This is an optimization exercise on Yosys and OpenROAD, whose aim is small area, a short achievable clock period and few clock cycles per item, not a production implementation. Where RTL was checked, it was by simulation tests only, not by an equivalence proof against the original. Some runs may be left out. An edit can pass the tests and still lose a function that they never use. No functional check of the RTL was part of runs 2 and 5 to 7.

<file path="design/flow/run.sh">
#!/bin/bash
# synth_recipe.tcl (not shown) runs the flow's synth.tcl, then flattens the netlist and writes it again
# the make line also repeats each setting of config.mk as NAME=value (left out here)
make -C /OpenROAD-flow-scripts/flow DESIGN_CONFIG=/design/flow/config.mk WORK_HOME=/design/flow/orfs CLKGATE_MAP_FILE= SYNTH_SCRIPT=/design/flow/synth_recipe.tcl finish
</file>
<file path="design/flow/config.mk">
export PLATFORM = sky130hd
export DESIGN_NAME = SQRT
export DESIGN_NICKNAME = SQRT
export VERILOG_FILES = /design/flow/design.v
export SDC_FILE = /design/flow/constraint.sdc
export NUM_CORES = 4
export LEC_CHECK = 0
export CAP_MARGIN = 20
export CORE_MARGIN = 2
export CORE_UTILIZATION = 40
export SLEW_MARGIN = 20
</file>
<file path="design/flow/constraint.sdc">
create_clock -name core_clock -period 10.0 [get_ports {CLK}]
set_input_delay 2.0000 -clock core_clock [delete_from_list [all_inputs] [get_ports {CLK}]]
set_output_delay 2.0000 -clock core_clock [all_outputs]
set_load 0.01 [all_outputs]
</file>
<file path="design/flow/design.v">
module SQRT(
	RST,
	CLK,
	IN_VALID,
	IN,
	OUT_VALID,
	OUT
);
input CLK;
input RST;
input [15:0] IN;
input IN_VALID;
output [11:0] OUT;
output OUT_VALID;
reg OUT_VALID;
reg [25:0]in_use;
reg [4:0] IN_count;
reg [13:0] ans;
reg [11:0] OUT;
reg [25:0] x;
reg [25:0] tmp;
reg [25:0] tmp2;
reg [25:0] tmp3;
reg [25:0] tmp4;
reg [25:0] tmp5;
reg [25:0] tmp6;
reg [25:0] tmp7;
reg [25:0] tmp8;
reg [25:0] tmp9;
reg [25:0] tmp10;
reg [25:0] tmp11;
reg [25:0] tmp12;
reg [25:0] w1, w2, w3, w4, w5, w6, w7, w8, w9, w10, w11, w12, w13;
reg [13:0] a13;
always @ (posedge CLK) begin
	if(~RST) begin
		if(IN_VALID)
			in_use <= IN << 10;
	end
end
always @ (posedge CLK) begin
	if(~RST) begin
		if(IN_count == 1) begin
			w1 = 13'b1_0000_0000_0000;
			if(in_use > (w1 * w1)) w1[11] = 1;
			else begin
				w1[12] = 0;
				w1[11] = 1;
			end
			x <= w1;
		end
	end
end
always @ (posedge CLK) begin
	if(~RST) begin
		if(IN_count == 2) begin
			w2 = x;
			if(in_use > (w2 * w2)) w2[10] = 1;
			else begin
				w2[11] = 0;
				w2[10] = 1;
			end
			tmp <= w2;
		end
	end	
end
always @ (posedge CLK) begin
	if(~RST) begin
		if(IN_count == 3) begin
			w3 = tmp;
			if(in_use > (w3 * w3)) w3[9] = 1;
			else begin
				w3[10] = 0;
				w3[9] = 1;
			end
			tmp2 <= w3;
		end
	end	
end
always @ (posedge CLK) begin
	if(~RST) begin
		if(IN_count == 4) begin
			w4 = tmp2;
			if(in_use > (w4 * w4)) w4[8] = 1;
			else begin
				w4[9] = 0;
				w4[8] = 1;
			end
			tmp3 <= w4;
		end
	end	
end
always @ (posedge CLK) begin
	if(~RST) begin
		if(IN_count == 5) begin
			w5 = tmp3;
			if(in_use > (w5 * w5)) w5[7] = 1;
			else begin
				w5[8] = 0;
				w5[7] = 1;
			end
			tmp4 <= w5;
		end
	end	
end
always @ (posedge CLK) begin
	if(~RST) begin
		if(IN_count == 6) begin
			w6 = tmp4;
			if(in_use > (w6 * w6)) w6[6] = 1;
			else begin
				w6[7] = 0;
				w6[6] = 1;
			end
			tmp5 <= w6;
		end
	end	
end
always @ (posedge CLK) begin
	if(~RST) begin
		if(IN_count == 7) begin
			w7 = tmp5;
			if(in_use > (w7 * w7)) w7[5] = 1;
			else begin
				w7[6] = 0;
				w7[5] = 1;
			end
			tmp6 <= w7;
		end
	end	
end
always @ (posedge CLK) begin
	if(~RST) begin
		if(IN_count == 8) begin
			w8 = tmp6;
			if(in_use > (w8 * w8)) w8[4] = 1;
			else begin
				w8[5] = 0;
				w8[4] = 1;
			end
			tmp7 <= w8;
		end
	end	
end
always @ (posedge CLK) begin
	if(~RST) begin
		if(IN_count == 9) begin
			w9 = tmp7;
			if(in_use > (w9 * w9)) w9[3] = 1;
			else begin
				w9[4] = 0;
				w9[3] = 1;
			end
			tmp8 <= w9;
		end
	end	
end
always @ (posedge CLK) begin
	if(~RST) begin
		if(IN_count == 10) begin
			w10 = tmp8;
			if(in_use > (w10 * w10)) w10[2] = 1;
			else begin
				w10[3] = 0;
				w10[2] = 1;
			end
			tmp9 <= w10;
		end
	end	
end
always @ (posedge CLK) begin
	if(~RST) begin
		if(IN_count == 11) begin
			w11 = tmp9;
			if(in_use > (w11 * w11)) w11[1] = 1;
			else begin
				w11[2] = 0;
				w11[1] = 1;
			end
			tmp10 <= w11;
		end
	end	
end
always @ (posedge CLK) begin
	if(~RST) begin
		if(IN_count == 12) begin
			w12 = tmp10;
			if(in_use > (w12 * w12)) w12[0] = 1;
			else begin
				w12[1] = 0;
				w12[0] = 1;
			end
			tmp11 <= w12;
		end
	end	
end
always @ (posedge CLK) begin
	if(~RST) begin
		if(IN_count == 13) begin
			w13 = tmp11;
			if(in_use > (w13 * w13)) w13[0] = 1;
			else begin
				w13[0] = 0;
			end
			tmp12 <= w13;
			a13 = w13;
			if(a13[0] == 1) a13 = a13 + 1;
			a13 = a13 >> 1;	
			ans <= a13;
		end
	end	
end
always @(posedge CLK) begin
	if(RST)
		OUT_VALID <= 1'b0;
	else if(IN_count == 14) begin
		OUT <= ans;
		OUT_VALID <= 1'b1;
	end	
	else begin
		OUT_VALID <= 1'b0;
	end
end
always @(posedge CLK) begin
   if(RST)
	IN_count <= 15;
   else if(IN_VALID)
	IN_count <= 1;
   else if(IN_count != 15)
	IN_count <= IN_count +1 ;
end
endmodule
</file>
Figure 1. Signal wires by layer (run 1).
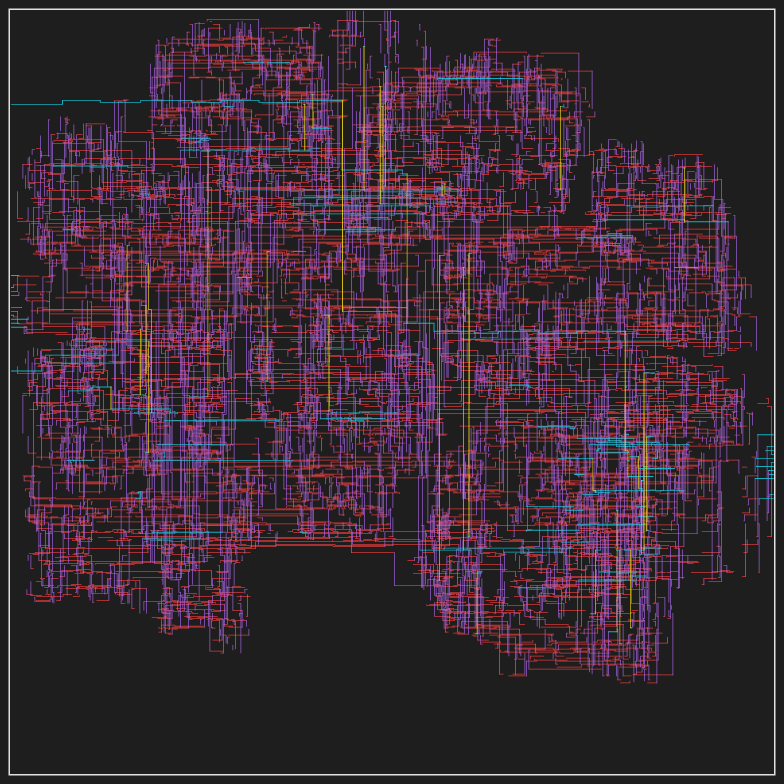
| colour | layer | wire length |
|---|---|---|
| purple | M2 | 28.6 mm |
| red | M1 | 26.8 mm |
| yellow | M4 | 1,330 um |
| cyan | M3 | 1,940 um |

Figure 2. Placed cells, one colour a class (run 1).
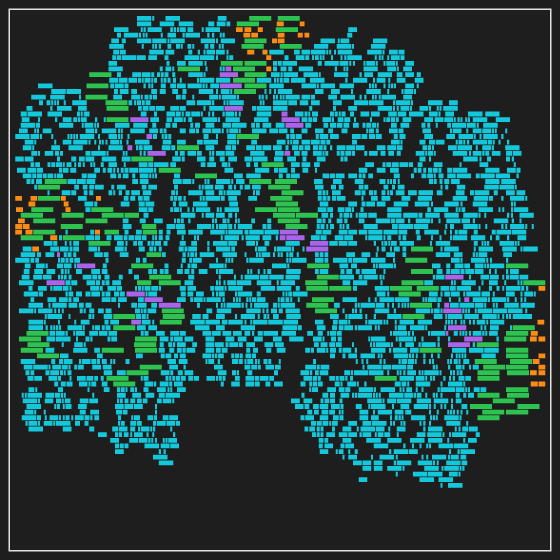
| colour | class | cells | share of their area |
|---|---|---|---|
| cyan | remaining logic cells | 2,536 | 83% |
| green | sequential cells | 124 | 13% |
| orange | remaining buffers and delay cells | 44 | 1.5% |
| purple | clock drivers and dummy loads | 32 | 2.3% |
design area: 28,400 um^2
proportion of cell area occupied by registers: 0.129
Final Core Density: 0.433

==> notes.md, run 1 <==
status timing/DRC/antenna clean; global-route wire length before repair ~100,000 um; post-place setup slack roughly 1.3 ns; max_cap viols 0; gr usage total 0.184; port bufs 31; Slew Limit Fails 0; slowest CP cell edfxtp_1; Rel. slew slack 0.445; post-DP HPWL around 48,000 um; final hold violations 0; number of synthesized register bits about 120; post_cts resized 0; most common cell after layout, fill and taps aside inv_1; startpoint types register; period utilisation layout 0.877; post-route setup TNS 0 ns; WL final approximately 59,000 um; CP max FO 14; RSZ-0062 raised after global routing false; antenna viol nets, final 0; met3 WL around 1900 um; Initial Util 0.403; Post-synth EDFFs 118; clock-pin slew on the worst setup and hold paths 0.07 ns; Ant. Diodes 0; Seq/Total Area, Yosys 0.139; setup slack after layout about 1.2 ns; r2r worst-path depth 33; via count of the first global-routing pass roughly 20,000; largest net degree at the start of global routing 17; share of synthesized registers carrying an async set or reset 0; initial drt markers 788; Worst Hold Path Cells 0; most frequent cell after synthesis inv_1; highest routing layer actually used met4; TritonCTS Buffers 17; critical path class register to register; Primary FF master, synth edfxtp_1; drt drc 0; # fillers approximately 6,300; area of the core 65,600 um^2; routed vias/inst just over 5; Worst Skew 0.0176 ns; layout cell share with drive strength beyond 1 0.0351; GP Congestion 0.906; Post-synth top cells inv_1, ha_1, fa_1, nand2_1, nor2_1; TritonCTS clock tree yes; antenna violations before repair 0; Die X 261 um; Post CTS Setup Buffer Count 0; synthesized area ~26,000 um^2; num ports 32; Die ar. just under 70,000 um^2; Pre-Repair DR Iteration Count 5; clock sinks 124; vias between 15,000 and 20,000; CTS hold repair buffers 0; DIE HEIGHT between 200 and 300 um; yosys warns 1; fin crit period just under 9 ns; grt ovf 0; worst skew pair latency around 0.45 ns; Max H-tree Level 4; fin nets 3,614; routed length per instance about 16 um; row count 94; setup violators final 0; CTS max path bufs 2; Mapped Cells 2,697; critical path arrival ~9.0 ns; Slew @ Worst Pin about 0.83 ns; top cell type's share of synthesized area 0.277; fmax 114 MHz; Syn Nets between 3,000 and 4,000; Mean Syn Cell Area 9.80 um^2
Testbench counts for the RTL of run 1, summed over its fixed seeds: cycles 48,008, items 3,200.
Figure 3. Clock distribution (run 1).
The bar under the picture is 100 um long.
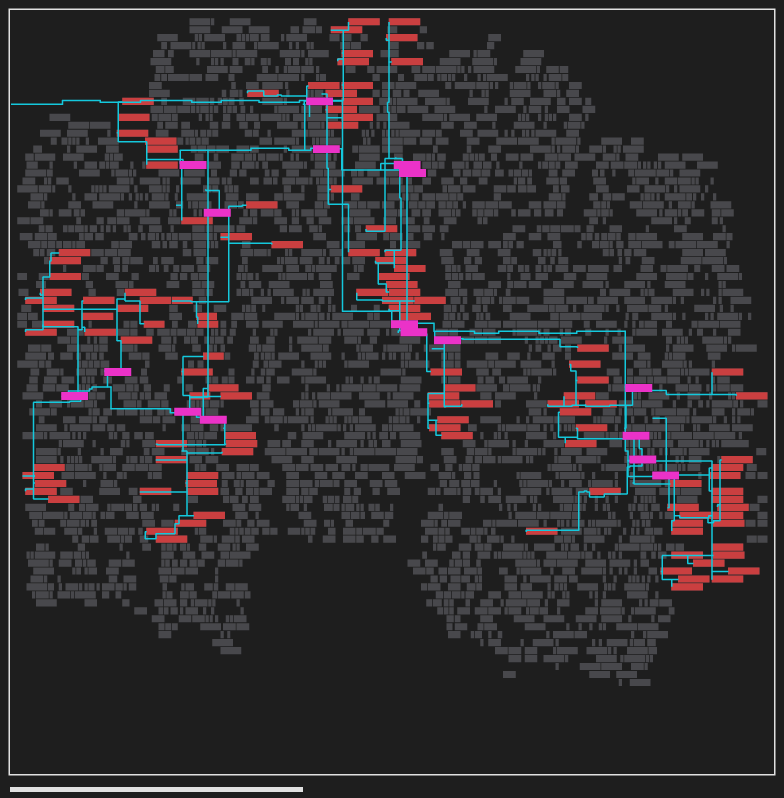
[cyan] clock wires | length: 2,270 um
[red] flip-flops | count: 124
[magenta] clock-net drivers | count: 17
routed clock nets: 18

[run 1: metrics by stage]
step / std cells
floorplan: 2697
global placement: 3568
detailed placement: 3568
global route: 3600
finish: 3600
CTS: 3600
[run 1: flip-flops by register name, summed over array words and instances, names as in the netlist, 7 cells and up]
| signal | cells |
|---|---|
| in_use | 16 |
| ans | 12 |
| tmp7 | 8 |
| OUT | 12 |
| tmp6 | 7 |
| tmp9 | 10 |
| tmp10 | 11 |
| tmp8 | 9 |
| tmp11 | 12 |
[run 1: worst max-delay path: cells and delay by family (launching register included)]
kind | cells | cell delay, ns
fa+ha+maj | 8 | 3.50
compound gates | 9 | 2.12
simple gates | 6 | 1.27
buf+inv | 8 | 0.69
flops | 1 | 0.68
xor+xnor | 2 | 0.24
[run 1: layout make-up]
type / count / area [um^2] / area share
Multi-Input combinational cell: 1975 / 20500 / 0.722
Sequential cell: 124 / 3660 / 0.129
Inverter: 561 / 2110 / 0.0741
Tap cell: 864 / 1080 / 0.0381
Clock buffer: 19 / 443 / 0.0156
Timing Repair Buffer: 44 / 408 / 0.0144
Clock inverter: 13 / 191 / 0.00674
[run 1: routing by layer]
layer,GRT usage,vias to the layer above
met4,0.0488,0
li1,-,8786
met2,0.320,299
met3,0.0160,77
met1,0.246,9171
met5,0,-
[run 1: kinds of logic (layout without fill, tap and decap cells)]
group,after synthesis,after routing,share of synthesized area
buf+inv,598,637,0.0852
other cells,1,1,0.000142
flops,124,124,0.139
xor+xnor,180,180,0.0596
fa+ha+maj,872,872,0.517
compound gates,326,326,0.0826
mux,11,11,0.00459
simple gates,585,585,0.113
[run 1: worst paths after layout]
kind                                from     end  slack, ns
worst max-delay path            tmp11[3]  ans[9]       1.23
worst max register to register  tmp11[3]  ans[9]       1.23
worst min-delay path              ans[1]  OUT[1]       0.41
worst min register to register    ans[1]  OUT[1]       0.41
Figure 4. Path with the least slack (run 1).
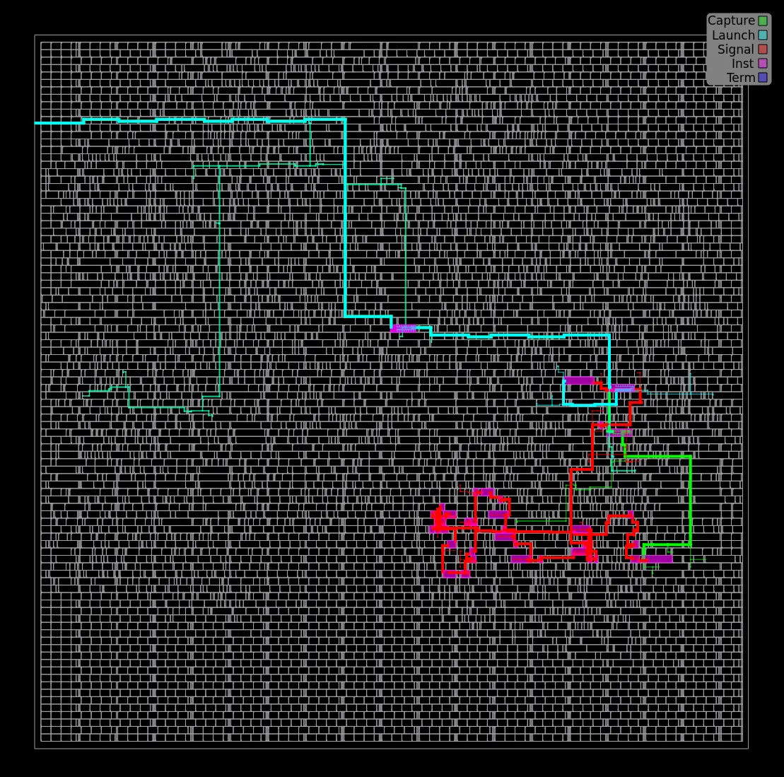

==> run 2: changes to the inputs <==
==> design/flow/design.v (replaced) <==
module SQRT(
	RST,
	CLK,
	IN_VALID,
	IN,
	OUT_VALID,
	OUT
);
input CLK;
input RST;
input [15:0] IN;
input IN_VALID;
output [11:0] OUT;
output OUT_VALID;
reg OUT_VALID;
reg [11:0] OUT;
wire [25:0] M = {IN - 16'd1, 10'h3ff};
reg [15:0] rem;
reg [15:0] trial;
reg [12:0] root;
integer i;
always @(*) begin
	rem = 16'd0;
	root = 13'd0;
	for (i = 12; i >= 0; i = i - 1) begin
		rem = {rem[13:0], M[2*i+1], M[2*i]};
		trial = {1'b0, root, 2'b01};
		if (rem >= trial) begin
			rem = rem - trial;
			root = {root[11:0], 1'b1};
		end else begin
			root = {root[11:0], 1'b0};
		end
	end
end
wire [12:0] rounded = root + {12'd0, root[0]};
always @(posedge CLK) begin
	if (RST)
		OUT_VALID <= 1'b0;
	else
		OUT_VALID <= IN_VALID;
	OUT <= rounded[12:1];
end
endmodule
Figure 5. Path with the least slack (run 2).
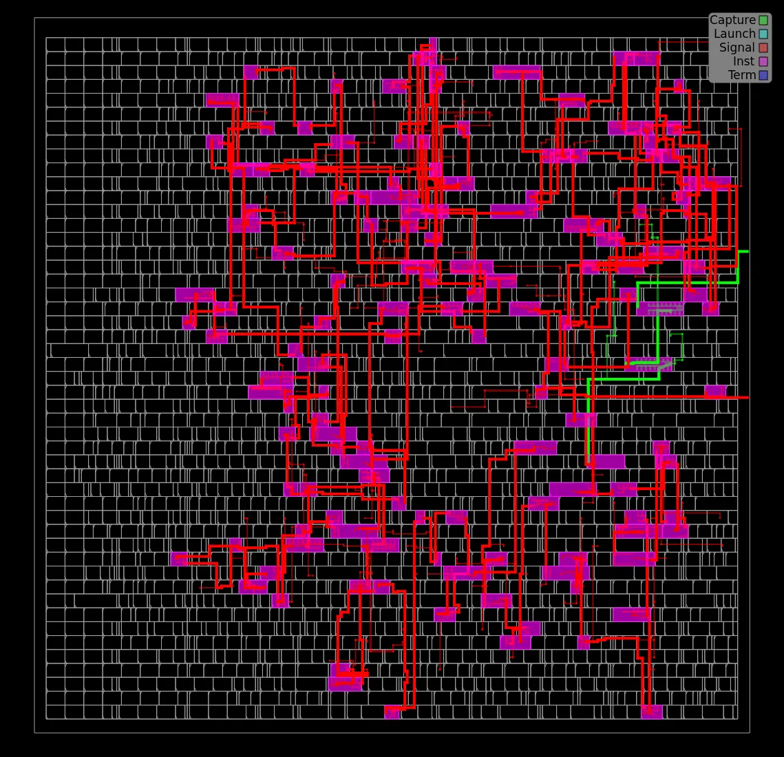
fin cells: 1,914
post-route setup TNS: -184.28 ns

Figure 6. Clock routing (run 2).
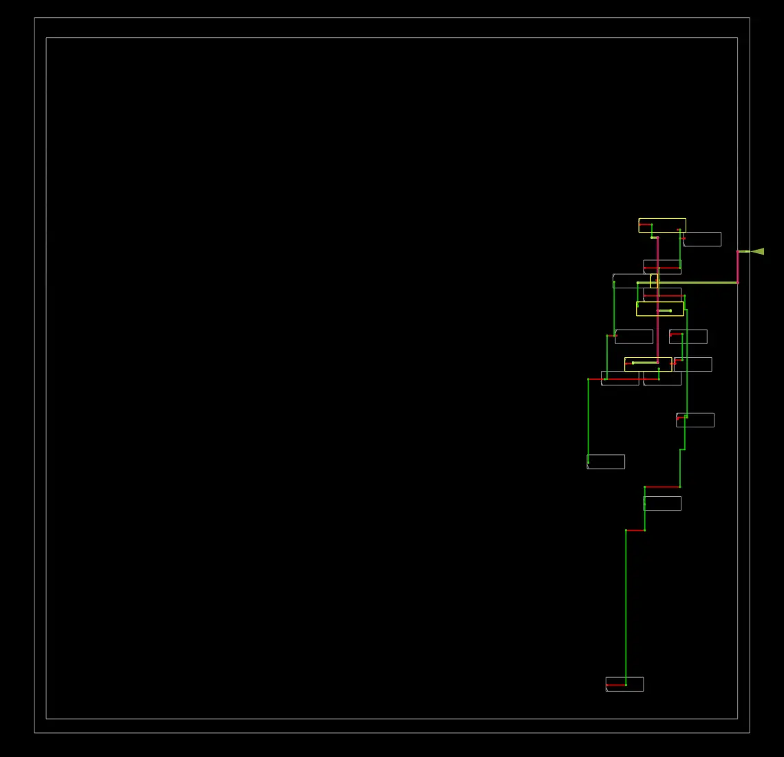
clock sinks: 13
clock buffers: 4
TritonCTS Buffers: 3

==> notes.md, run 2 <==
drt drc 0 (unchanged); GR Layer Usage met3 0.0335 (+0.0175); largest net degree at the start of global routing 17 (unchanged); area of the core 18,000 um^2 (-73%); row count 49 (-48%); RSZ-0062 raised after global routing true; Hold Crit Class primary input to register; grt ovf 0 (unchanged); DIE HEIGHT 140 um (-46%); met3 WL 4170 um (+120%); layout cell share with drive strength beyond 1 0.548 (+0.512); post-DP HPWL 22,800 um (-52%); Seq/Total Area, Yosys 0.0352 (-0.103); setup violators final 12 (+12); leading area contributor after synthesis ha_1; Rel. slew slack 0.544 (+0.0989); fmax 39.1 MHz (-66%); Slew @ Worst Pin 0.678 ns (-0.154 ns); gr busiest metal met2; gr usage total 0.320 (+0.137); highest routing layer actually used met4; number of synthesized register bits 13 (-90%); fin crit period 25.57 ns (+16.80 ns); max reg flops 12 (-4); global-route wire length before repair 52,600 um (-48%); Syn Nets 1,128 (-69%); fin nets 1,802 (-50%); top cell type's share of synthesized area 0.164 (-0.113); Area contributors post-synth ha_1, xnor2_1, a21oi_1, nor2_1, nand2_1; num ports 32 (unchanged); Die X 140 um (-46%); routed vias/inst 6.21 (+22%); design area 14,200 um^2 (-50%); final hold violations 0 (unchanged); wire length on met2 ~19,000 um; CTS max path bufs 2 (unchanged); Max H-tree Level 1 (-3); Post-synth EDFFs 0 (-100%); CTS root buf clkbuf_16; antenna viol nets, final 0 (unchanged); CP required about 10 ns; Initial Util 0.410 (+0.00713); GP Congestion 0.960 (+5.9%); Mapped Cells 1,011 (-63%); GR Layer Usage met2 0.556 (+0.236); synthesized area 7390 um^2 (-72%); status failed layout checks; CP max FO 16 (+2); WL final 40,600 um (-31%); initial drt markers 1,114 (+41%); yosys warns 1 (unchanged); period utilisation layout 2.56 (+1.68); area added between synthesis and finish 91.8%; Reg with most FFs OUT; vias 11,900 (-35%); most frequent cell after synthesis ha_1; via count of the first global-routing pass 11,000 (-45%); TritonCTS clock tree yes; CP endpoint kind register; WHS Endpoint OUT_VALID; SO Viols setup timing; slowest CP cell or4_4; antenna violations before repair 1 (+1); met1 Use GR 0.416 (+0.171); Worst Hold Path Cells 2 (+2); Slew Limit Fails 0 (unchanged); dpl cell area about 12,000 um^2; hold path startpoint RST; most common cell after layout, fill and taps aside buf_4; synth unique cells around 120; clock-pin slew on the worst setup and hold paths 0.05 ns (-0.02 ns); CTS hold repair buffers 0 (unchanged); Primary FF master, synth dfxtp_1; port bufs 31 (unchanged); critical path arrival 25.71 ns (+16.73 ns); Die ar. 19,600 um^2 (-71%); biggest regs OUT: 12 flops, OUT_VALID: 1 flops; max_cap viols 0 (unchanged); critical path class primary input to register; most frequent cells in the layout buf_4, nor2_1, nand2_1; share of synthesized registers carrying an async set or reset 0 (unchanged); Pre-Repair DR Iteration Count 6 (+1); Post-synth top cells ha_1, nor2_1, nand2_1, a21oi_1, xnor2_1; Mean Syn Cell Area 7.31 um^2 (-25%); setup slack after layout -15.57 ns (-16.80 ns); slowest stage delay, CP around 0.45 ns; routed length per instance 21.2 um (+30%); startpoint types primary input
Figure 7. Placed cells, one colour a class (run 2).
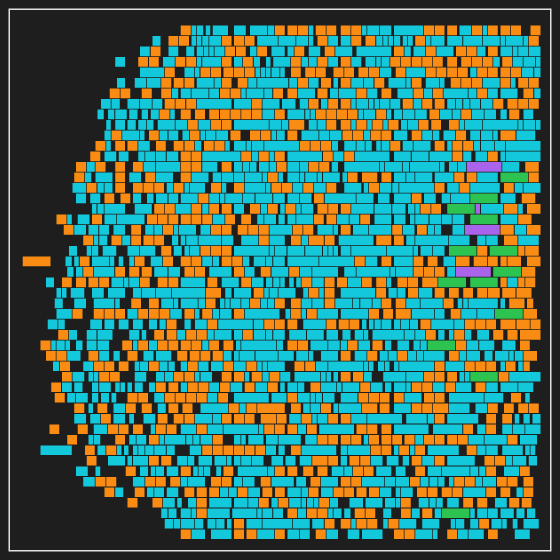
| colour | class | cells | share of their area |
|---|---|---|---|
| orange | remaining buffers and delay cells | 684 | 38% |
| cyan | remaining logic cells | 983 | 60% |
| green | sequential cells | 13 | 1.9% |
| purple | clock drivers and dummy loads | 4 | 0.57% |

## run 2: cell types whose count changed in the layout (fill, tap and decap cells not counted), moves of 117 or more
cell      before  now
buf_4         13  641
inv_1        556   38
ha_1         506   64
fa_1         366    0
edfxtp_1     118    0
and2_1       130   13
## run 2: cell families (layout without fill, tap and decap cells)
group,after synthesis,count (layout),share of synthesized area
and+or+nand+nor,372,372,0.281
other,1,2,0.000508
xor gates and xnor gates,88,88,0.112
muxes,23,23,0.0335
AOI/OAI and AO/OA,340,340,0.330
adders and majority gates,98,98,0.167
buffers and inverters,76,749,0.0413
DFF,13,13,0.0352
## run 2: worst max-delay path by stage
stage,depth (start not counted),endpoint,startpoint,slack [ns]
after CTS,150,OUT[8],IN[1],-13.50
after detailed placement,144,OUT[8],IN[1],-14.96
after floorplan,155,OUT[8],IN[1],-16.12
after global placement,145,OUT[4],IN[1],-14.11
final,143,OUT[10],IN[6],-15.57
after global routing,143,OUT[8],IN[6],-16.40
## run 2: layout make-up
type | count | area [um^2]
inverters | 61 | 305
diodes | 1 | 2.50
clock buffers | 4 | 78.8
fillers | 1009 | 3860
repair buffers | 684 | 5260
flip-flops and latches | 13 | 260
multi-input cells | 922 | 7980
well taps | 229 | 287
## run 2: what timing repair did
item | 4_1_cts | 5_1_grt
gates resized for setup | 128 | 87
endpoints found under the setup margin | 12 | 12
pin swaps | 122 | 104
buffers inserted | 134 | 44
## run 2: worst max-delay path, delay by kind of cell
kind / cells / cell delay, ns
compound gates: 56 / 8.90
xor+xnor: 3 / 0.68
fa+ha+maj: 14 / 3.34
buf+inv: 15 / 1.74
mux: 5 / 1.15
simple gates: 50 / 7.89
## run 2: through the flow
stage,setup WS [ns],std cells,utilization,hold WS (ns),setup TNS [ns]
floorplan,-16.12,1011,-,2.07,-191.02
global placement,-14.11,1738,0.667,2.54,-167.98
detailed placement,-14.96,1738,0.667,2.55,-176.86
finish,-15.57,1914,0.786,2.30,-184.28
global route,-16.40,1913,0.786,2.30,-193.78
CTS,-13.50,1875,0.743,2.31,-159.32
Figure 8. Signal wires by layer (run 2).
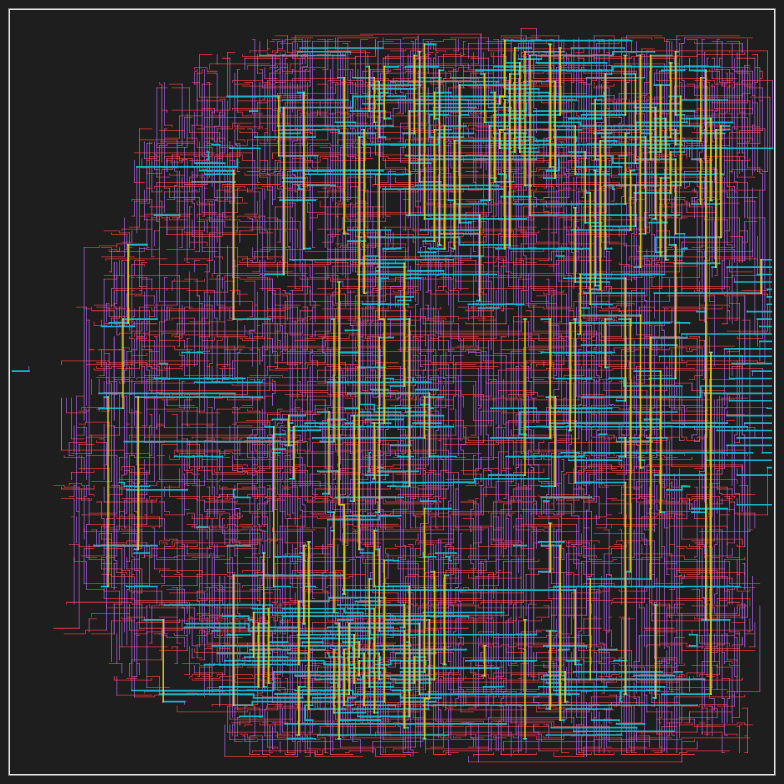

==> run 3: changes to the inputs <==
==> design/flow/design.v (replaced) <==
module SQRT(
	RST,
	CLK,
	IN_VALID,
	IN,
	OUT_VALID,
	OUT
);
input CLK;
input RST;
input [15:0] IN;
input IN_VALID;
output [11:0] OUT;
output OUT_VALID;
reg OUT_VALID;
reg [3:0] k;        
reg [13:0] G;       
reg [2:0] L;        
reg [11:0] Y;       
reg flag;           
wire idle = (k == 4'd15);
wire first = (k == 4'd11);
wire last = (k == 4'd0);
reg [11:0] mask;
integer i;
always @(*) begin
	for (i = 0; i < 12; i = i + 1)
		mask[i] = (i < k);
end
wire [13:0] B = {1'b0, Y, 1'b0} | {2'b00, mask};
wire formP = |Y;                    
wire cin = formP | (|L);
wire [14:0] sum = {1'b0, G} + {1'b0, ~B} + {14'd0, cin};
wire acc = sum[14];
wire xbit = L[2] ^ ~(L[1] | L[0]);   
wire inbit = (formP | acc) ? xbit : L[2];
wire [13:0] rem = acc ? sum[13:0] : G;
wire flagc = (&G[12:1]) & (G[0] | (|L));
always @(posedge CLK) begin
	if (IN_VALID) begin
		G <= {1'b0, IN[15:3]};
		L <= IN[2:0];
	end else begin
		G <= {rem[12:0], inbit};
		L <= {L[1:0], 1'b0};
	end
end
always @(posedge CLK) begin
	if (first)
		flag <= flagc;
end
always @(posedge CLK) begin
	for (i = 0; i < 12; i = i + 1) begin
		if (IN_VALID)
			Y[i] <= 1'b0;
		else if (k == i)
			Y[i] <= acc & ~(last & flag);
		else if (last & flag)
			Y[i] <= 1'b0;
	end
end
assign OUT = Y;
always @(posedge CLK) begin
	if (RST)
		k <= 4'd15;
	else if (IN_VALID)
		k <= 4'd11;
	else if (!idle)
		k <= k - 4'd1;
end
always @(posedge CLK) begin
	if (RST)
		OUT_VALID <= 1'b0;
	else
		OUT_VALID <= last;
end
endmodule
--- a/design/flow/config.mk
+++ b/design/flow/config.mk
@@ -5,6 +5,7 @@
 export SDC_FILE = /design/flow/constraint.sdc
 export NUM_CORES = 4
 export LEC_CHECK = 0
+export ABC_AREA = 1
 export CAP_MARGIN = 20
 export CORE_MARGIN = 2
 export CORE_UTILIZATION = 40
Figure 9. Signal wires by layer (run 3).
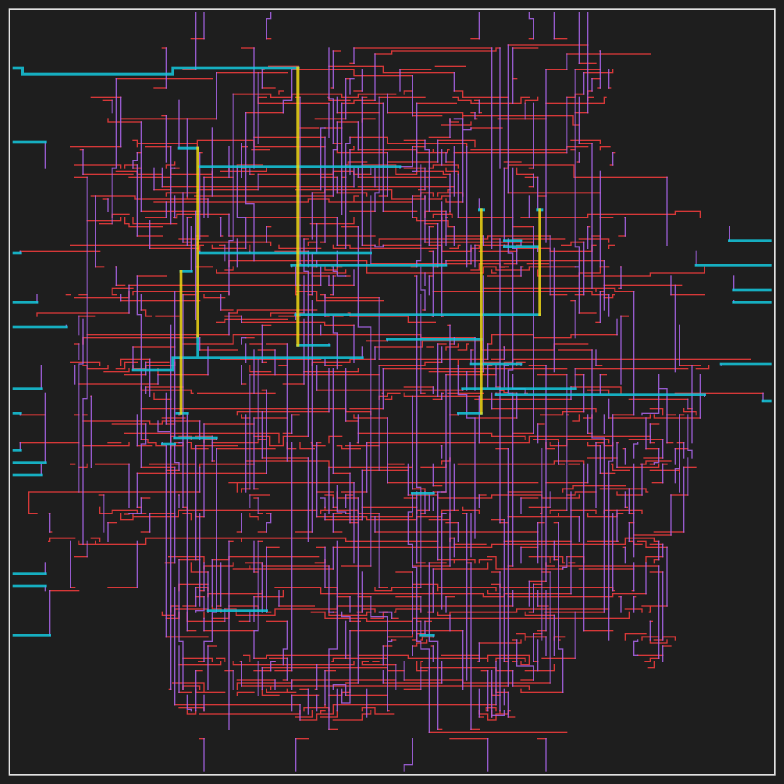
routed length per instance: 13.0 um
gr usage total: 0.198

Figure 10. Placed cells, one colour a class (run 3).
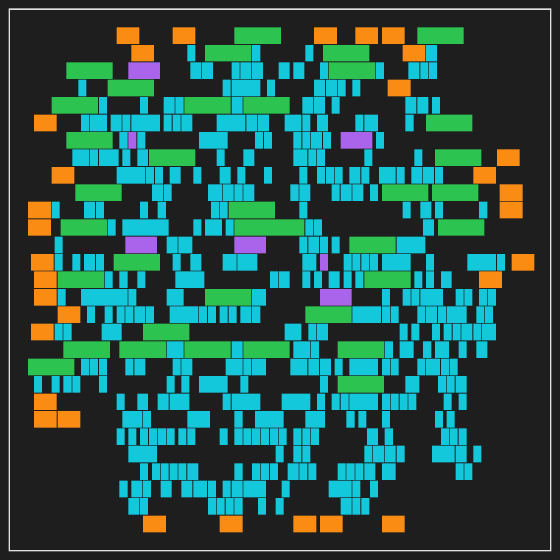
Final Core Density: 0.476
row count: 29

Figure 11. Clock routing (run 3).
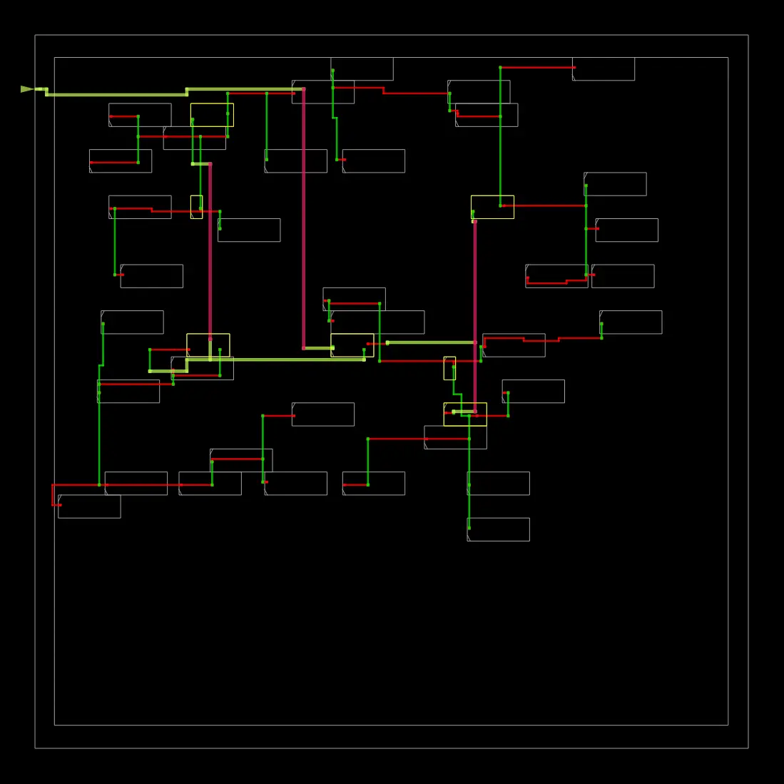
clock buffers: 7
Seq Cell Count: 35
clock sinks: 35
TritonCTS Buffers: 5

==> notes.md, run 3 <==
Rel. slew slack 0.540 (-0.00375); Max H-tree Level 2 (+1); share of synthesized registers carrying an async set or reset 0 (unchanged); CP required 10.19 ns (+0.05 ns); Primary FF master, synth dfxtp_1; critical path class primary input to register; Post CTS Setup Buffer Count 0 (-100%); Ant. Diodes 0 (-1); routed vias/inst 4.91 (-21%); Die X 84.3 um (-40%); top cell type's share of synthesized area 0.264 (+0.0999); drt drc 0 (unchanged); clock-pin slew on the worst setup and hold paths 0.07 ns (+0.02 ns); DIE HEIGHT 84.3 um (-40%); status timing/DRC/antenna clean; yosys warns 1 (unchanged); CTS max path bufs 2 (unchanged); CP max FO 19 (+3); CP endpoint kind register; Hold Crit Class register to register; TritonCTS clock tree yes; # fillers 669 (-34%); fin crit period 4.13 ns (-21.44 ns); number of synthesized register bits 35 (+22); Pre-Repair DR Iteration Count 5 (-1); grt ovf 0 (unchanged); most frequent cells in the layout nand2_1, inv_1, nand3_1; post_cts resized 0 (-100%); antenna viol nets, final 0 (unchanged); RSZ-0062 raised after global routing false; post-DP HPWL 5250 um (-77%); Mean Syn Cell Area 6.27 um^2 (-14%); fin nets 477 (-74%); Initial Util 0.410 (+0.000506); period utilisation layout 0.413 (-2.14); CTS root buf clkbuf_8; most frequent cell after synthesis nand2_1; Reg with most FFs G; Mapped Cells 411 (-59%); fmax 242 MHz (+520%); Slew Limit Fails 0 (unchanged); post-route setup TNS 0 ns (+184.28 ns); vias 2,527 (-79%); startpoint types primary input; global-route wire length before repair 11,200 um (-79%); port bufs 31 (unchanged); initial drt markers 160 (-86%); biggest regs G: 14 flops, Y: 12 flops, k: 4 flops; area of the core 6280 um^2 (-65%); final hold violations 0 (unchanged); largest net degree at the start of global routing 30 (+13); num ports 32 (unchanged); synthesized area 2580 um^2 (-65%); most common cell after layout, fill and taps aside nand2_1; area added between synthesis and finish 16.0%; Area contributors post-synth dfxtp_1, nand2_1, inv_1, ha_1, nand3_1; leading area contributor after synthesis dfxtp_1; Slew @ Worst Pin 0.687 ns (+0.00956 ns); max_cap viols 0 (unchanged); Hold WS 0.448 ns (-1.85 ns); Post-synth top cells nand2_1, inv_1, nand3_1, dfxtp_1, nor2_1; synth unique cells 31 (-73%); critical path arrival 4.32 ns (-21.39 ns); GP Congestion 0.872 (-9.1%); Die ar. 7100 um^2 (-64%); setup violators final 0 (-12); Seq/Total Area, Yosys 0.276 (+0.241); layout cell share with drive strength beyond 1 0.0388 (-0.509)
Testbench counts for the RTL of run 3, summed over its fixed seeds: cycles 41,608, items 3,200.
[run 3: changes by cell type after synthesis, moves of 21 or more]
cell,change
ha_1,-79
a21oi_1,-59
nor2_1,-56
xnor2_1,-55
nand2_1,+37
o21ai_0,-37
a21o_1,-34
inv_1,+28
nor3_1,-25
o21bai_1,-23
xor2_1,-23
dfxtp_1,+21
[run 3: path summary, 6_finish.rpt]
kind                            startpoint  endpoint  slack [ns]  depth (start not counted)
worst max-delay path              IN_VALID      Y[2]        5.87                          6
worst min-delay path                  L[0]      L[1]        0.45                          2
worst min register to register        L[0]      L[1]        0.45                          2
worst max register to register        k[0]     G[13]        6.53                         13
[run 3: cell type report]
class / instances / area [um^2] / area share
flip-flops and latches: 35 / 711 / 0.238
repair buffers: 31 / 310 / 0.104
well taps: 77 / 96.3 / 0.0322
multi-input cells: 285 / 1500 / 0.500
clock buffers: 7 / 76.3 / 0.0255
inverters: 80 / 300 / 0.100
[run 3: through the flow]
step / instances / util / setup WS [ns] / cell area [um^2]
after CTS: 515 / 0.476 / 5.83 / 2990
after global placement: 508 / 0.464 / 5.63 / 2910
after detailed placement: 508 / 0.464 / 5.53 / 2910
after floorplan: 411 / - / 7.10 / 2580
after global routing: 515 / 0.476 / 5.56 / 2990
final: 515 / 0.476 / 5.87 / 2990
[run 3: logic make-up after synthesis]
group                    count (synthesis)  synth area share
AO/OA/AOI/OAI                           42            0.0884
XOR/XNOR                                 5            0.0170
adder cells (fa/ha/maj)                 20             0.103
buffers and inverters                   91             0.144
flip-flops                              35             0.276
AND/OR/NAND/NOR                        218             0.372
[run 3: worst max-delay path, cell delays in order]
cell and delay [ns]:
clkdlybuf4s50_1 0.91, clkinv_1 0.62, nand2_1 0.55, a21oi_1 0.08, o21ai_0 0.09, inv_1 0.05
[run 3: metal layers]
layer,GRT usage,part of all wire,vias to the layer above
met2,0.303,0.44,57
met3,0.0344,0.043,11
met5,0,0,-
met4,0.0645,0.015,0
li1,-,-,1335
met1,0.284,0.50,1124
Figure 12. Path with the least slack (run 3).
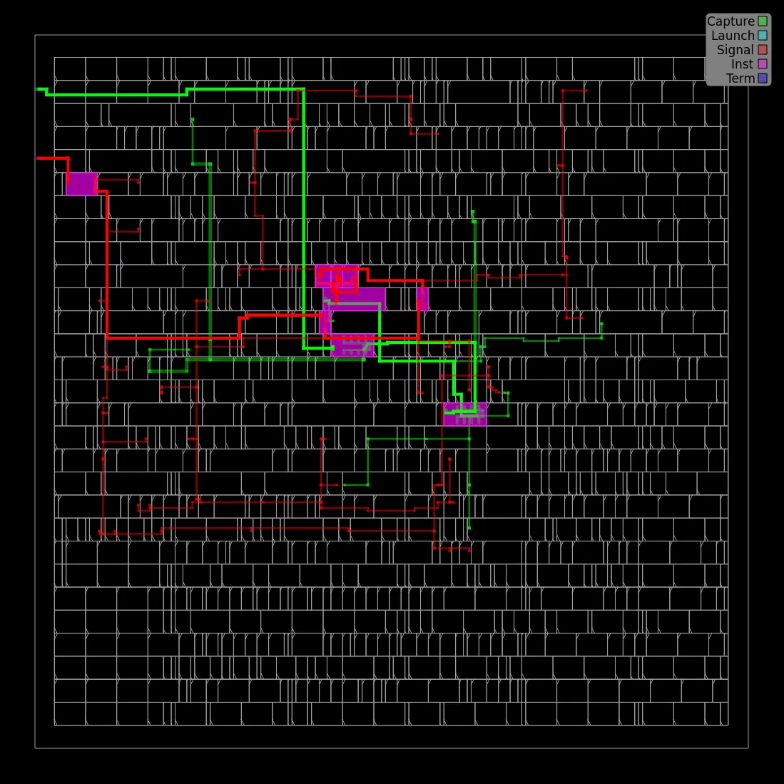

==> run 4: changes to the inputs <==
--- a/design/flow/config.mk
+++ b/design/flow/config.mk
@@ -5,7 +5,6 @@
 export SDC_FILE = /design/flow/constraint.sdc
 export NUM_CORES = 4
 export LEC_CHECK = 0
-export ABC_AREA = 1
 export CAP_MARGIN = 20
 export CORE_MARGIN = 2
 export CORE_UTILIZATION = 40
Figure 13. Path with the least slack (run 4).
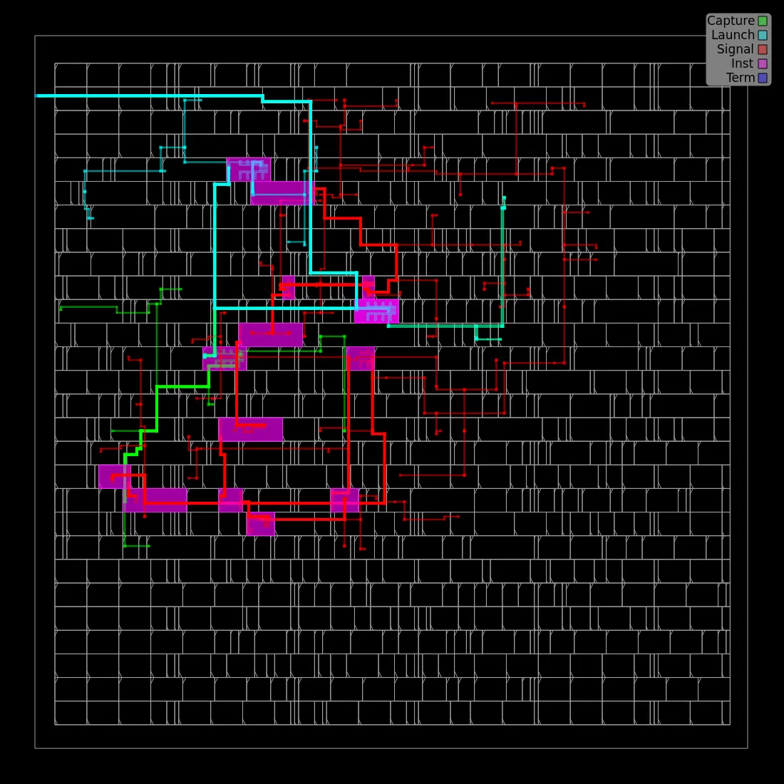
post-route setup TNS: 0 ns
Final Core Density: 0.478
setup slack after layout: 6.12 ns
fin crit period: 3.88 ns
fin cells: 388

Figure 14. Logic cells by family (run 4).
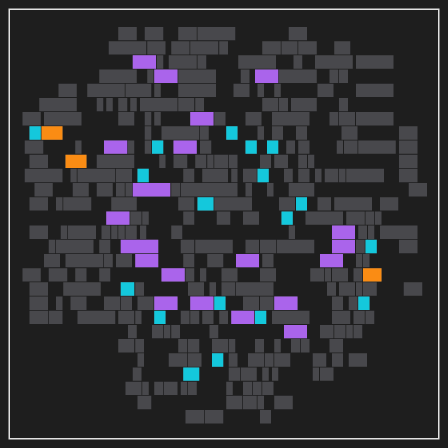
| colour | family | cells | most used |
|---|---|---|---|
| orange | mux cells | 3 | mux2_2 |
| purple | fa/ha/maj cells | 20 | ha_1 |
| cyan | and/or cells | 18 | and2_1 |

==> notes.md, run 4 <==
status timing/DRC/antenna clean; clock sinks 35 (unchanged); hold path startpoint L[1]; CP endpoint kind register; startpoint types register; fin nets 352 (-26%); final hold violations 0 (unchanged); TritonCTS clock tree yes; CP required 10.18 ns (about the same); synthesized area 2440 um^2 (-5.4%); DIE HEIGHT 82.1 um (-2.6%); CTS root buf clkbuf_8; Max H-tree Level 2 (unchanged); r2r startpoint k[3]; Hold Crit Class register to register; Reg with most FFs G; Post CTS Setup Buffer Count 0 (unchanged); Worst Hold Path Cells 1 (-1); critical path class register to register; initial drt markers 160 (unchanged); port bufs 31 (unchanged); biggest regs G: 14 flops, Y: 12 flops, k: 4 flops; worst reg-to-reg setup slack 6.12 ns (-0.41 ns); GP Congestion 0.809 (-7.3%); dpl cell area 2750 um^2 (-5.5%); routed vias/inst 5.82 (+19%); most common cell after layout, fill and taps aside dfxtp_1; r2r worst-path depth 9 (-4); Area contributors post-synth dfxtp_1, ha_1, a21oi_1, a311oi_1, nor2_1; CTS max path bufs 2 (unchanged); CP max FO 23 (+4); Slew @ Worst Pin 0.866 ns (+0.178 ns); setup violators final 0 (unchanged); reg-to-reg endpoint G[4]; grt ovf 0 (unchanged); critical path arrival 4.06 ns (-0.26 ns); global-route wire length before repair 10,500 um (-5.8%); post-place setup slack 5.95 ns (+0.422 ns); gr usage total 0.204 (+0.00538); row count 28 (-3.4%); antenna viol nets, final 0 (unchanged); Pre-Repair DR Iteration Count 4 (-1); post-DP HPWL 4850 um (-7.6%); Post-synth top cells dfxtp_1, a21oi_1, nor2_1, nand2_1, ha_1; drt drc 0 (unchanged); synth unique cells 54 (+74%); Mean Syn Cell Area 8.35 um^2 (+33%); Rel. slew slack 0.408 (-0.132); largest net degree at the start of global routing 29 (-3.3%); TritonCTS Buffers 5 (unchanged); Hold WS 0.481 ns (+0.0332 ns); Primary FF master, synth dfxtp_1; yosys warns 1 (unchanged); Mapped Cells 292 (-29%); number of synthesized register bits 35 (unchanged); routed length per instance 16.6 um (+27%); clock-pin slew on the worst setup and hold paths 0.07 ns (about the same); Seq/Total Area, Yosys 0.292 (+0.0157); period utilisation layout 0.388 (-0.0248); WHS Endpoint L[2]; area added between synthesis and finish 16.1% (about the same); layout cell share with drive strength beyond 1 0.0575 (+0.0187); most frequent cells in the layout dfxtp_1, clkdlybuf4s50_1, a21oi_1; Die ar. 6730 um^2 (-5.1%); fmax 258 MHz (+6.4%); num ports 32 (unchanged); most frequent cell after synthesis dfxtp_1; post_cts resized 0 (unchanged); Ant. Diodes 0 (unchanged); top cell type's share of synthesized area 0.279 (+0.0151); vias 2,259 (-11%); leading area contributor after synthesis dfxtp_1
Figure 15. Placed cells, one colour a class (run 4).
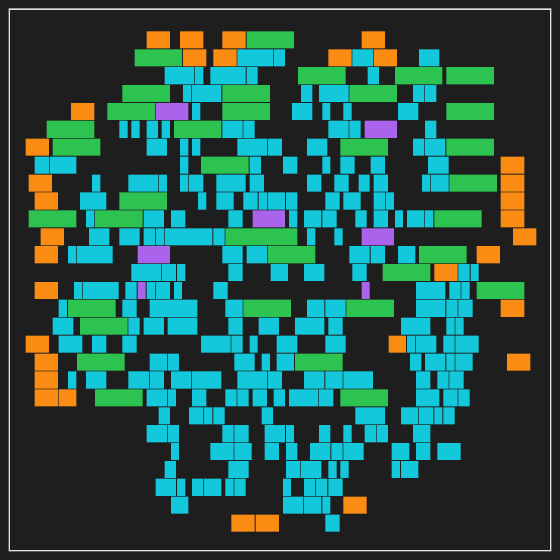
| colour | class | cells | share of their area |
|---|---|---|---|
| green | sequential cells | 35 | 26% |
| orange | remaining buffers and delay cells | 33 | 12% |
| purple | clock drivers and dummy loads | 7 | 2.8% |
| cyan | remaining logic cells | 238 | 59% |
proportion of cell area occupied by registers: 0.251
design area: 2830 um^2

-- run 4: layout make-up --
cell class / instances / area [um^2]
Fill cell: 606 / 3090
Multi-Input combinational cell: 225 / 1570
Sequential cell: 35 / 711
Timing Repair Buffer: 33 / 325
Tap cell: 75 / 93.8
Clock buffer: 7 / 76.3
Inverter: 13 / 48.8
-- run 4: worst max path at each step --
| stage | from | end | slack (ns) | cells after the start |
|---|---|---|---|---|
| 6_report | k[3] | G[4] | 6.12 | 9 |
| 2_1_floorplan | k[0] | Y[1] | 6.76 | 13 |
| 4_1_cts | k[3] | G[3] | 6.16 | 9 |
| 3_5_place_dp | IN_VALID | Y[2] | 5.95 | 5 |
| 5_1_grt | k[3] | G[3] | 5.84 | 9 |
| 3_3_place_gp | IN_VALID | Y[2] | 5.99 | 5 |
-- run 4: kinds of logic (layout without fill, tap and decap cells) --
| group | Yosys count | count (layout) | share of synthesized area |
|---|---|---|---|
| adder cells (fa/ha/maj) | 20 | 20 | 0.109 |
| XOR/XNOR | 7 | 7 | 0.0252 |
| flip-flops | 35 | 35 | 0.292 |
| buffers and inverters | 32 | 53 | 0.0626 |
| multiplexers | 3 | 3 | 0.0133 |
| AO/OA/AOI/OAI | 97 | 97 | 0.292 |
| AND/OR/NAND/NOR | 98 | 98 | 0.207 |
-- run 4: layer usage --
metal,global-route usage,share of wire
met1,0.290,0.50
met2,0.322,0.44
met3,0.0341,0.051
met4,0.0450,0.0082
met5,0,0
-- run 4: stage by stage --
step	std cells
floorplan	292
global placement	381
finish	388
detailed placement	381
CTS	388
global route	388
-- run 4: worst max-delay path, cell delays in order (launching register included) --
cell	delay, ns
dfxtp_1	0.46
nor2_1	0.66
nand2_1	0.21
fa_1	0.48
fa_1	0.41
and2b_1	0.22
o2111ai_1	0.19
a211o_1	0.51
and2_4	0.32
a221o_1	0.31
Figure 16. Clock routing (run 4).
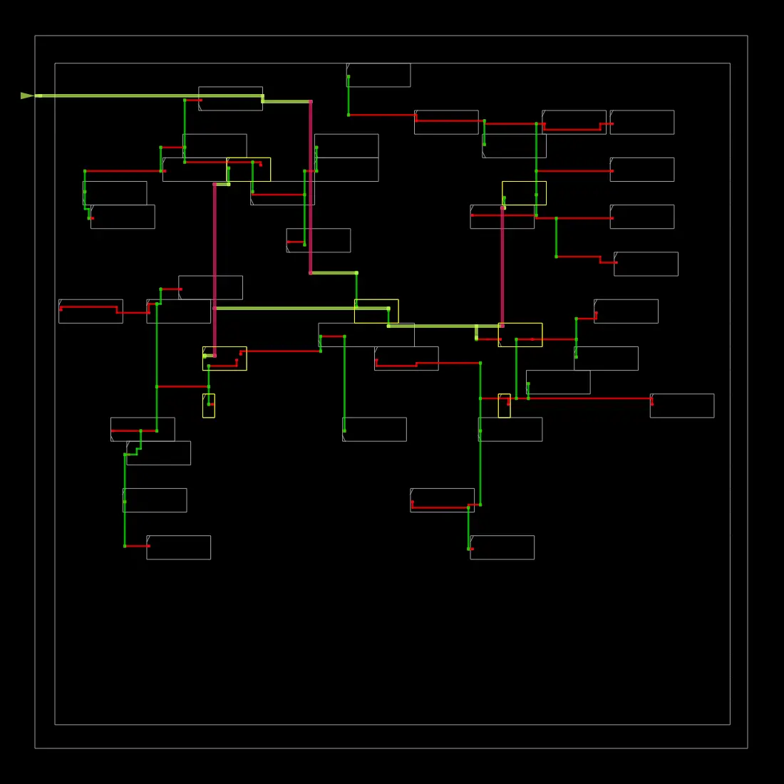

==> run 5: changes to the inputs <==
--- a/design/flow/design.v
+++ b/design/flow/design.v
@@ -17,9 +17,7 @@
 reg [13:0] G;       
 reg [2:0] L;        
 reg [11:0] Y;       
-reg flag;           
 wire idle = (k == 4'd15);
-wire first = (k == 4'd11);
 wire last = (k == 4'd0);
 reg [11:0] mask;
 integer i;
@@ -35,28 +33,22 @@
 wire xbit = L[2] ^ ~(L[1] | L[0]);   
 wire inbit = (formP | acc) ? xbit : L[2];
 wire [13:0] rem = acc ? sum[13:0] : G;
-wire flagc = (&G[12:1]) & (G[0] | (|L));
+wire big = (&IN[15:4]) & (|IN[3:0]);
 always @(posedge CLK) begin
 	if (IN_VALID) begin
-		G <= {1'b0, IN[15:3]};
-		L <= IN[2:0];
+		G <= big ? 14'd0 : {1'b0, IN[15:3]};
+		L <= big ? 3'd0 : IN[2:0];
 	end else begin
 		G <= {rem[12:0], inbit};
 		L <= {L[1:0], 1'b0};
 	end
 end
 always @(posedge CLK) begin
-	if (first)
-		flag <= flagc;
-end
-always @(posedge CLK) begin
 	for (i = 0; i < 12; i = i + 1) begin
 		if (IN_VALID)
 			Y[i] <= 1'b0;
 		else if (k == i)
-			Y[i] <= acc & ~(last & flag);
-		else if (last & flag)
-			Y[i] <= 1'b0;
+			Y[i] <= acc;
 	end
 end
 assign OUT = Y;
Figure 17. Clock routing (run 5).
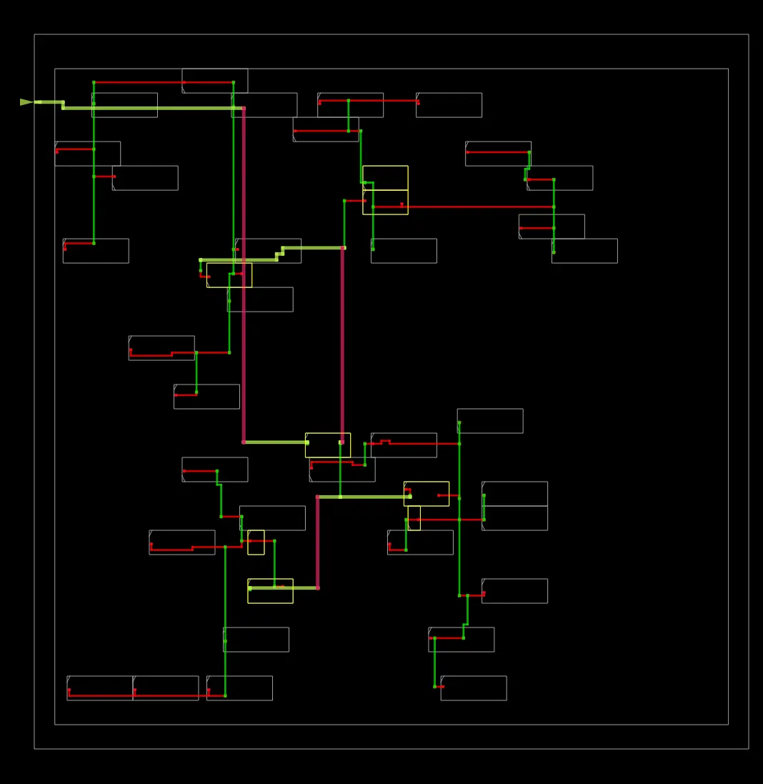
worst skew pair latency: 0.28 ns
Seq Cell Count: 34
Worst Skew: 0.00272 ns

Figure 18. Signal wires by layer (run 5).
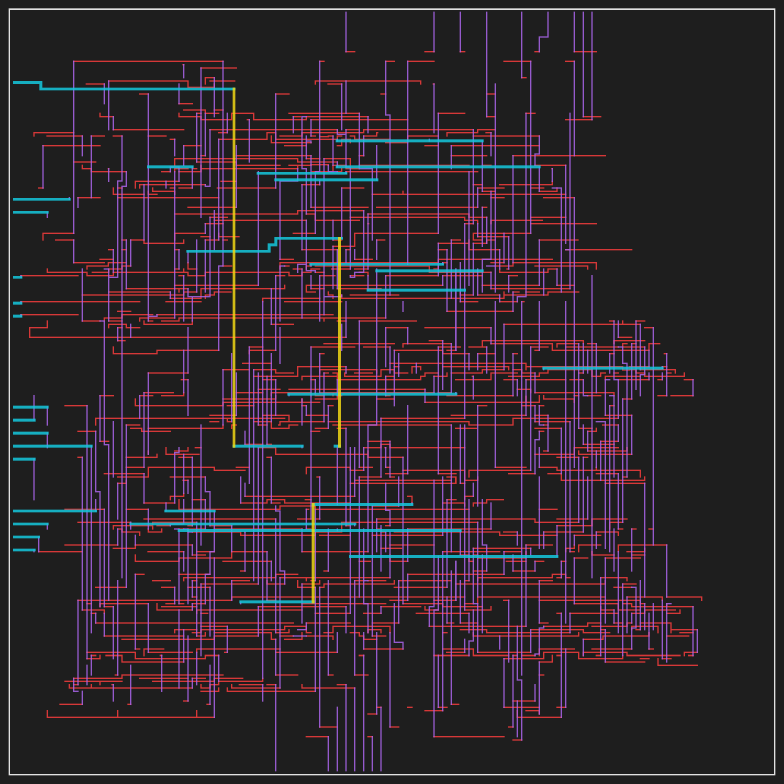
routed length per instance: 16.5 um
WL final: 6220 um
gr usage total: 0.211
vias: 2,203

==> notes.md, run 5 <==
status timing/DRC/antenna clean; clock-pin slew on the worst setup and hold paths 0.07 ns (about the same); Primary FF master, synth dfxtp_1; CP required 10.20 ns (+0.02 ns); grt ovf 0 (unchanged); startpoint types primary input; layout cell share with drive strength beyond 1 0.0689 (+0.0113); Worst Hold Path Cells 2 (+1); setup slack after layout 6.03 ns (-0.0856 ns); area added between synthesis and finish 19.0%; initial drt markers 146 (-8.8%); worst reg-to-reg setup slack 6.09 ns (-0.03 ns); DP Cell Count 369 (-3.1%); final hold violations 0 (unchanged); setup violators final 0 (unchanged); top cell type's share of synthesized area 0.295 (+0.0153); Rel. slew slack 0.437 (+0.0287); Max H-tree Level 2 (unchanged); most frequent cells in the layout dfxtp_1, clkdlybuf4s50_1, nor2_1, nand2_1, ha_1; post_cts resized 0 (unchanged); post-DP HPWL 4660 um (-3.9%); CTS max path bufs 2 (unchanged); Hold WS 0.487 ns (+0.00527 ns); synth unique cells 53 (-1.9%); critical path class primary input to register; TritonCTS clock tree yes; global-route wire length before repair 10,400 um (-0.98%); r2r startpoint k[3]; fin nets 343 (-2.6%); TritonCTS Buffers 5 (unchanged); reg-to-reg endpoint G[3]; largest net degree at the start of global routing 32 (+10%); GP Congestion 0.871 (+7.7%); DIE HEIGHT 80.0 um (-2.5%); # fillers 564 (-6.9%); clock sinks 34 (-2.9%); routed vias/inst 5.84 (+0.37%); Hold Crit Class register to register; num ports 32 (unchanged); Area contributors post-synth dfxtp_1, ha_1, nand2_1, nor2_1, a21oi_1; drt drc 0 (unchanged); Post CTS Setup Buffer Count 0 (unchanged); r2r worst-path depth 10 (+1); Mapped Cells 277 (-5.1%); yosys warns 1 (unchanged); Reg with most FFs G; most frequent cell after synthesis dfxtp_1; CP max FO 31 (+35%); post-route setup TNS 0 ns (unchanged); row count 27 (-3.6%); period utilisation layout 0.397 (+0.00856); post-place setup slack 5.74 ns (-0.207 ns); hold path startpoint G[12]; CP endpoint kind register; leading area contributor after synthesis dfxtp_1; Slew @ Worst Pin 0.842 ns (-0.0237 ns); Post-synth top cells dfxtp_1, nand2_1, nor2_1, ha_1, a21oi_1; Die ar. 6400 um^2 (-4.9%); fmax 252 MHz (-2.2%)
Figure 19. Path with the least slack (run 5).
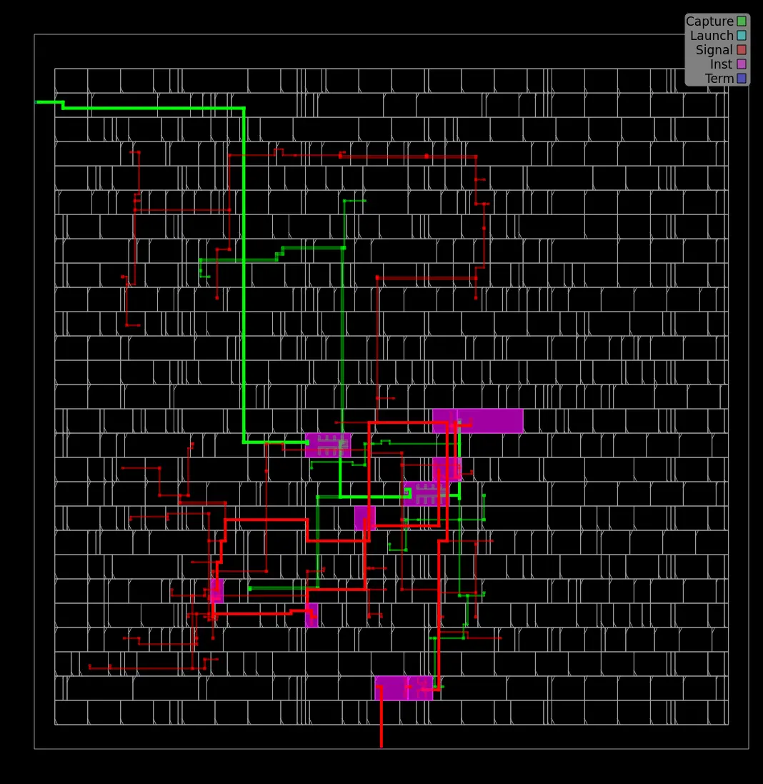
Final Core Density: 0.496
fin cells: 377
fin crit period: 3.97 ns

run 5: area by class of cell:
class / count / area [um^2] / share of cell area
clock inverter: 1 / 5.00 / 0.00182
sequential: 34 / 681 / 0.247
tap: 72 / 90.1 / 0.0328
clock buffer: 7 / 86.3 / 0.0314
timing repair buffer: 32 / 318 / 0.116
inverter: 12 / 45.0 / 0.0164
multi-input combinational: 219 / 1530 / 0.555
run 5: worst max path at each step:
| stage | start | to | slack, ns |
|---|---|---|---|
| after floorplan | k[0] | G[4] | 6.81 |
| after global placement | IN_VALID | G[7] | 5.78 |
| after detailed placement | IN_VALID | G[7] | 5.74 |
| after CTS | IN_VALID | G[7] | 6.06 |
| after global routing | k[3] | G[3] | 5.83 |
| final | IN_VALID | G[7] | 6.03 |
run 5: per-layer routing:
layer | vias to the layer above | GRT usage | share of wire
li1 | 1101 | - | -
met1 | 1042 | 0.309 | 0.48
met2 | 54 | 0.316 | 0.46
met3 | 6 | 0.0362 | 0.051
met4 | 0 | 0.0610 | 0.011
met5 | - | 0 | 0
run 5: cell families (layout without fill, tap and decap cells):
group | Yosys count | after routing | synth area share
multiplexers | 1 | 1 | 0.00433
adder cells (fa/ha/maj) | 20 | 20 | 0.115
buffers and inverters | 24 | 52 | 0.0455
AND/OR/NAND/NOR | 99 | 99 | 0.219
flip-flops | 34 | 34 | 0.295
XOR/XNOR | 9 | 9 | 0.0341
AO/OA/AOI/OAI | 90 | 90 | 0.288
run 5: per-stage QoR:
step / cell area (um^2) / util
final: 2750 / 0.496
after global routing: 2750 / 0.496
after CTS: 2750 / 0.496
after detailed placement: 2660 / 0.480
after global placement: 2660 / 0.480
after floorplan: 2310 / -
run 5: worst max-delay path, stage by stage:
cell and delay, ns:
clkdlybuf4s50_1 0.45, buf_4 0.31, inv_1 0.28, nor2_1 0.72, and2_1 0.24, a41oi_1 0.05
o31ai_1 0.10
Figure 20. Logic cells by family (run 5).
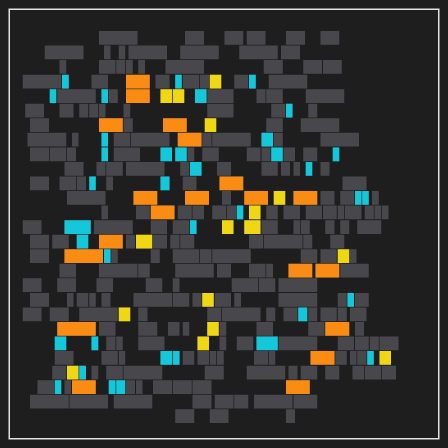

==> run 6: changes to the inputs <==
--- a/design/flow/config.mk
+++ b/design/flow/config.mk
@@ -7,5 +7,6 @@
 export LEC_CHECK = 0
 export CAP_MARGIN = 20
 export CORE_MARGIN = 2
-export CORE_UTILIZATION = 40
+export CORE_UTILIZATION = 60
+export CTS_BUF_LIST = sky130_fd_sc_hd__clkbuf_4
 export SLEW_MARGIN = 20
Figure 21. Logic cells by family (run 6).
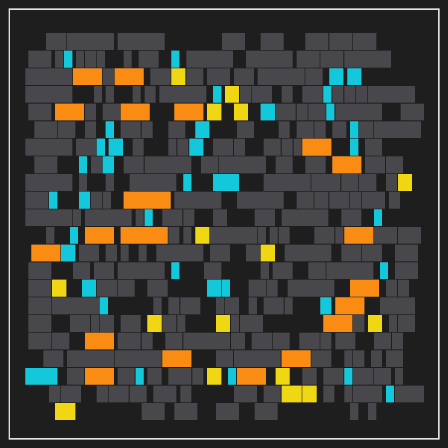
| colour | family | cells | most used |
|---|---|---|---|
| cyan | nor cells | 37 | nor2_1 |
| orange | fa/ha/maj cells | 20 | ha_1 |
| yellow | and/or cells | 16 | and2_1 |
fin cells: 352
most common cell after layout, fill and taps aside: dfxtp_1
fraction of area in multi-input gates: 0.570

Figure 22. Placed cells, one colour a class (run 6).
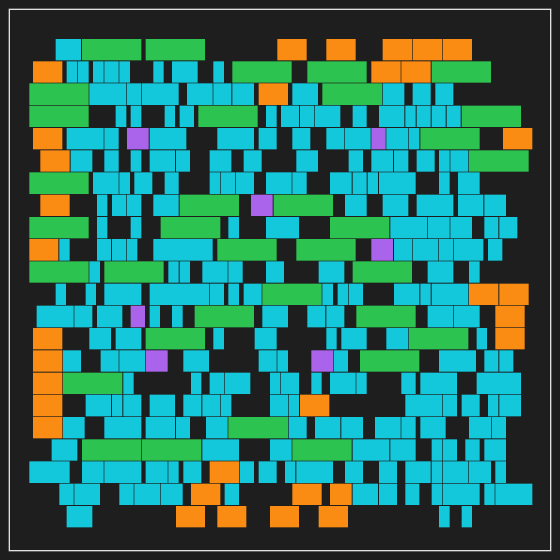
| colour | class | cells | share of their area |
|---|---|---|---|
| cyan | remaining logic cells | 231 | 60% |
| green | sequential cells | 34 | 26% |
| orange | remaining buffers and delay cells | 32 | 12% |
| purple | clock drivers and dummy loads | 7 | 1.8% |

==> notes.md, run 6 <==
synth unique cells 53 (unchanged); startpoint types primary input; design area 2680 um^2 (-2.7%); WL final 6270 um (+0.79%); routed vias/inst 6.51 (+11%); CP endpoint kind register; num ports 32 (unchanged); worst skew pair latency 0.34 ns (+0.06 ns); slowest CP cell nor2_1; initial drt markers 223 (+53%); yosys warns 1 (unchanged); status timing/DRC/antenna clean; Post CTS Setup Buffer Count 0 (unchanged); DIE HEIGHT 66.1 um (-17%); post-DP HPWL 4610 um (-0.94%); drt drc 0 (unchanged); fmax 253 MHz (+0.49%); most frequent cells in the layout dfxtp_1, clkdlybuf4s50_1, nor2_1, nand2_1, ha_1; Reg with most FFs G; worst reg-to-reg setup slack 6.13 ns (+0.04 ns); TritonCTS clock tree yes; TritonCTS Buffers 5 (unchanged); CTS max path bufs 2 (unchanged); CP max FO 31 (unchanged); Hold WS 0.492 ns (+0.00560 ns); critical path class primary input to register; Rel. slew slack 0.429 (-0.00717); fin crit period 3.95 ns (-0.0193 ns); gr usage total 0.311 (+0.100); Mapped Cells 277 (unchanged); Cell Chain, Critical Path clkdlybuf4s50_1 > buf_4 > inv_1 > nor2_1 > and2_1 > a41oi_1 > o31ai_1; grt ovf 0 (unchanged); global-route wire length before repair 10,300 um (-1.3%); setup violators final 0 (unchanged); # fillers 322 (-43%); area added between synthesis and finish 15.8%; dpl cell area 2630 um^2 (-1.1%); routed length per instance 17.8 um (+7.9%); CP required 10.25 ns (+0.05 ns); layout cell share with drive strength beyond 1 0.0691 (+0.000226); most frequent cell after synthesis dfxtp_1; post_cts resized 0 (unchanged); vias 2,290 (+3.9%); Hold Crit Class register to register; Post-synth top cells dfxtp_1, nand2_1, nor2_1, ha_1, a21oi_1
Figure 23. Clock routing (run 6).
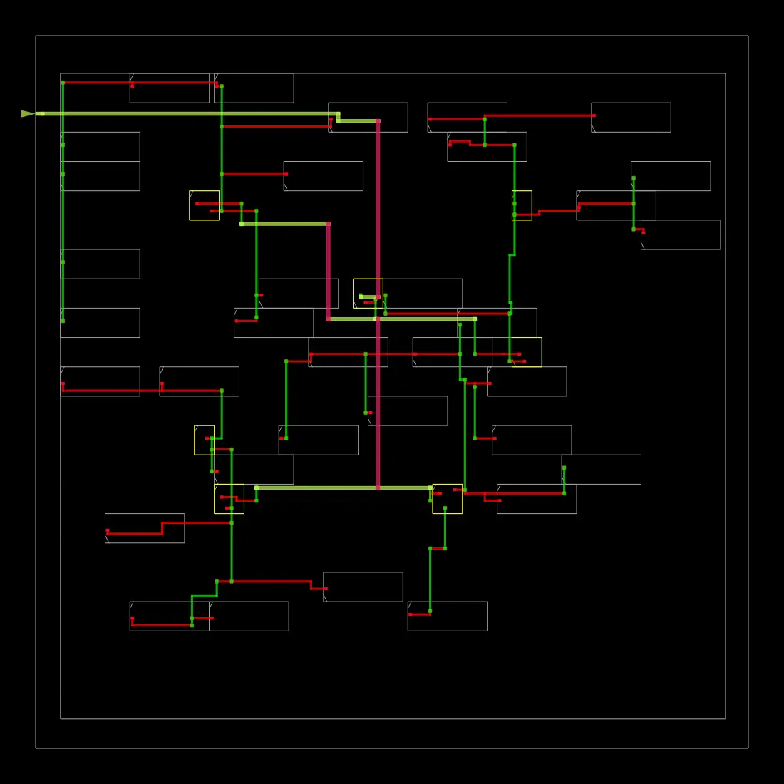
Worst Skew: 0.00425 ns

==> run 6: final cells by class <==
type | count | share of cell area
Clock inverter | 2 | 0.00374
Clock buffer | 5 | 0.0140
Multi-Input combinational cell | 219 | 0.570
Sequential cell | 34 | 0.254
Tap cell | 48 | 0.0224
Timing Repair Buffer | 32 | 0.119
Inverter | 12 | 0.0168
==> run 6: critical path: cells and delay by family <==
kind,cells,cell delay (ns)
compound gates,2,0.17
simple gates,2,0.96
buf+inv,3,1.06
==> run 6: final timing paths <==
kind	start	endpoint	depth (start not counted)
max	IN_VALID	G[7]	7
min	L[0]	L[1]	1
min reg2reg	L[0]	L[1]	1
max reg2reg	k[3]	G[4]	10
==> run 6: metrics by stage <==
step	setup slack, ns	cells	util
after floorplan	6.81	277	-
after global placement	5.80	345	0.713
after detailed placement	5.75	345	0.713
after CTS	6.12	352	0.726
after global routing	5.89	352	0.726
final	6.05	352	0.726
==> run 6: cells by family after synthesis <==
kind of cell | Yosys count | share of synthesized area
XOR/XNOR | 9 | 0.0341
AO/OA/AOI/OAI | 90 | 0.288
adder cells (fa/ha/maj) | 20 | 0.115
flip-flops | 34 | 0.295
AND/OR/NAND/NOR | 99 | 0.219
buffers and inverters | 24 | 0.0455
multiplexers | 1 | 0.00433
==> run 6: per-layer routing <==
metal / track usage / up-vias / wire length [um]
li1: - / 1104 / -
met1: 0.456 / 1076 / 3060
met2: 0.472 / 100 / 2690
met3: 0.0664 / 10 / 442
met4: 0.0612 / 0 / 76
met5: 0 / - / 0
Figure 24. Clock distribution (run 6).
The bar under the picture is 20 um long.
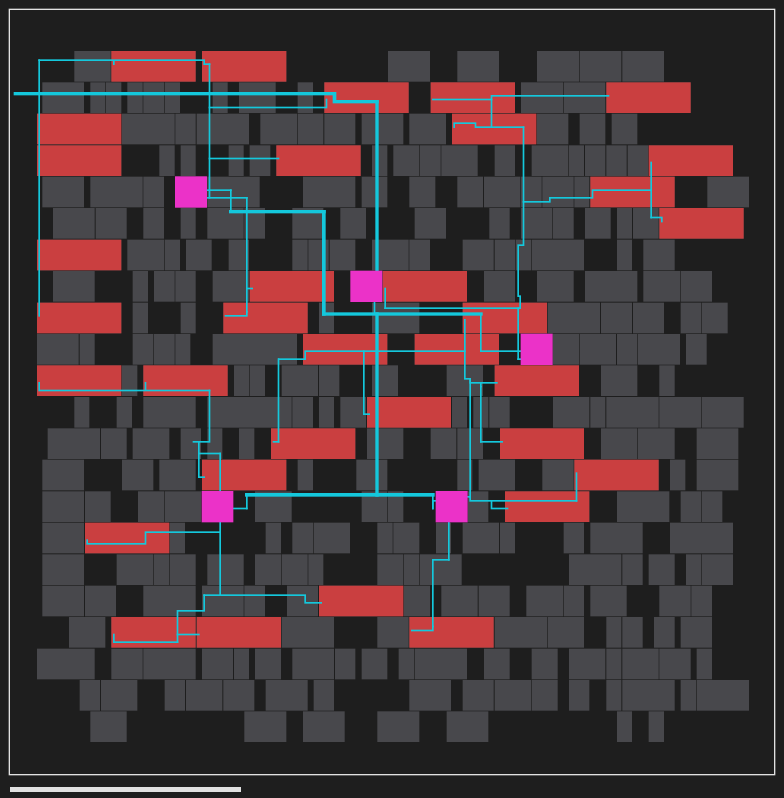

==> run 7: changes to the inputs <==
--- a/design/flow/design.v
+++ b/design/flow/design.v
@@ -35,7 +35,7 @@
 wire [13:0] rem = acc ? sum[13:0] : G;
 wire big = (&IN[15:4]) & (|IN[3:0]);
 always @(posedge CLK) begin
-	if (IN_VALID) begin
+	if (idle) begin
 		G <= big ? 14'd0 : {1'b0, IN[15:3]};
 		L <= big ? 3'd0 : IN[2:0];
 	end else begin
@@ -45,7 +45,7 @@
 end
 always @(posedge CLK) begin
 	for (i = 0; i < 12; i = i + 1) begin
-		if (IN_VALID)
+		if (idle)
 			Y[i] <= 1'b0;
 		else if (k == i)
 			Y[i] <= acc;
--- a/design/flow/config.mk
+++ b/design/flow/config.mk
@@ -8,5 +8,4 @@
 export CAP_MARGIN = 20
 export CORE_MARGIN = 2
 export CORE_UTILIZATION = 60
-export CTS_BUF_LIST = sky130_fd_sc_hd__clkbuf_4
 export SLEW_MARGIN = 20
Figure 25. Clock distribution (run 7).
The bar under the picture is 20 um long.
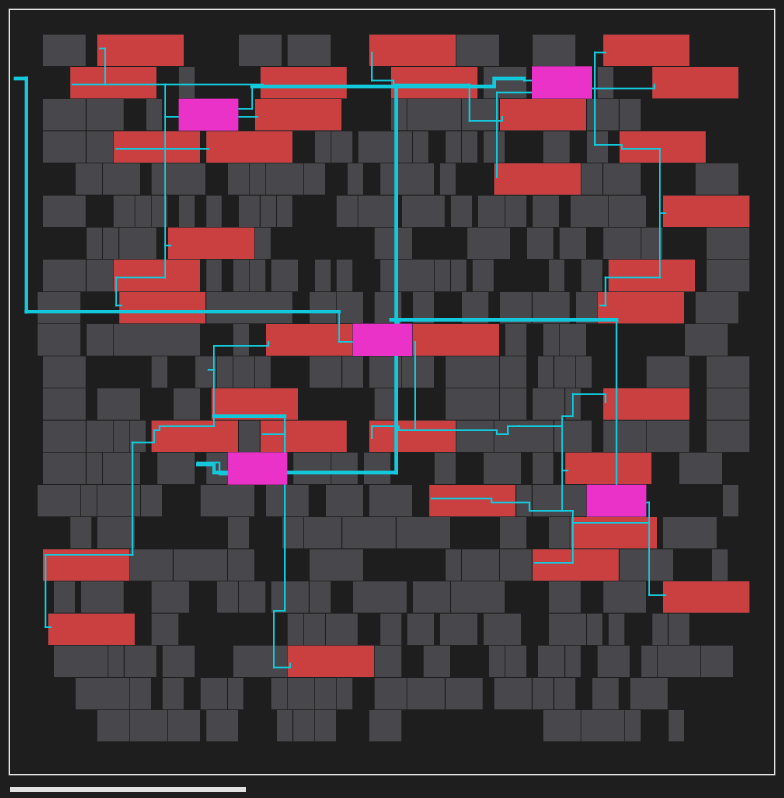
[red] flip-flops | count: 34
[cyan] clock wires | length: 461 um
[magenta] clock-net drivers | count: 5
flops lie: all over the die

Figure 26. Logic cells by family (run 7).
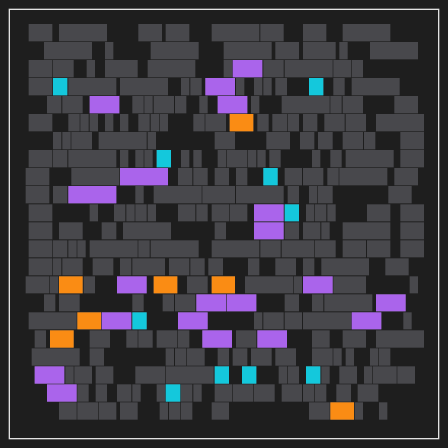
| colour | family | cells |
|---|---|---|
| purple | fa/ha/maj cells | 20 |
| cyan | and/or cells | 10 |
| orange | mux cells | 7 |
fraction of area in multi-input gates: 0.544
fin cells: 339

==> notes.md, run 7 <==
Ant. Diodes 0; CTS root buf clkbuf_8; CP endpoint kind register; routed vias/inst 6.08 (-6.6%); TritonCTS Buffers 5 (unchanged); antenna viol nets, final 0; status timing/DRC/antenna clean; Slew Limit Fails 0; share of synthesized registers carrying an async set or reset 0; layout cell share with drive strength beyond 1 0.0619 (-0.00722); row count 22; slowest CP cell or2_1; slowest stage delay, CP between 0.5 and 0.6 ns; via count of the first global-routing pass a little under 2,000; startpoint types register; Cell Chain, Critical Path nor2_1 > nand2_1 > fa_1 > fa_1 > nor2b_1 > o211ai_1 > a211oi_2 > or2_1 > a21oi_1 > a22o_1; Area contributors post-synth dfxtp_1, ha_1, a21oi_1, nand2_1, nor2_1; fin crit period 3.74 ns (-0.207 ns); Worst Skew 0.00869 ns (+0.00444 ns); area added between synthesis and finish 17.7%; setup slack after layout 6.26 ns (+0.207 ns); max reg flops 14; TritonCTS clock tree yes; Mapped Cells 265 (-4.3%); met3 WL 351 um (-21%); initial drt markers 175 (-22%); wire length on met2 2590 um (-3.7%); most frequent CP cell fa_1; DP Cell Count 331 (-4.1%); critical path arrival 3.92 ns; DIE HEIGHT 64.6 um (-2.2%); synthesized area 2200 um^2; buffer and inverter count on the worst path 0 (-3); r2r startpoint k[3]; GP Congestion just over 0.9; wl on met1 2480 um (-19%); RSZ-0062 raised after global routing false; global-route wire length before repair 9110 um (-11%); Slew @ Worst Pin 0.963 ns; CP max FO 19 (-39%); r2r worst-path depth 10 (unchanged); clock-pin slew on the worst setup and hold paths ~0.070 ns; reg-to-reg endpoint G[1]; period utilisation layout 0.374; Reg with most FFs G; fmax 267 MHz (+5.5%); post-route setup TNS 0 ns; Hold Crit Class register to register; yosys warns 1 (unchanged); Initial Util 0.611; leading area contributor after synthesis dfxtp_1; area of the core 3610 um^2; critical path class register to register; Rel. slew slack 0.355 (-0.0740); Die X 64.6 um; WHS Endpoint L[1]; hold path startpoint L[0]; routed length per instance 16.2 um (-9.1%); post_cts resized 0 (unchanged); post-place setup slack 6.11 ns (+0.367 ns); most frequent cell after synthesis dfxtp_1; most frequent cells in the layout dfxtp_1, clkdlybuf4s50_1, nand2_1; fin nets roughly 330; CP required 10.18 ns (-0.07 ns); CTS max path bufs 2 (unchanged); Mean Syn Cell Area a little over 8 um^2; post-DP HPWL 4200 um (-8.9%); top cell type's share of synthesized area 0.309; antenna violations before repair 0; final hold violations 0; worst reg-to-reg setup slack 6.26 ns (+0.13 ns); port bufs 31; Worst Hold Path Cells 1 (unchanged); clock sinks 34; CTS hold repair buffers 0; biggest regs G: 14 flops, Y: 12 flops, k: 4 flops; synth unique cells 52 (-1.9%); Primary FF master, synth dfxtp_1; largest net degree at the start of global routing 20; num ports 32 (unchanged); grt ovf 0 (unchanged); most common cell after layout, fill and taps aside dfxtp_1; Pre-Repair DR Iteration Count 4; drt drc 0 (unchanged); Post-synth top cells dfxtp_1, nand2_1, nor2_1, a21oi_1, ha_1; setup violators final 0 (unchanged); highest routing layer actually used met4; max_cap viols 0; Die ar. around 4200 um^2; cell family with most CP delay simple AND/OR/NAND/NOR gates; worst skew pair latency 0.30 ns (-0.04 ns); Post CTS Setup Buffer Count 0 (unchanged); # fillers 309 (-4.0%); Max H-tree Level 2
Figure 27. Signal wires by layer (run 7).
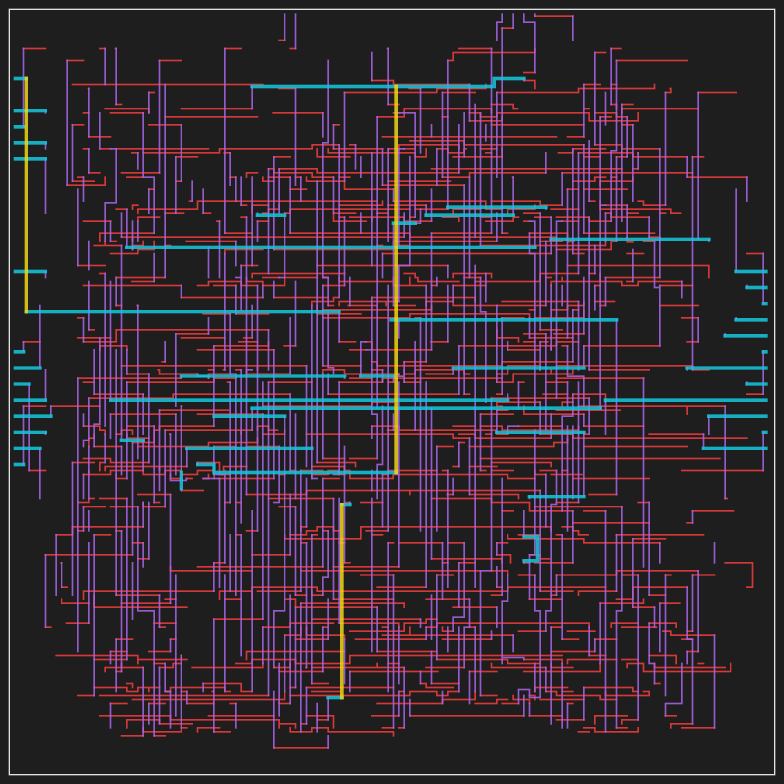
vias: 2,060
WL final: 5490 um
gr usage total: 0.289

## run 7: cell types whose count changed in the layout (fill, tap and decap cells not counted), sizes merged, moves of 4 or more
cell and delta:
a32oi +4, nand3 -7, o311ai -4, o21ai +4, and2 -5, a211oi -5
mux2i +6
## run 7: per-layer routing
metal  up-vias  global-route usage
li1       1015                   -
met1       964               0.378
met2        74               0.474
met3         7              0.0712
met4         0              0.0798
met5         -                   0
## run 7: worst max-delay path by stage
stage               start    to  slack, ns  cells after the start
detailed placement  IN[0]  G[1]       6.11                      5
global route         k[3]  G[4]       5.91                     10
finish               k[3]  G[1]       6.26                     10
global placement    IN[0]  G[0]       6.17                      6
floorplan            k[0]  G[6]       6.87                     14
CTS                  k[3]  G[1]       6.31                     10
## run 7: worst reg2reg max path, delay by kind of cell (launching register included)
kind	cells	cell delay [ns]
AND/OR/NAND/NOR	4	1.37
AO/OA/AOI/OAI	4	0.90
adder cells (fa/ha/maj)	2	0.88
flip-flops	1	0.49
## run 7: logic make-up (layout without fill, tap and decap cells)
logic type	count (synthesis)	after routing	share of synthesized area
flip-flops	34	34	0.309
buffers and inverters	24	50	0.0522
adder cells (fa/ha/maj)	20	20	0.120
XOR/XNOR	11	11	0.0437
AO/OA/AOI/OAI	80	80	0.250
multiplexers	7	7	0.0318
AND/OR/NAND/NOR	89	89	0.193
## run 7: final cells by class
| class | instances | area (um^2) | share of cell area |
|---|---|---|---|
| clock inverter | 1 | 5.00 | 0.00193 |
| clock buffer | 7 | 86.3 | 0.0333 |
| multi-input combinational | 207 | 1410 | 0.544 |
| timing repair buffer | 31 | 310 | 0.120 |
| inverter | 11 | 41.3 | 0.0159 |
| sequential | 34 | 681 | 0.262 |
| tap | 48 | 60.1 | 0.0231 |
## run 7: stage by stage
step	hold slack, ns	util	instance area (um^2)
after global routing	0.509	0.720	2590
after CTS	0.486	0.719	2590
after global placement	0.465	0.694	2500
after floorplan	0.450	-	2200
after detailed placement	0.471	0.694	2500
final	0.482	0.720	2590
Figure 28. Clock routing (run 7).
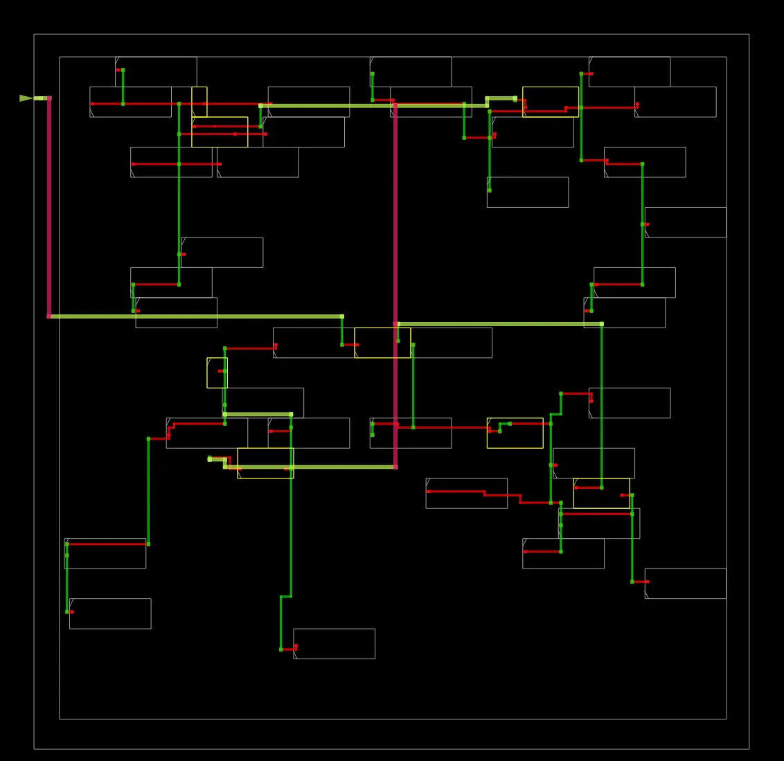

==> run 8: changes to the inputs <==
==> design/flow/design.v (replaced) <==
module SQRT(
	RST,
	CLK,
	IN_VALID,
	IN,
	OUT_VALID,
	OUT
);
input CLK;
input RST;
input [15:0] IN;
input IN_VALID;
output [11:0] OUT;
output OUT_VALID;
reg OUT_VALID;
reg [3:0] k;        
reg [13:0] G;       
reg [2:0] L;        
reg [12:0] B;       
reg formP;          
wire idle = (k == 4'd15);
wire last = (k == 4'd0);
wire cin = formP | (|L);
wire [14:0] sum = {1'b0, G} + {2'b01, ~B} + {14'd0, cin};
wire acc = sum[14];
wire xbit = L[2] ^ ~(L[1] | L[0]);   
wire inbit = (formP | acc) ? xbit : L[2];
wire [13:0] rem = acc ? sum[13:0] : G;
wire big = (&IN[15:4]) & (|IN[3:0]);
always @(posedge CLK) begin
	if (idle) begin
		G <= big ? 14'd0 : {1'b0, IN[15:3]};
		L <= big ? 3'd0 : IN[2:0];
		formP <= 1'b0;
	end else begin
		formP <= formP | acc;
		G <= {rem[12:0], inbit};
		L <= {L[1:0], 1'b0};
	end
end
integer i;
always @(posedge CLK) begin
	for (i = 0; i < 13; i = i + 1) begin
		if (idle)
			B[i] <= (i < 11);
		else if (k == i - 1)
			B[i] <= acc;
		else if (k == i + 1)
			B[i] <= 1'b0;
	end
end
assign OUT = B[12:1];
always @(posedge CLK) begin
	if (RST)
		k <= 4'd15;
	else if (IN_VALID)
		k <= 4'd11;
	else if (!idle)
		k <= k - 4'd1;
end
always @(posedge CLK) begin
	if (RST)
		OUT_VALID <= 1'b0;
	else
		OUT_VALID <= last;
end
endmodule
Figure 29. Clock routing (run 8).
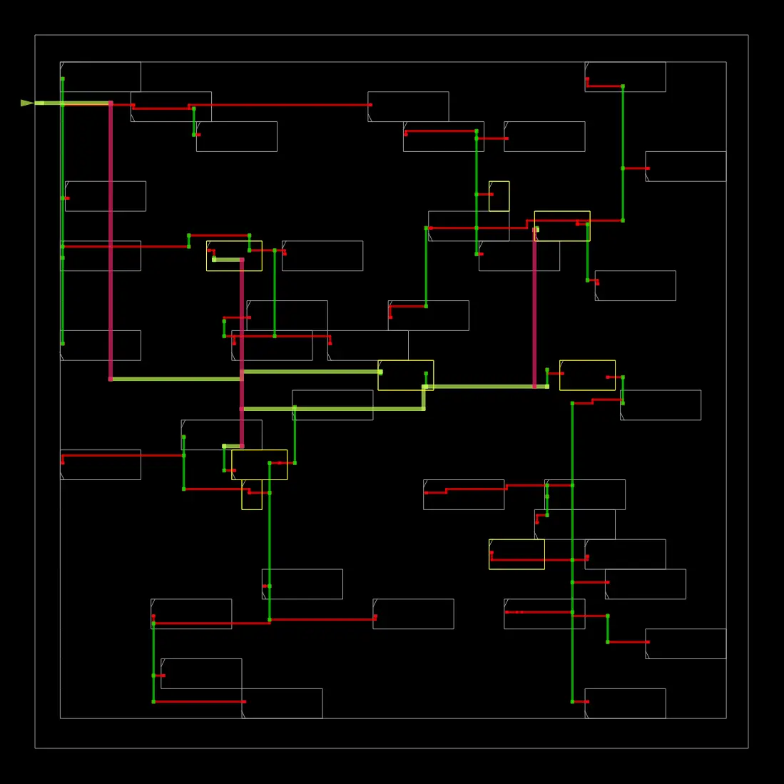
Worst Skew: 0.00562 ns
clock buffers: 6
clock sinks: 36
Seq Cell Count: 36
worst skew pair latency: 0.29 ns

Figure 30. Placed cells, one colour a class (run 8).
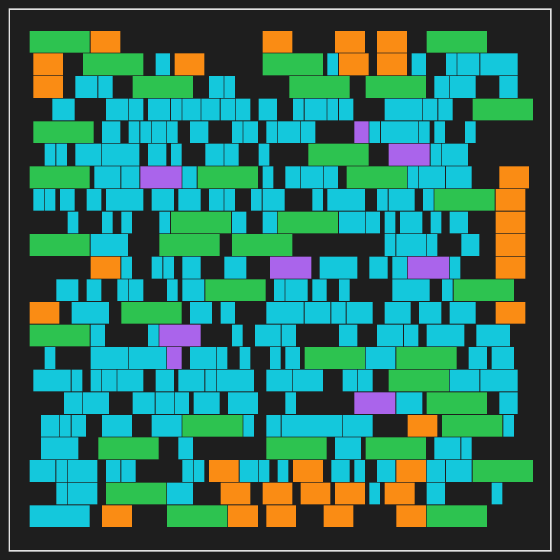
row count: 22
proportion of cell area occupied by registers: 0.281
design area: 2570 um^2
Final Core Density: 0.707
area of the core: 3630 um^2

==> notes.md, run 8 <==
area added between synthesis and finish 14.9%; Primary FF master, synth dfxtp_1; synthesized area 2230 um^2 (+1.4%); CTS root buf clkbuf_8; Hold Crit Class register to register; routed vias/inst 5.71 (-6.0%); Ant. Diodes 0 (unchanged); Slew @ Worst Pin 0.979 ns (+0.0154 ns); most frequent cells in the layout dfxtp_1, nand2_1, clkdlybuf4s50_1; FF+latch area 721 um^2 (+5.9%); Die X 65.0 um (+0.63%); wire length on met2 2300 um (-11%); share of synthesized registers carrying an async set or reset 0 (unchanged); num ports 32 (unchanged); yosys warns 1 (unchanged); Mean Syn Cell Area 8.28 um^2 (-0.51%); Syn Nets a little over 300; max reg flops 14 (unchanged); GP Congestion 0.886 (-3.5%); period utilisation layout 0.358 (-0.0163); Post CTS Setup Buffer Count 0 (unchanged); initial drt markers 140 (-20%); wl on met1 2420 um (-2.5%); DP Cell Count 329 (-0.60%); CTS max path bufs 2 (unchanged); antenna viol nets, final 0 (unchanged); critical path class primary input to register; grt ovf 0 (unchanged); Pre-Repair DR Iteration Count 4 (unchanged); Area contributors post-synth dfxtp_1, ha_1, o21ai_0, nand2_1, mux2i_1; post-route setup TNS 0 ns (unchanged); fin nets 326 (-0.91%); most common cell after layout, fill and taps aside dfxtp_1; routed length per instance 14.7 um (-9.1%); TritonCTS Buffers 5 (unchanged); Mapped Cells 270 (+1.9%); Seq/Total Area, Yosys 0.323; Post-synth EDFFs 0; port bufs 31 (unchanged); layout cell share with drive strength beyond 1 0.0519 (-0.00995); most frequent cell after synthesis dfxtp_1; CTS hold repair buffers 0 (unchanged); largest net degree at the start of global routing 20 (unchanged); top cell type's share of synthesized area 0.323 (+0.0138); gr usage total 0.257 (-0.0316); global-route wire length before repair 8420 um (-7.6%); Hold WS 0.483 ns (+0.000985 ns); Worst Hold Path Cells 1 (unchanged); startpoint types primary input; Reg with most FFs G; antenna violations before repair 0 (unchanged); status timing/DRC/antenna clean; met3 WL 187 um (-47%); post-DP HPWL 3760 um (-11%); via count of the first global-routing pass 1,791 (-7.7%); leading area contributor after synthesis dfxtp_1; max_cap viols 0 (unchanged); clock-pin slew on the worst setup and hold paths 0.07 ns (about the same); final hold violations 0 (unchanged); Slew Limit Fails 0 (unchanged); RSZ-0062 raised after global routing false; CP max FO 16 (-3); TritonCTS clock tree yes; r2r worst-path depth 12 (+2); fmax 280 MHz (+4.6%); drt drc 0 (unchanged); setup violators final 0 (unchanged); Post-synth top cells dfxtp_1, nand2_1, o21ai_0, inv_1, ha_1; post_cts resized 0 (unchanged); fin crit period 3.58 ns (-0.163 ns); DIE HEIGHT 65.0 um (+0.63%); WL final 4960 um (-9.6%); synth unique cells 46 (-12%); vias 1,925 (-6.6%); fin cells 337 (-0.59%); # fillers 330 (+6.8%); Die ar. 4230 um^2 (+1.3%); CP required 10.20 ns (+0.02 ns); Max H-tree Level 2 (unchanged); CP endpoint kind register; biggest regs G: 14 flops, B: 13 flops, k: 4 flops; Initial Util 0.615 (+0.00363); critical path arrival 3.78 ns (-0.14 ns); Multi-input gate area 1300 um^2 (-8.0%); Rel. slew slack 0.345 (-0.0103); highest routing layer actually used met4; number of synthesized register bits 36
Testbench counts for the RTL of run 8, summed over its fixed seeds: cycles 41,608, items 3,200.
Figure 31. Logic cells by family (run 8).
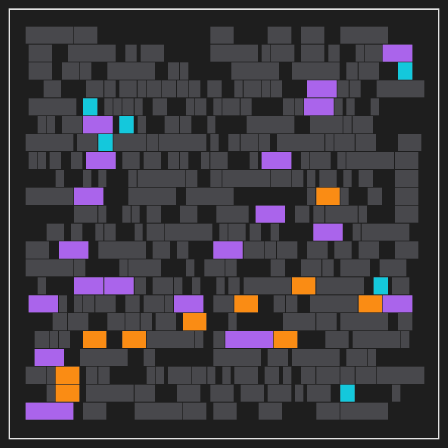
| colour | family | cells | most used |
|---|---|---|---|
| cyan | and/or cells | 6 | and2_1 |
| purple | fa/ha/maj cells | 19 | ha_1 |
| orange | mux cells | 10 | mux2i_1 |

## run 8: changes by cell type in the layout (fill, tap and decap cells not counted), sizes merged, moves of 6 or more
cell and delta:
nand2 +6, o21ai +13, nor2 -8, a311oi -8
a21oi -10, inv +12
## run 8: worst paths after layout
path | slack [ns] | end | start
hold reg to reg | 0.48 | L[1] | L[0]
setup / recovery | 6.42 | G[12] | IN[0]
setup reg to reg | 6.85 | B[1] | L[1]
hold / removal | 0.48 | L[1] | L[0]
## run 8: layer usage
metal  GRT usage  vias up
met5           0        -
met1       0.355      900
li1            -      977
met4      0.0885        0
met2       0.407       41
met3      0.0417        7
## run 8: cell families (layout without fill, tap and decap cells)
group,count (synthesis),after routing,synth area share
compound gates,75,75,0.218
xor+xnor,12,12,0.0470
fa+ha+maj,19,19,0.113
buf+inv,43,62,0.0963
flops,36,36,0.323
mux,10,10,0.0448
simple gates,75,75,0.158
## run 8: area by class of cell
class / count / area share
Clock inverter: 2 / 0.00390
Inverter: 23 / 0.0336
Tap cell: 48 / 0.0234
Sequential cell: 36 / 0.281
Timing Repair Buffer: 31 / 0.121
Multi-Input combinational cell: 191 / 0.506
Clock buffer: 6 / 0.0321
## run 8: through the flow
step | instance area (um^2) | setup slack (ns) | util
6_report | 2570 | 6.42 | 0.707
5_1_grt | 2570 | 6.28 | 0.707
3_5_place_dp | 2480 | 6.14 | 0.681
2_1_floorplan | 2230 | 6.99 | -
3_3_place_gp | 2480 | 6.17 | 0.681
4_1_cts | 2570 | 6.45 | 0.707
## run 8: critical path, stage by stage
cell and delay [ns]:
clkdlybuf4s50_1 0.41, nor4_1 0.29, nor4_1 0.09, nor2_1 0.74
nand2_1 0.14, o221ai_1 0.11
Figure 32. Path with the least slack (run 8).
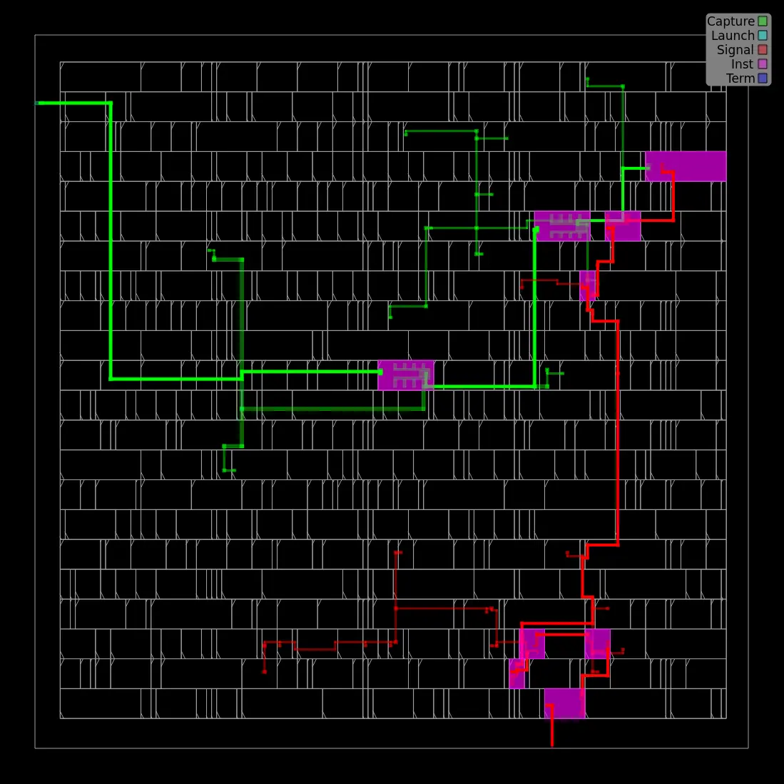

==> run 9: changes to the inputs <==
==> design/flow/flow/run.sh (new file) <==
#!/bin/bash
# Standard layout, with the smallest buffer on each input and output port.
set -euo pipefail
export BUFFER_PORTS_ARGS="-buffer_cell sky130_fd_sc_hd__buf_1"
bash standard.sh > standard_make.log 2>&1
==> design/flow/standard.sh (new file) <==
#!/bin/bash
# synth_recipe.tcl (not shown) runs the flow's synth.tcl, then flattens the netlist and writes it again
# the make line also repeats each setting of config.mk as NAME=value (left out here)
make -C /OpenROAD-flow-scripts/flow DESIGN_CONFIG=/design/flow/config.mk WORK_HOME=/design/flow/orfs CLKGATE_MAP_FILE= SYNTH_SCRIPT=/design/flow/synth_recipe.tcl "${@:-finish}"
removed: design/flow/run.sh
Figure 33. Path with the least slack (run 9).
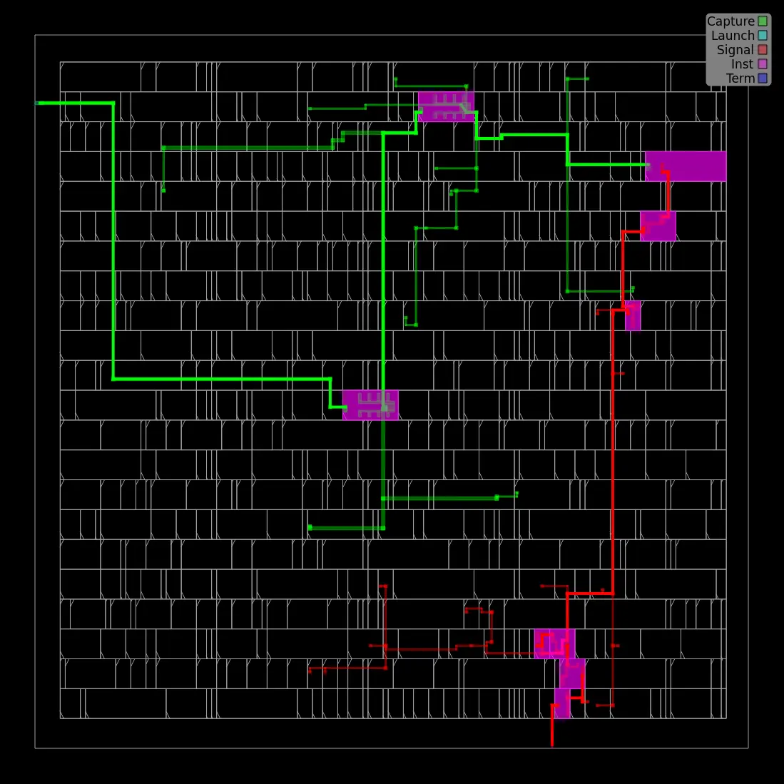
fin crit period: 3.16 ns
setup slack after layout: 6.84 ns
Final Core Density: 0.649
fin cells: 336

Figure 34. Signal wires by layer (run 9).
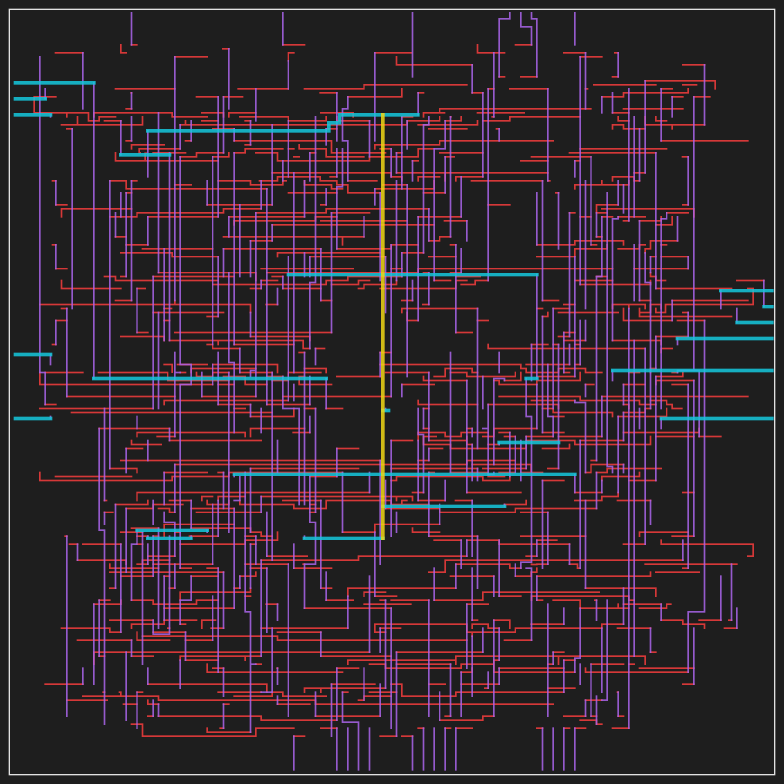
| colour | layer | wire length |
|---|---|---|
| cyan | M3 | 189 um |
| purple | M2 | 2,160 um |
| red | M1 | 2,440 um |
| yellow | M4 | 36.0 um |

==> notes.md, run 9 <==
Syn Nets 308 (unchanged); WL final 4830 um (-2.8%); max_cap viols 0 (unchanged); Rel. slew slack 0.373 (+0.0278); TritonCTS clock tree yes; Mapped Cells 270 (unchanged); grt ovf 0 (unchanged); layout cell share with drive strength beyond 1 0.0451 (-0.00676); Post CTS Setup Buffer Count 0 (unchanged); port bufs 31 (unchanged); initial drt markers 95 (-32%); FF+latch area 721 um^2 (unchanged); most common cell after layout, fill and taps aside dfxtp_1; CP endpoint kind register; RSZ-0062 raised after global routing false; critical path arrival 3.37 ns (-0.41 ns); antenna violations before repair 0 (unchanged); fin nets 326 (unchanged); DIE HEIGHT 65.0 um (unchanged); critical path class primary input to register; slowest stage delay, CP 0.71 ns (-0.03 ns); yosys warns 1 (unchanged); Multi-input gate area 1300 um^2 (unchanged); Primary FF master, synth dfxtp_1; synth unique cells 46 (unchanged); largest net degree at the start of global routing 20 (unchanged); status timing/DRC/antenna clean; most frequent cells in the layout dfxtp_1, nand2_1, buf_1; period utilisation layout 0.316 (-0.0418); Die X 65.0 um (unchanged); setup violators final 0 (unchanged); Reg with most FFs G; Post-synth EDFFs 0 (unchanged); CTS root buf clkbuf_8; share of synthesized registers carrying an async set or reset 0 (unchanged); CP required 10.21 ns (about the same); routed length per instance 14.4 um (-2.5%); Ant. Diodes 0 (unchanged); Max H-tree Level 2 (unchanged); leading area contributor after synthesis dfxtp_1; vias 1,863 (-3.2%); gr usage total 0.256 (-0.000732); Area contributors post-synth dfxtp_1, ha_1, o21ai_0, nand2_1, mux2i_1; Slew @ Worst Pin 0.937 ns (-0.0416 ns)
Figure 35. Clock routing (run 9).
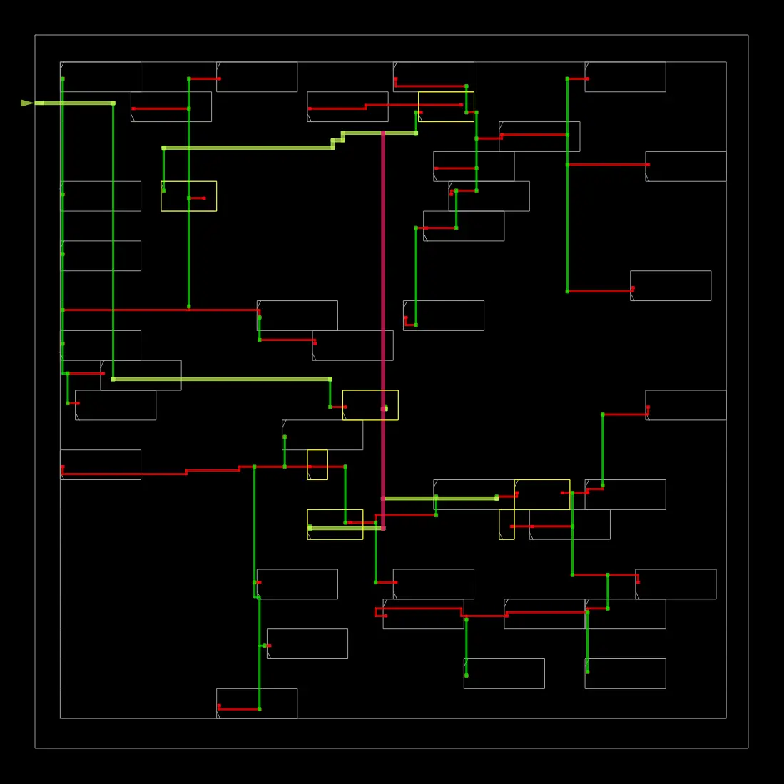
Worst Skew: 0.00454 ns

## run 9: cell counts after synthesis
Identical to the previous run, type by type.
## run 9: routing by layer
metal	routed length, um	GRT usage	vias to the layer above
li1	-	-	973
met2	2160	0.405	32
met1	2440	0.344	854
met4	36	0.0885	0
met5	0	0	-
met3	188	0.0590	4
## run 9: final timing paths
kind	start	to	slack [ns]	cells after the start
min	L[1]	L[2]	0.49	1
max	IN[0]	G[12]	6.84	6
min reg2reg	L[1]	L[2]	0.49	1
max reg2reg	L[1]	G[2]	6.87	12
## run 9: critical path, delay by kind of cell
family	cells	cell delay, ns
and+or+nand+nor	4	1.20
AOI/OAI and AO/OA	1	0.10
buffers and inverters	1	0.08
## run 9: layout make-up
type                    instances  area share
repair buffers                 31      0.0493
inverters                      23      0.0366
clock buffers                   6      0.0308
flip-flops and latches         36       0.305
multi-input cells             191       0.550
well taps                      48      0.0255
clock inverters                 1     0.00212
## run 9: logic make-up after synthesis
family                   after synthesis  synth area share
XOR/XNOR                              12            0.0470
flip-flops                            36             0.323
adder cells (fa/ha/maj)               19             0.113
multiplexers                          10            0.0448
buffers and inverters                 43            0.0963
AND/OR/NAND/NOR                       75             0.158
AO/OA/AOI/OAI                         75             0.218
## run 9: metrics by stage
| stage | utilization | hold slack [ns] |
|---|---|---|
| 5_1_grt | 0.649 | 0.517 |
| 6_report | 0.649 | 0.486 |
| 4_1_cts | 0.649 | 0.485 |
| 3_5_place_dp | 0.628 | 0.468 |
| 2_1_floorplan | - | 0.450 |
| 3_3_place_gp | 0.628 | 0.474 |
Figure 36. Clock distribution (run 9).
The bar under the picture is 20 um long.
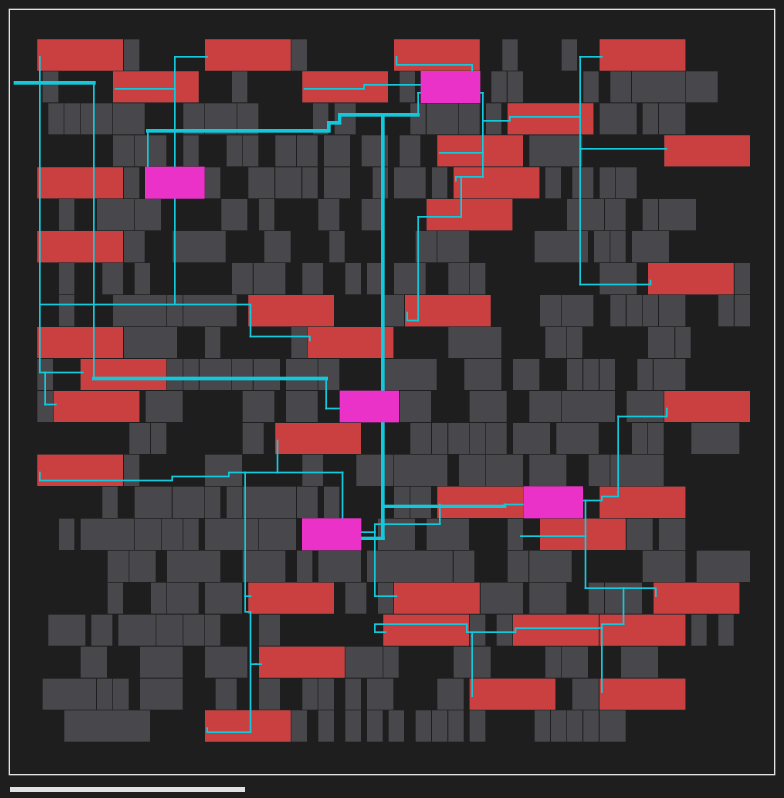

==> run 10: changes to the inputs <==
==> design/flow/flow/run.sh (replaced) <==
#!/bin/bash
# Standard layout, with the smallest buffer on each input and output port,
# and timing repair aimed at a setup slack well beyond the required 0.
set -euo pipefail
export BUFFER_PORTS_ARGS="-buffer_cell sky130_fd_sc_hd__buf_1"
export SETUP_SLACK_MARGIN=7.3
bash standard.sh > standard_make.log 2>&1
Figure 37. Clock distribution (run 10).
The bar under the picture is 20 um long.
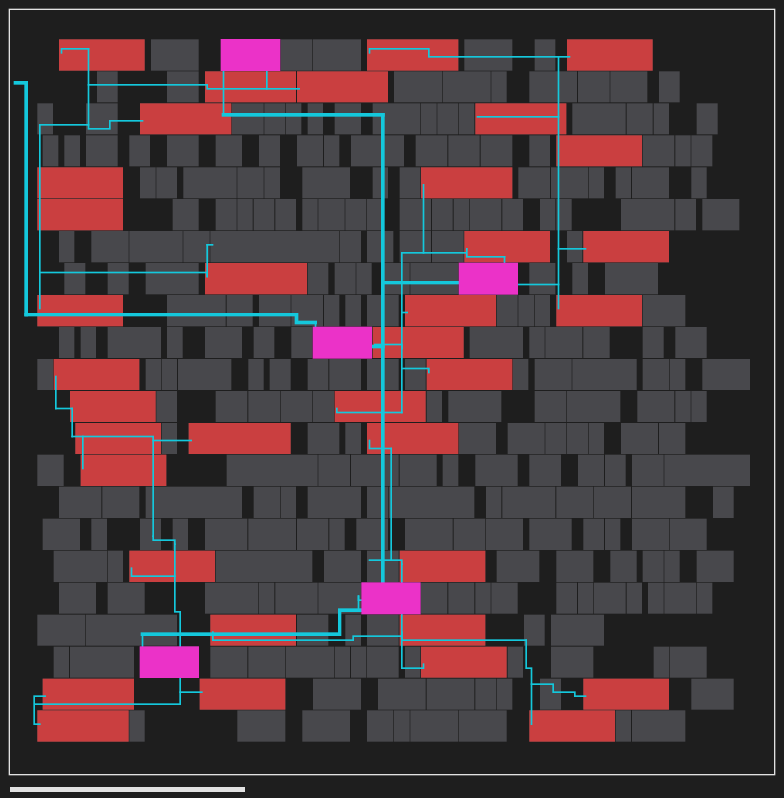
worst skew pair latency: 0.30 ns
Worst Skew: 0.00654 ns

Figure 38. Path with the least slack (run 10).
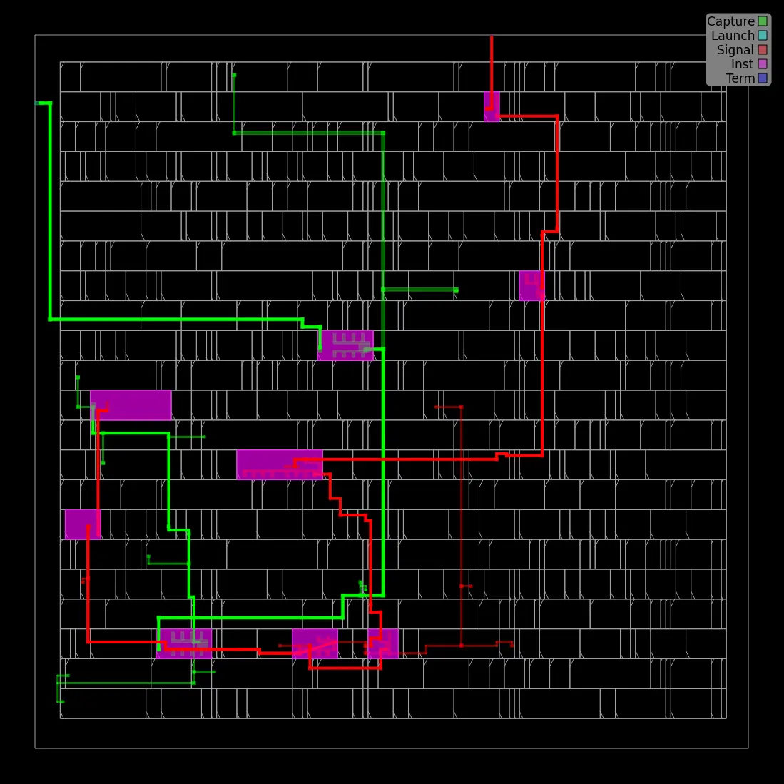
fin cells: 359
Final Core Density: 0.782
fin crit period: 2.93 ns

==> notes.md, run 10 <==
status timing/DRC/antenna clean; setup violators final 0 (unchanged); Syn Nets 308 (unchanged); max_cap viols 0 (unchanged); synthesized area around 2200 um^2; final hold violations 0; Area contributors post-synth dfxtp_1, ha_1, o21ai_0, nand2_1, mux2i_1; WL final 5910 um (+22%); CTS max path bufs 2; clock sinks 36; design area 2840 um^2; most frequent cells in the layout nand2_1, dfxtp_1, inv_1; Reg with most FFs G; row count 22; num ports 32; Pre-Repair DR Iteration Count 4; leading area contributor after synthesis dfxtp_1; via count of the first global-routing pass between 1,500 and 2,000; Primary FF master, synth dfxtp_1; fin nets 348 (+6.7%); Hold Crit Class register to register; Max H-tree Level 2 (unchanged); CP endpoint kind register; gr usage total 0.286 (+0.0295); number of synthesized register bits 36; FF+latch area 743 um^2 (+3.1%); synth unique cells 46 (unchanged); RSZ-0062 raised after global routing true; Slew @ Worst Pin 0.849 ns (-0.0879 ns); Mapped Cells 270 (unchanged); Seq/Total Area, Yosys 0.323; Rel. slew slack 0.432 (+0.0596); top cell type's share of synthesized area 0.323; fmax 342 MHz; Worst Hold Path Cells 1 (unchanged); clock-pin slew on the worst setup and hold paths roughly 0.070 ns; initial drt markers 166 (+75%); worst reg-to-reg setup slack 7.27 ns (+0.40 ns); WHS Endpoint L[2]; reg-to-reg endpoint G[7]; hold path startpoint L[1]; share of synthesized registers carrying an async set or reset 0 (unchanged); area of the core roughly 3600 um^2; critical path class primary input to register; CP required 10.18 ns (-0.03 ns); TritonCTS Buffers 5; vias 2,070 (+11%); Initial Util 0.615; post-place setup slack 6.46 ns; drt drc 0; max reg flops 14; area added between synthesis and finish 27.1%; routed length per instance 16.5 um (+15%); global-route wire length before repair around 9200 um; most common cell after layout, fill and taps aside nand2_1; grt ovf 0 (unchanged); post-route setup TNS 0 ns; # fillers 266; startpoint types primary input; CTS root buf clkbuf_8; antenna violations before repair 0 (unchanged); CP max FO 8; r2r startpoint L[2]; setup slack after layout 7.07 ns (+0.232 ns); port bufs 31 (unchanged); critical path arrival 3.11 ns (-0.26 ns); Multi-input gate area 1410 um^2 (+8.2%); Slew Limit Fails 0; Mean Syn Cell Area about 8.3 um^2; routed vias/inst 5.77; Post-synth top cells dfxtp_1, nand2_1, o21ai_0, inv_1, ha_1; layout cell share with drive strength beyond 1 0.286 (+0.241); GP Congestion 0.862; post-DP HPWL ~3800 um; period utilisation layout 0.293 (-0.0232); TritonCTS clock tree yes; Die ar. approximately 4200 um^2; yosys warns 1 (unchanged); largest net degree at the start of global routing 21 (+5.0%); most frequent cell after synthesis dfxtp_1; Ant. Diodes 0 (unchanged); antenna viol nets, final 0; Die X 65.0 um (unchanged); biggest regs G: 14 flops, B: 13 flops, k: 4 flops; dpl cell area approximately 2300 um^2; Post-synth EDFFs 0 (unchanged); DIE HEIGHT 65.0 um (unchanged); r2r worst-path depth 13 (+1)
Figure 39. Clock routing (run 10).
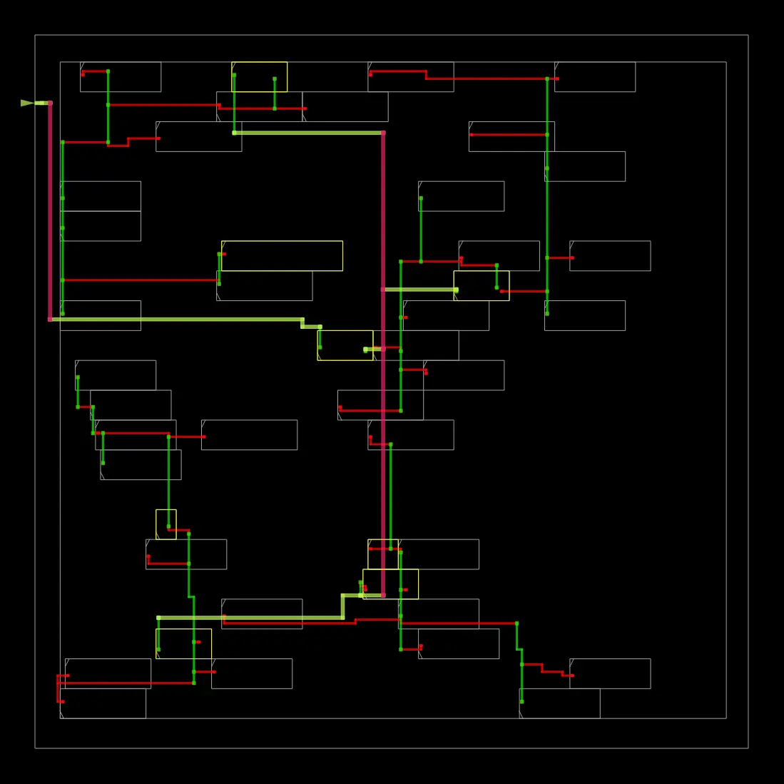
clock buffers: 5

-- run 10: cell counts after synthesis --
No cell type changed its count.
-- run 10: layer usage --
layer  up-vias  routed length, um  global-route usage
met3        12                276              0.0486
met2        60               2970               0.473
met5         -                  0                   0
li1       1020                  -                   -
met4         0                117               0.107
met1       978               2550               0.374
-- run 10: area by class of cell --
cell class	count	area share
flip-flops and latches	36	0.262
clock inverters	3	0.0150
well taps	48	0.0211
inverters	23	0.0304
repair buffers	52	0.153
multi-input cells	192	0.495
clock buffers	5	0.0242
-- run 10: timing repair --
| item | CTS | global route |
|---|---|---|
| buffers inserted | 15 | 6 |
| cloned | 1 | 0 |
| gates resized for setup | 50 | 34 |
| hold buffers | 0 | 0 |
| setup endpoints to repair | 41 | 42 |
| pin swaps | 7 | 20 |
-- run 10: worst max path at each step --
stage                     slack, ns    from     to
after floorplan                7.05   IN[0]  G[11]
after global placement         6.48   IN[0]   G[0]
after detailed placement       6.46   IN[0]   G[2]
after CTS                      7.15  IN[15]   G[0]
after global routing           7.04   IN[4]   G[0]
final                          7.07  IN[14]   G[0]
-- run 10: worst max-delay path, stage by stage --
cell	delay (ns)
buf_1	0.11
nand4_1	0.19
nor4_4	0.30
buf_4	0.17
nor2_4	0.06
a22o_1	0.28
-- run 10: cell families (layout without fill, tap and decap cells) --
family	Yosys count	in the layout	synth area share
xor+xnor	12	12	0.0470
flops	36	36	0.323
compound gates	75	75	0.218
simple gates	75	76	0.158
buf+inv	43	83	0.0963
fa+ha+maj	19	19	0.113
mux	10	10	0.0448
-- run 10: through the flow --
step | hold slack [ns] | cells
after detailed placement | 0.479 | 329
final | 0.472 | 359
after global placement | 0.473 | 329
after CTS | 0.488 | 353
after global routing | 0.490 | 359
after floorplan | 0.450 | 270
Figure 40. Placed cells, one colour a class (run 10).
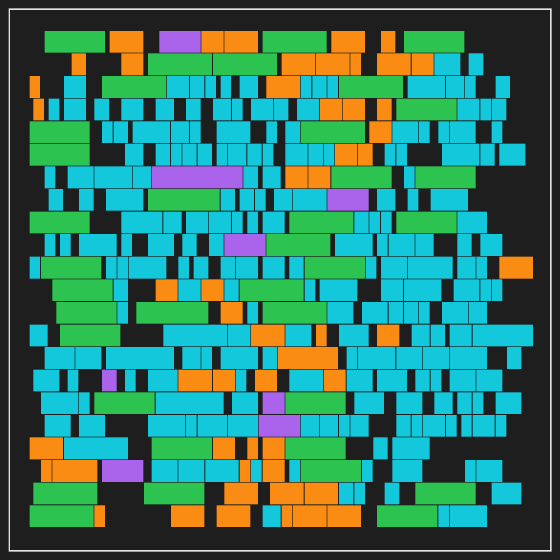

==> run 11: changes to the inputs <==
--- a/design/flow/config.mk
+++ b/design/flow/config.mk
@@ -8,4 +8,5 @@
 export CAP_MARGIN = 20
 export CORE_MARGIN = 2
 export CORE_UTILIZATION = 60
+export CTS_BUF_LIST = sky130_fd_sc_hd__clkbuf_4
 export SLEW_MARGIN = 20
Figure 41. Placed cells, one colour a class (run 11).
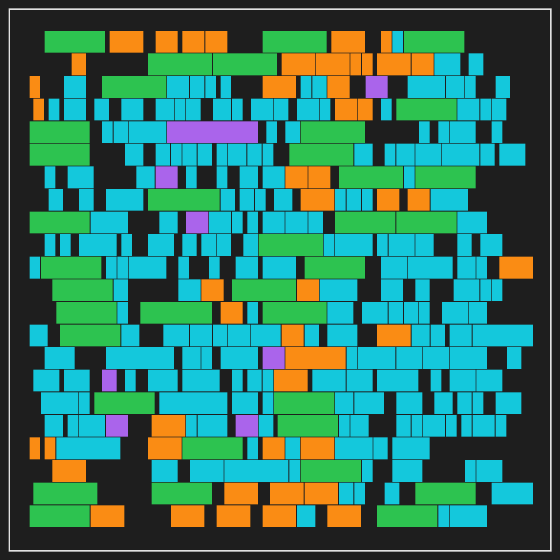
| colour | class | cells | share of their area |
|---|---|---|---|
| orange | remaining buffers and delay cells | 47 | 15% |
| purple | clock drivers and dummy loads | 8 | 3.0% |
| green | sequential cells | 36 | 27% |
| cyan | remaining logic cells | 215 | 54% |
design area: 2770 um^2
proportion of cell area occupied by registers: 0.268
Final Core Density: 0.763

Figure 42. M4 wires (run 11).
The bar under the picture is 20 um long. Supply wires on this layer in grey.
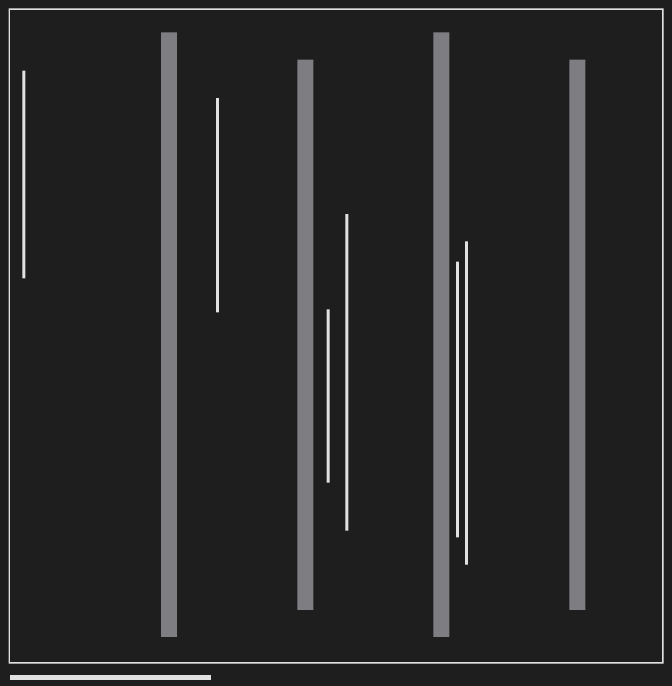
nets with wire on the layer: 5
wire length on this layer: 149 um
longest straight run: 32.0 um
main direction: vertical
vias: 2,045
WL final: 5800 um

Figure 43. Clock routing (run 11).
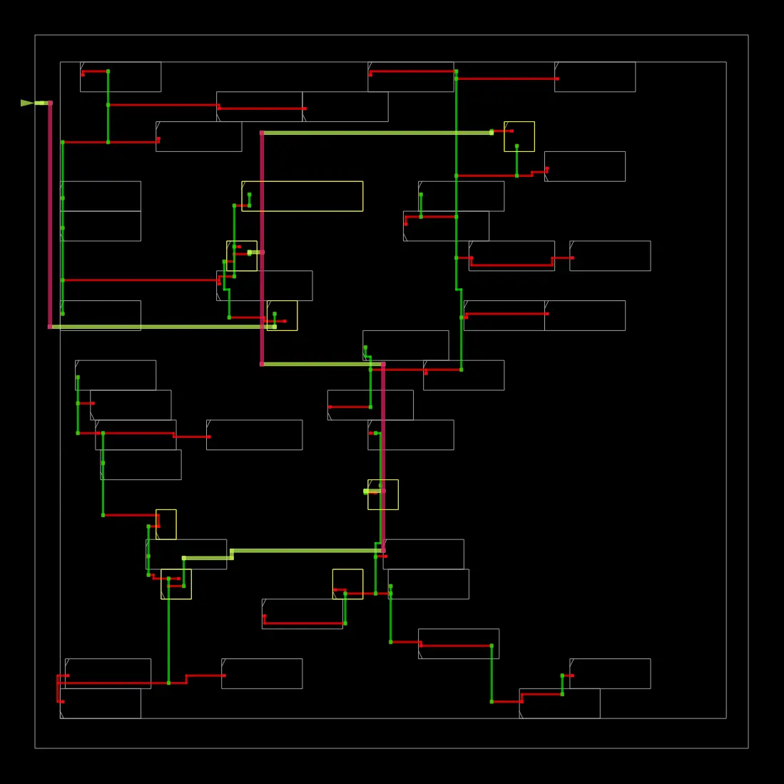
Worst Skew: 0.0135 ns
worst skew pair latency: 0.37 ns

==> notes.md, run 11 <==
most frequent cells in the layout nand2_1, dfxtp_1, inv_1; top cell type's share of synthesized area 0.323 (unchanged); synthesized area 2230 um^2 (unchanged); critical path class register to output pin; CP max FO 2 (-6); fin nets 343 (-1.4%); grt ovf 0 (unchanged); post-place setup slack 6.46 ns (unchanged); leading area contributor after synthesis dfxtp_1; DIE HEIGHT 65.0 um (unchanged); Initial Util 0.615 (unchanged); cell family with most CP delay flip-flops; RSZ-0062 raised after global routing true; yosys warns 1 (unchanged); gr usage total 0.277 (-0.00871); most common cell after layout, fill and taps aside nand2_1; Slew @ Worst Pin 0.846 ns (-0.00318 ns); setup slack after layout 7.14 ns (+0.0711 ns); post-route setup TNS 0 ns (unchanged); most frequent cell after synthesis dfxtp_1; row count 22 (unchanged); final hold violations 0 (unchanged); routed vias/inst 5.78 (+0.19%); Hold Crit Class register to register; Mapped Cells 270 (unchanged); status timing/DRC/antenna clean; setup violators final 0 (unchanged); clock-pin slew on the worst setup and hold paths 0.12 ns (+0.05 ns); buffer and inverter count on the worst path 1 (-1); CP endpoint kind output pin; Rel. slew slack 0.435 (+0.00212); synth unique cells 46 (unchanged); via count of the first global-routing pass 1,967 (+1.1%); Seq/Total Area, Yosys 0.323 (unchanged); num ports 32 (unchanged); Hold WS 0.479 ns (+0.00711 ns); max reg flops 14 (unchanged); area of the core 3630 um^2 (unchanged); Reg with most FFs G; initial drt markers 158 (-4.8%); number of synthesized register bits 36 (unchanged); CP required 8.00 ns (-2.18 ns); slowest stage delay, CP 0.38 ns (+0.08 ns); CTS max path bufs 2 (unchanged); Area contributors post-synth dfxtp_1, ha_1, o21ai_0, nand2_1, mux2i_1; startpoint types register; antenna violations before repair 0 (unchanged); Die X 65.0 um (unchanged); Cell Chain, Critical Path buf_6; CTS hold repair buffers 0 (unchanged); routed length per instance 16.4 um (-0.51%); share of synthesized registers carrying an async set or reset 0 (unchanged); port bufs 31 (unchanged); Primary FF master, synth dfxtp_1; Slew Limit Fails 0 (unchanged); period utilisation layout 0.286 (-0.00711)
## run 11: changes by cell type in the layout (fill, tap and decap cells not counted), sizes merged
cell    change
buf         -4
clkbuf      -1
## run 11: per-layer routing
| layer | part of all wire | vias up | global-route usage |
|---|---|---|---|
| met5 | 0 | - | 0 |
| met2 | 0.50 | 49 | 0.448 |
| met1 | 0.43 | 969 | 0.360 |
| li1 | - | 1012 | - |
| met4 | 0.026 | 0 | 0.104 |
| met3 | 0.052 | 15 | 0.0642 |
## run 11: repair_timing
item,4_1_cts,5_1_grt
cloned,1,0
pin swaps,4,14
buffers inserted,14,2
resized for setup,44,38
endpoints found under the setup margin,41,42
## run 11: layout make-up
class	instances	area (um^2)
clock buffer	5	37.5
clock inverter	3	42.5
fill	272	862
inverter	23	86.3
multi-input combinational	192	1390
sequential	36	742
tap	48	60.1
timing repair buffer	47	417
## run 11: worst paths after layout
path	startpoint	to	slack [ns]	cells past startpoint
hold / removal	L[1]	L[2]	0.48	1
setup / recovery	B[6]	OUT[5]	7.14	1
hold reg to reg	L[1]	L[2]	0.48	1
setup reg to reg	L[0]	G[6]	7.38	13
## run 11: kinds of logic (layout without fill, tap and decap cells)
group	after synthesis	count (layout)	share of synthesized area
mux	10	10	0.0448
xor+xnor	12	12	0.0470
fa+ha+maj	19	19	0.113
buf+inv	43	78	0.0963
simple gates	75	76	0.158
flops	36	36	0.323
compound gates	75	75	0.218
## run 11: per-stage QoR
step	instance area (um^2)	std cells
floorplan	2250	270
global placement	2300	329
detailed placement	2300	329
CTS	2630	352
global route	2770	354
finish	2770	354

==> afterwards: timing with drivers on the ports <==
How much do the figures lean on ideal ports? The routed layouts below were timed once more, with nothing changed but the port constraints. Step 1 sets driving cells, clkbuf_16 on the clock port and buf_2 on the other inputs (assumed; they add their load-dependent delay and slew). Step 2, shift: input delay + t, output delay - t, t = (earliest + latest rising clock arrival at the registers) / 2. This alone moves slack from input paths to output paths. Slacks: ideal / step 1 / step 2; pairs: ideal / step 1.
| run | shift t [ns] | slack for setup (ns) | worst hold slack (ns) |
|---|---|---|---|
| run 1 | 0.501 | 1.231 / 1.231 / 1.231 | 0.415 / 0.415 / 0.415 |
| run 2 | 0.274 | -15.570 / -15.566 / -15.840 | 2.297 / 2.296 / 2.570 |
| run 3 | 0.318 | 5.870 / 5.876 / 5.558 | 0.448 / 0.448 / 0.448 |
| run 4 | 0.308 | 6.118 / 6.118 / 5.950 | 0.481 / 0.481 / 0.481 |
| run 5 | 0.311 | 6.032 / 6.037 / 5.725 | 0.487 / 0.487 / 0.487 |
| run 6 | 0.364 | 6.052 / 6.053 / 5.689 | 0.492 / 0.492 / 0.492 |
| run 7 | 0.319 | 6.259 / 6.259 / 6.132 | 0.482 / 0.482 / 0.482 |
| run 8 | 0.314 | 6.422 / 6.427 / 6.113 | 0.483 / 0.483 / 0.483 |
| run 9 | 0.312 | 6.840 / 6.846 / 6.534 | 0.486 / 0.486 / 0.486 |
| run 10 | 0.317 | 7.072 / 7.069 / 6.752 | 0.472 / 0.472 / 0.472 |
| run 11 | 0.383 | 7.143 / 7.122 / 6.775 | 0.479 / 0.479 / 0.479 |
The setup slack of run 11, which loses most, moves by -0.021 ns with the drivers and by -0.368 ns with both steps.
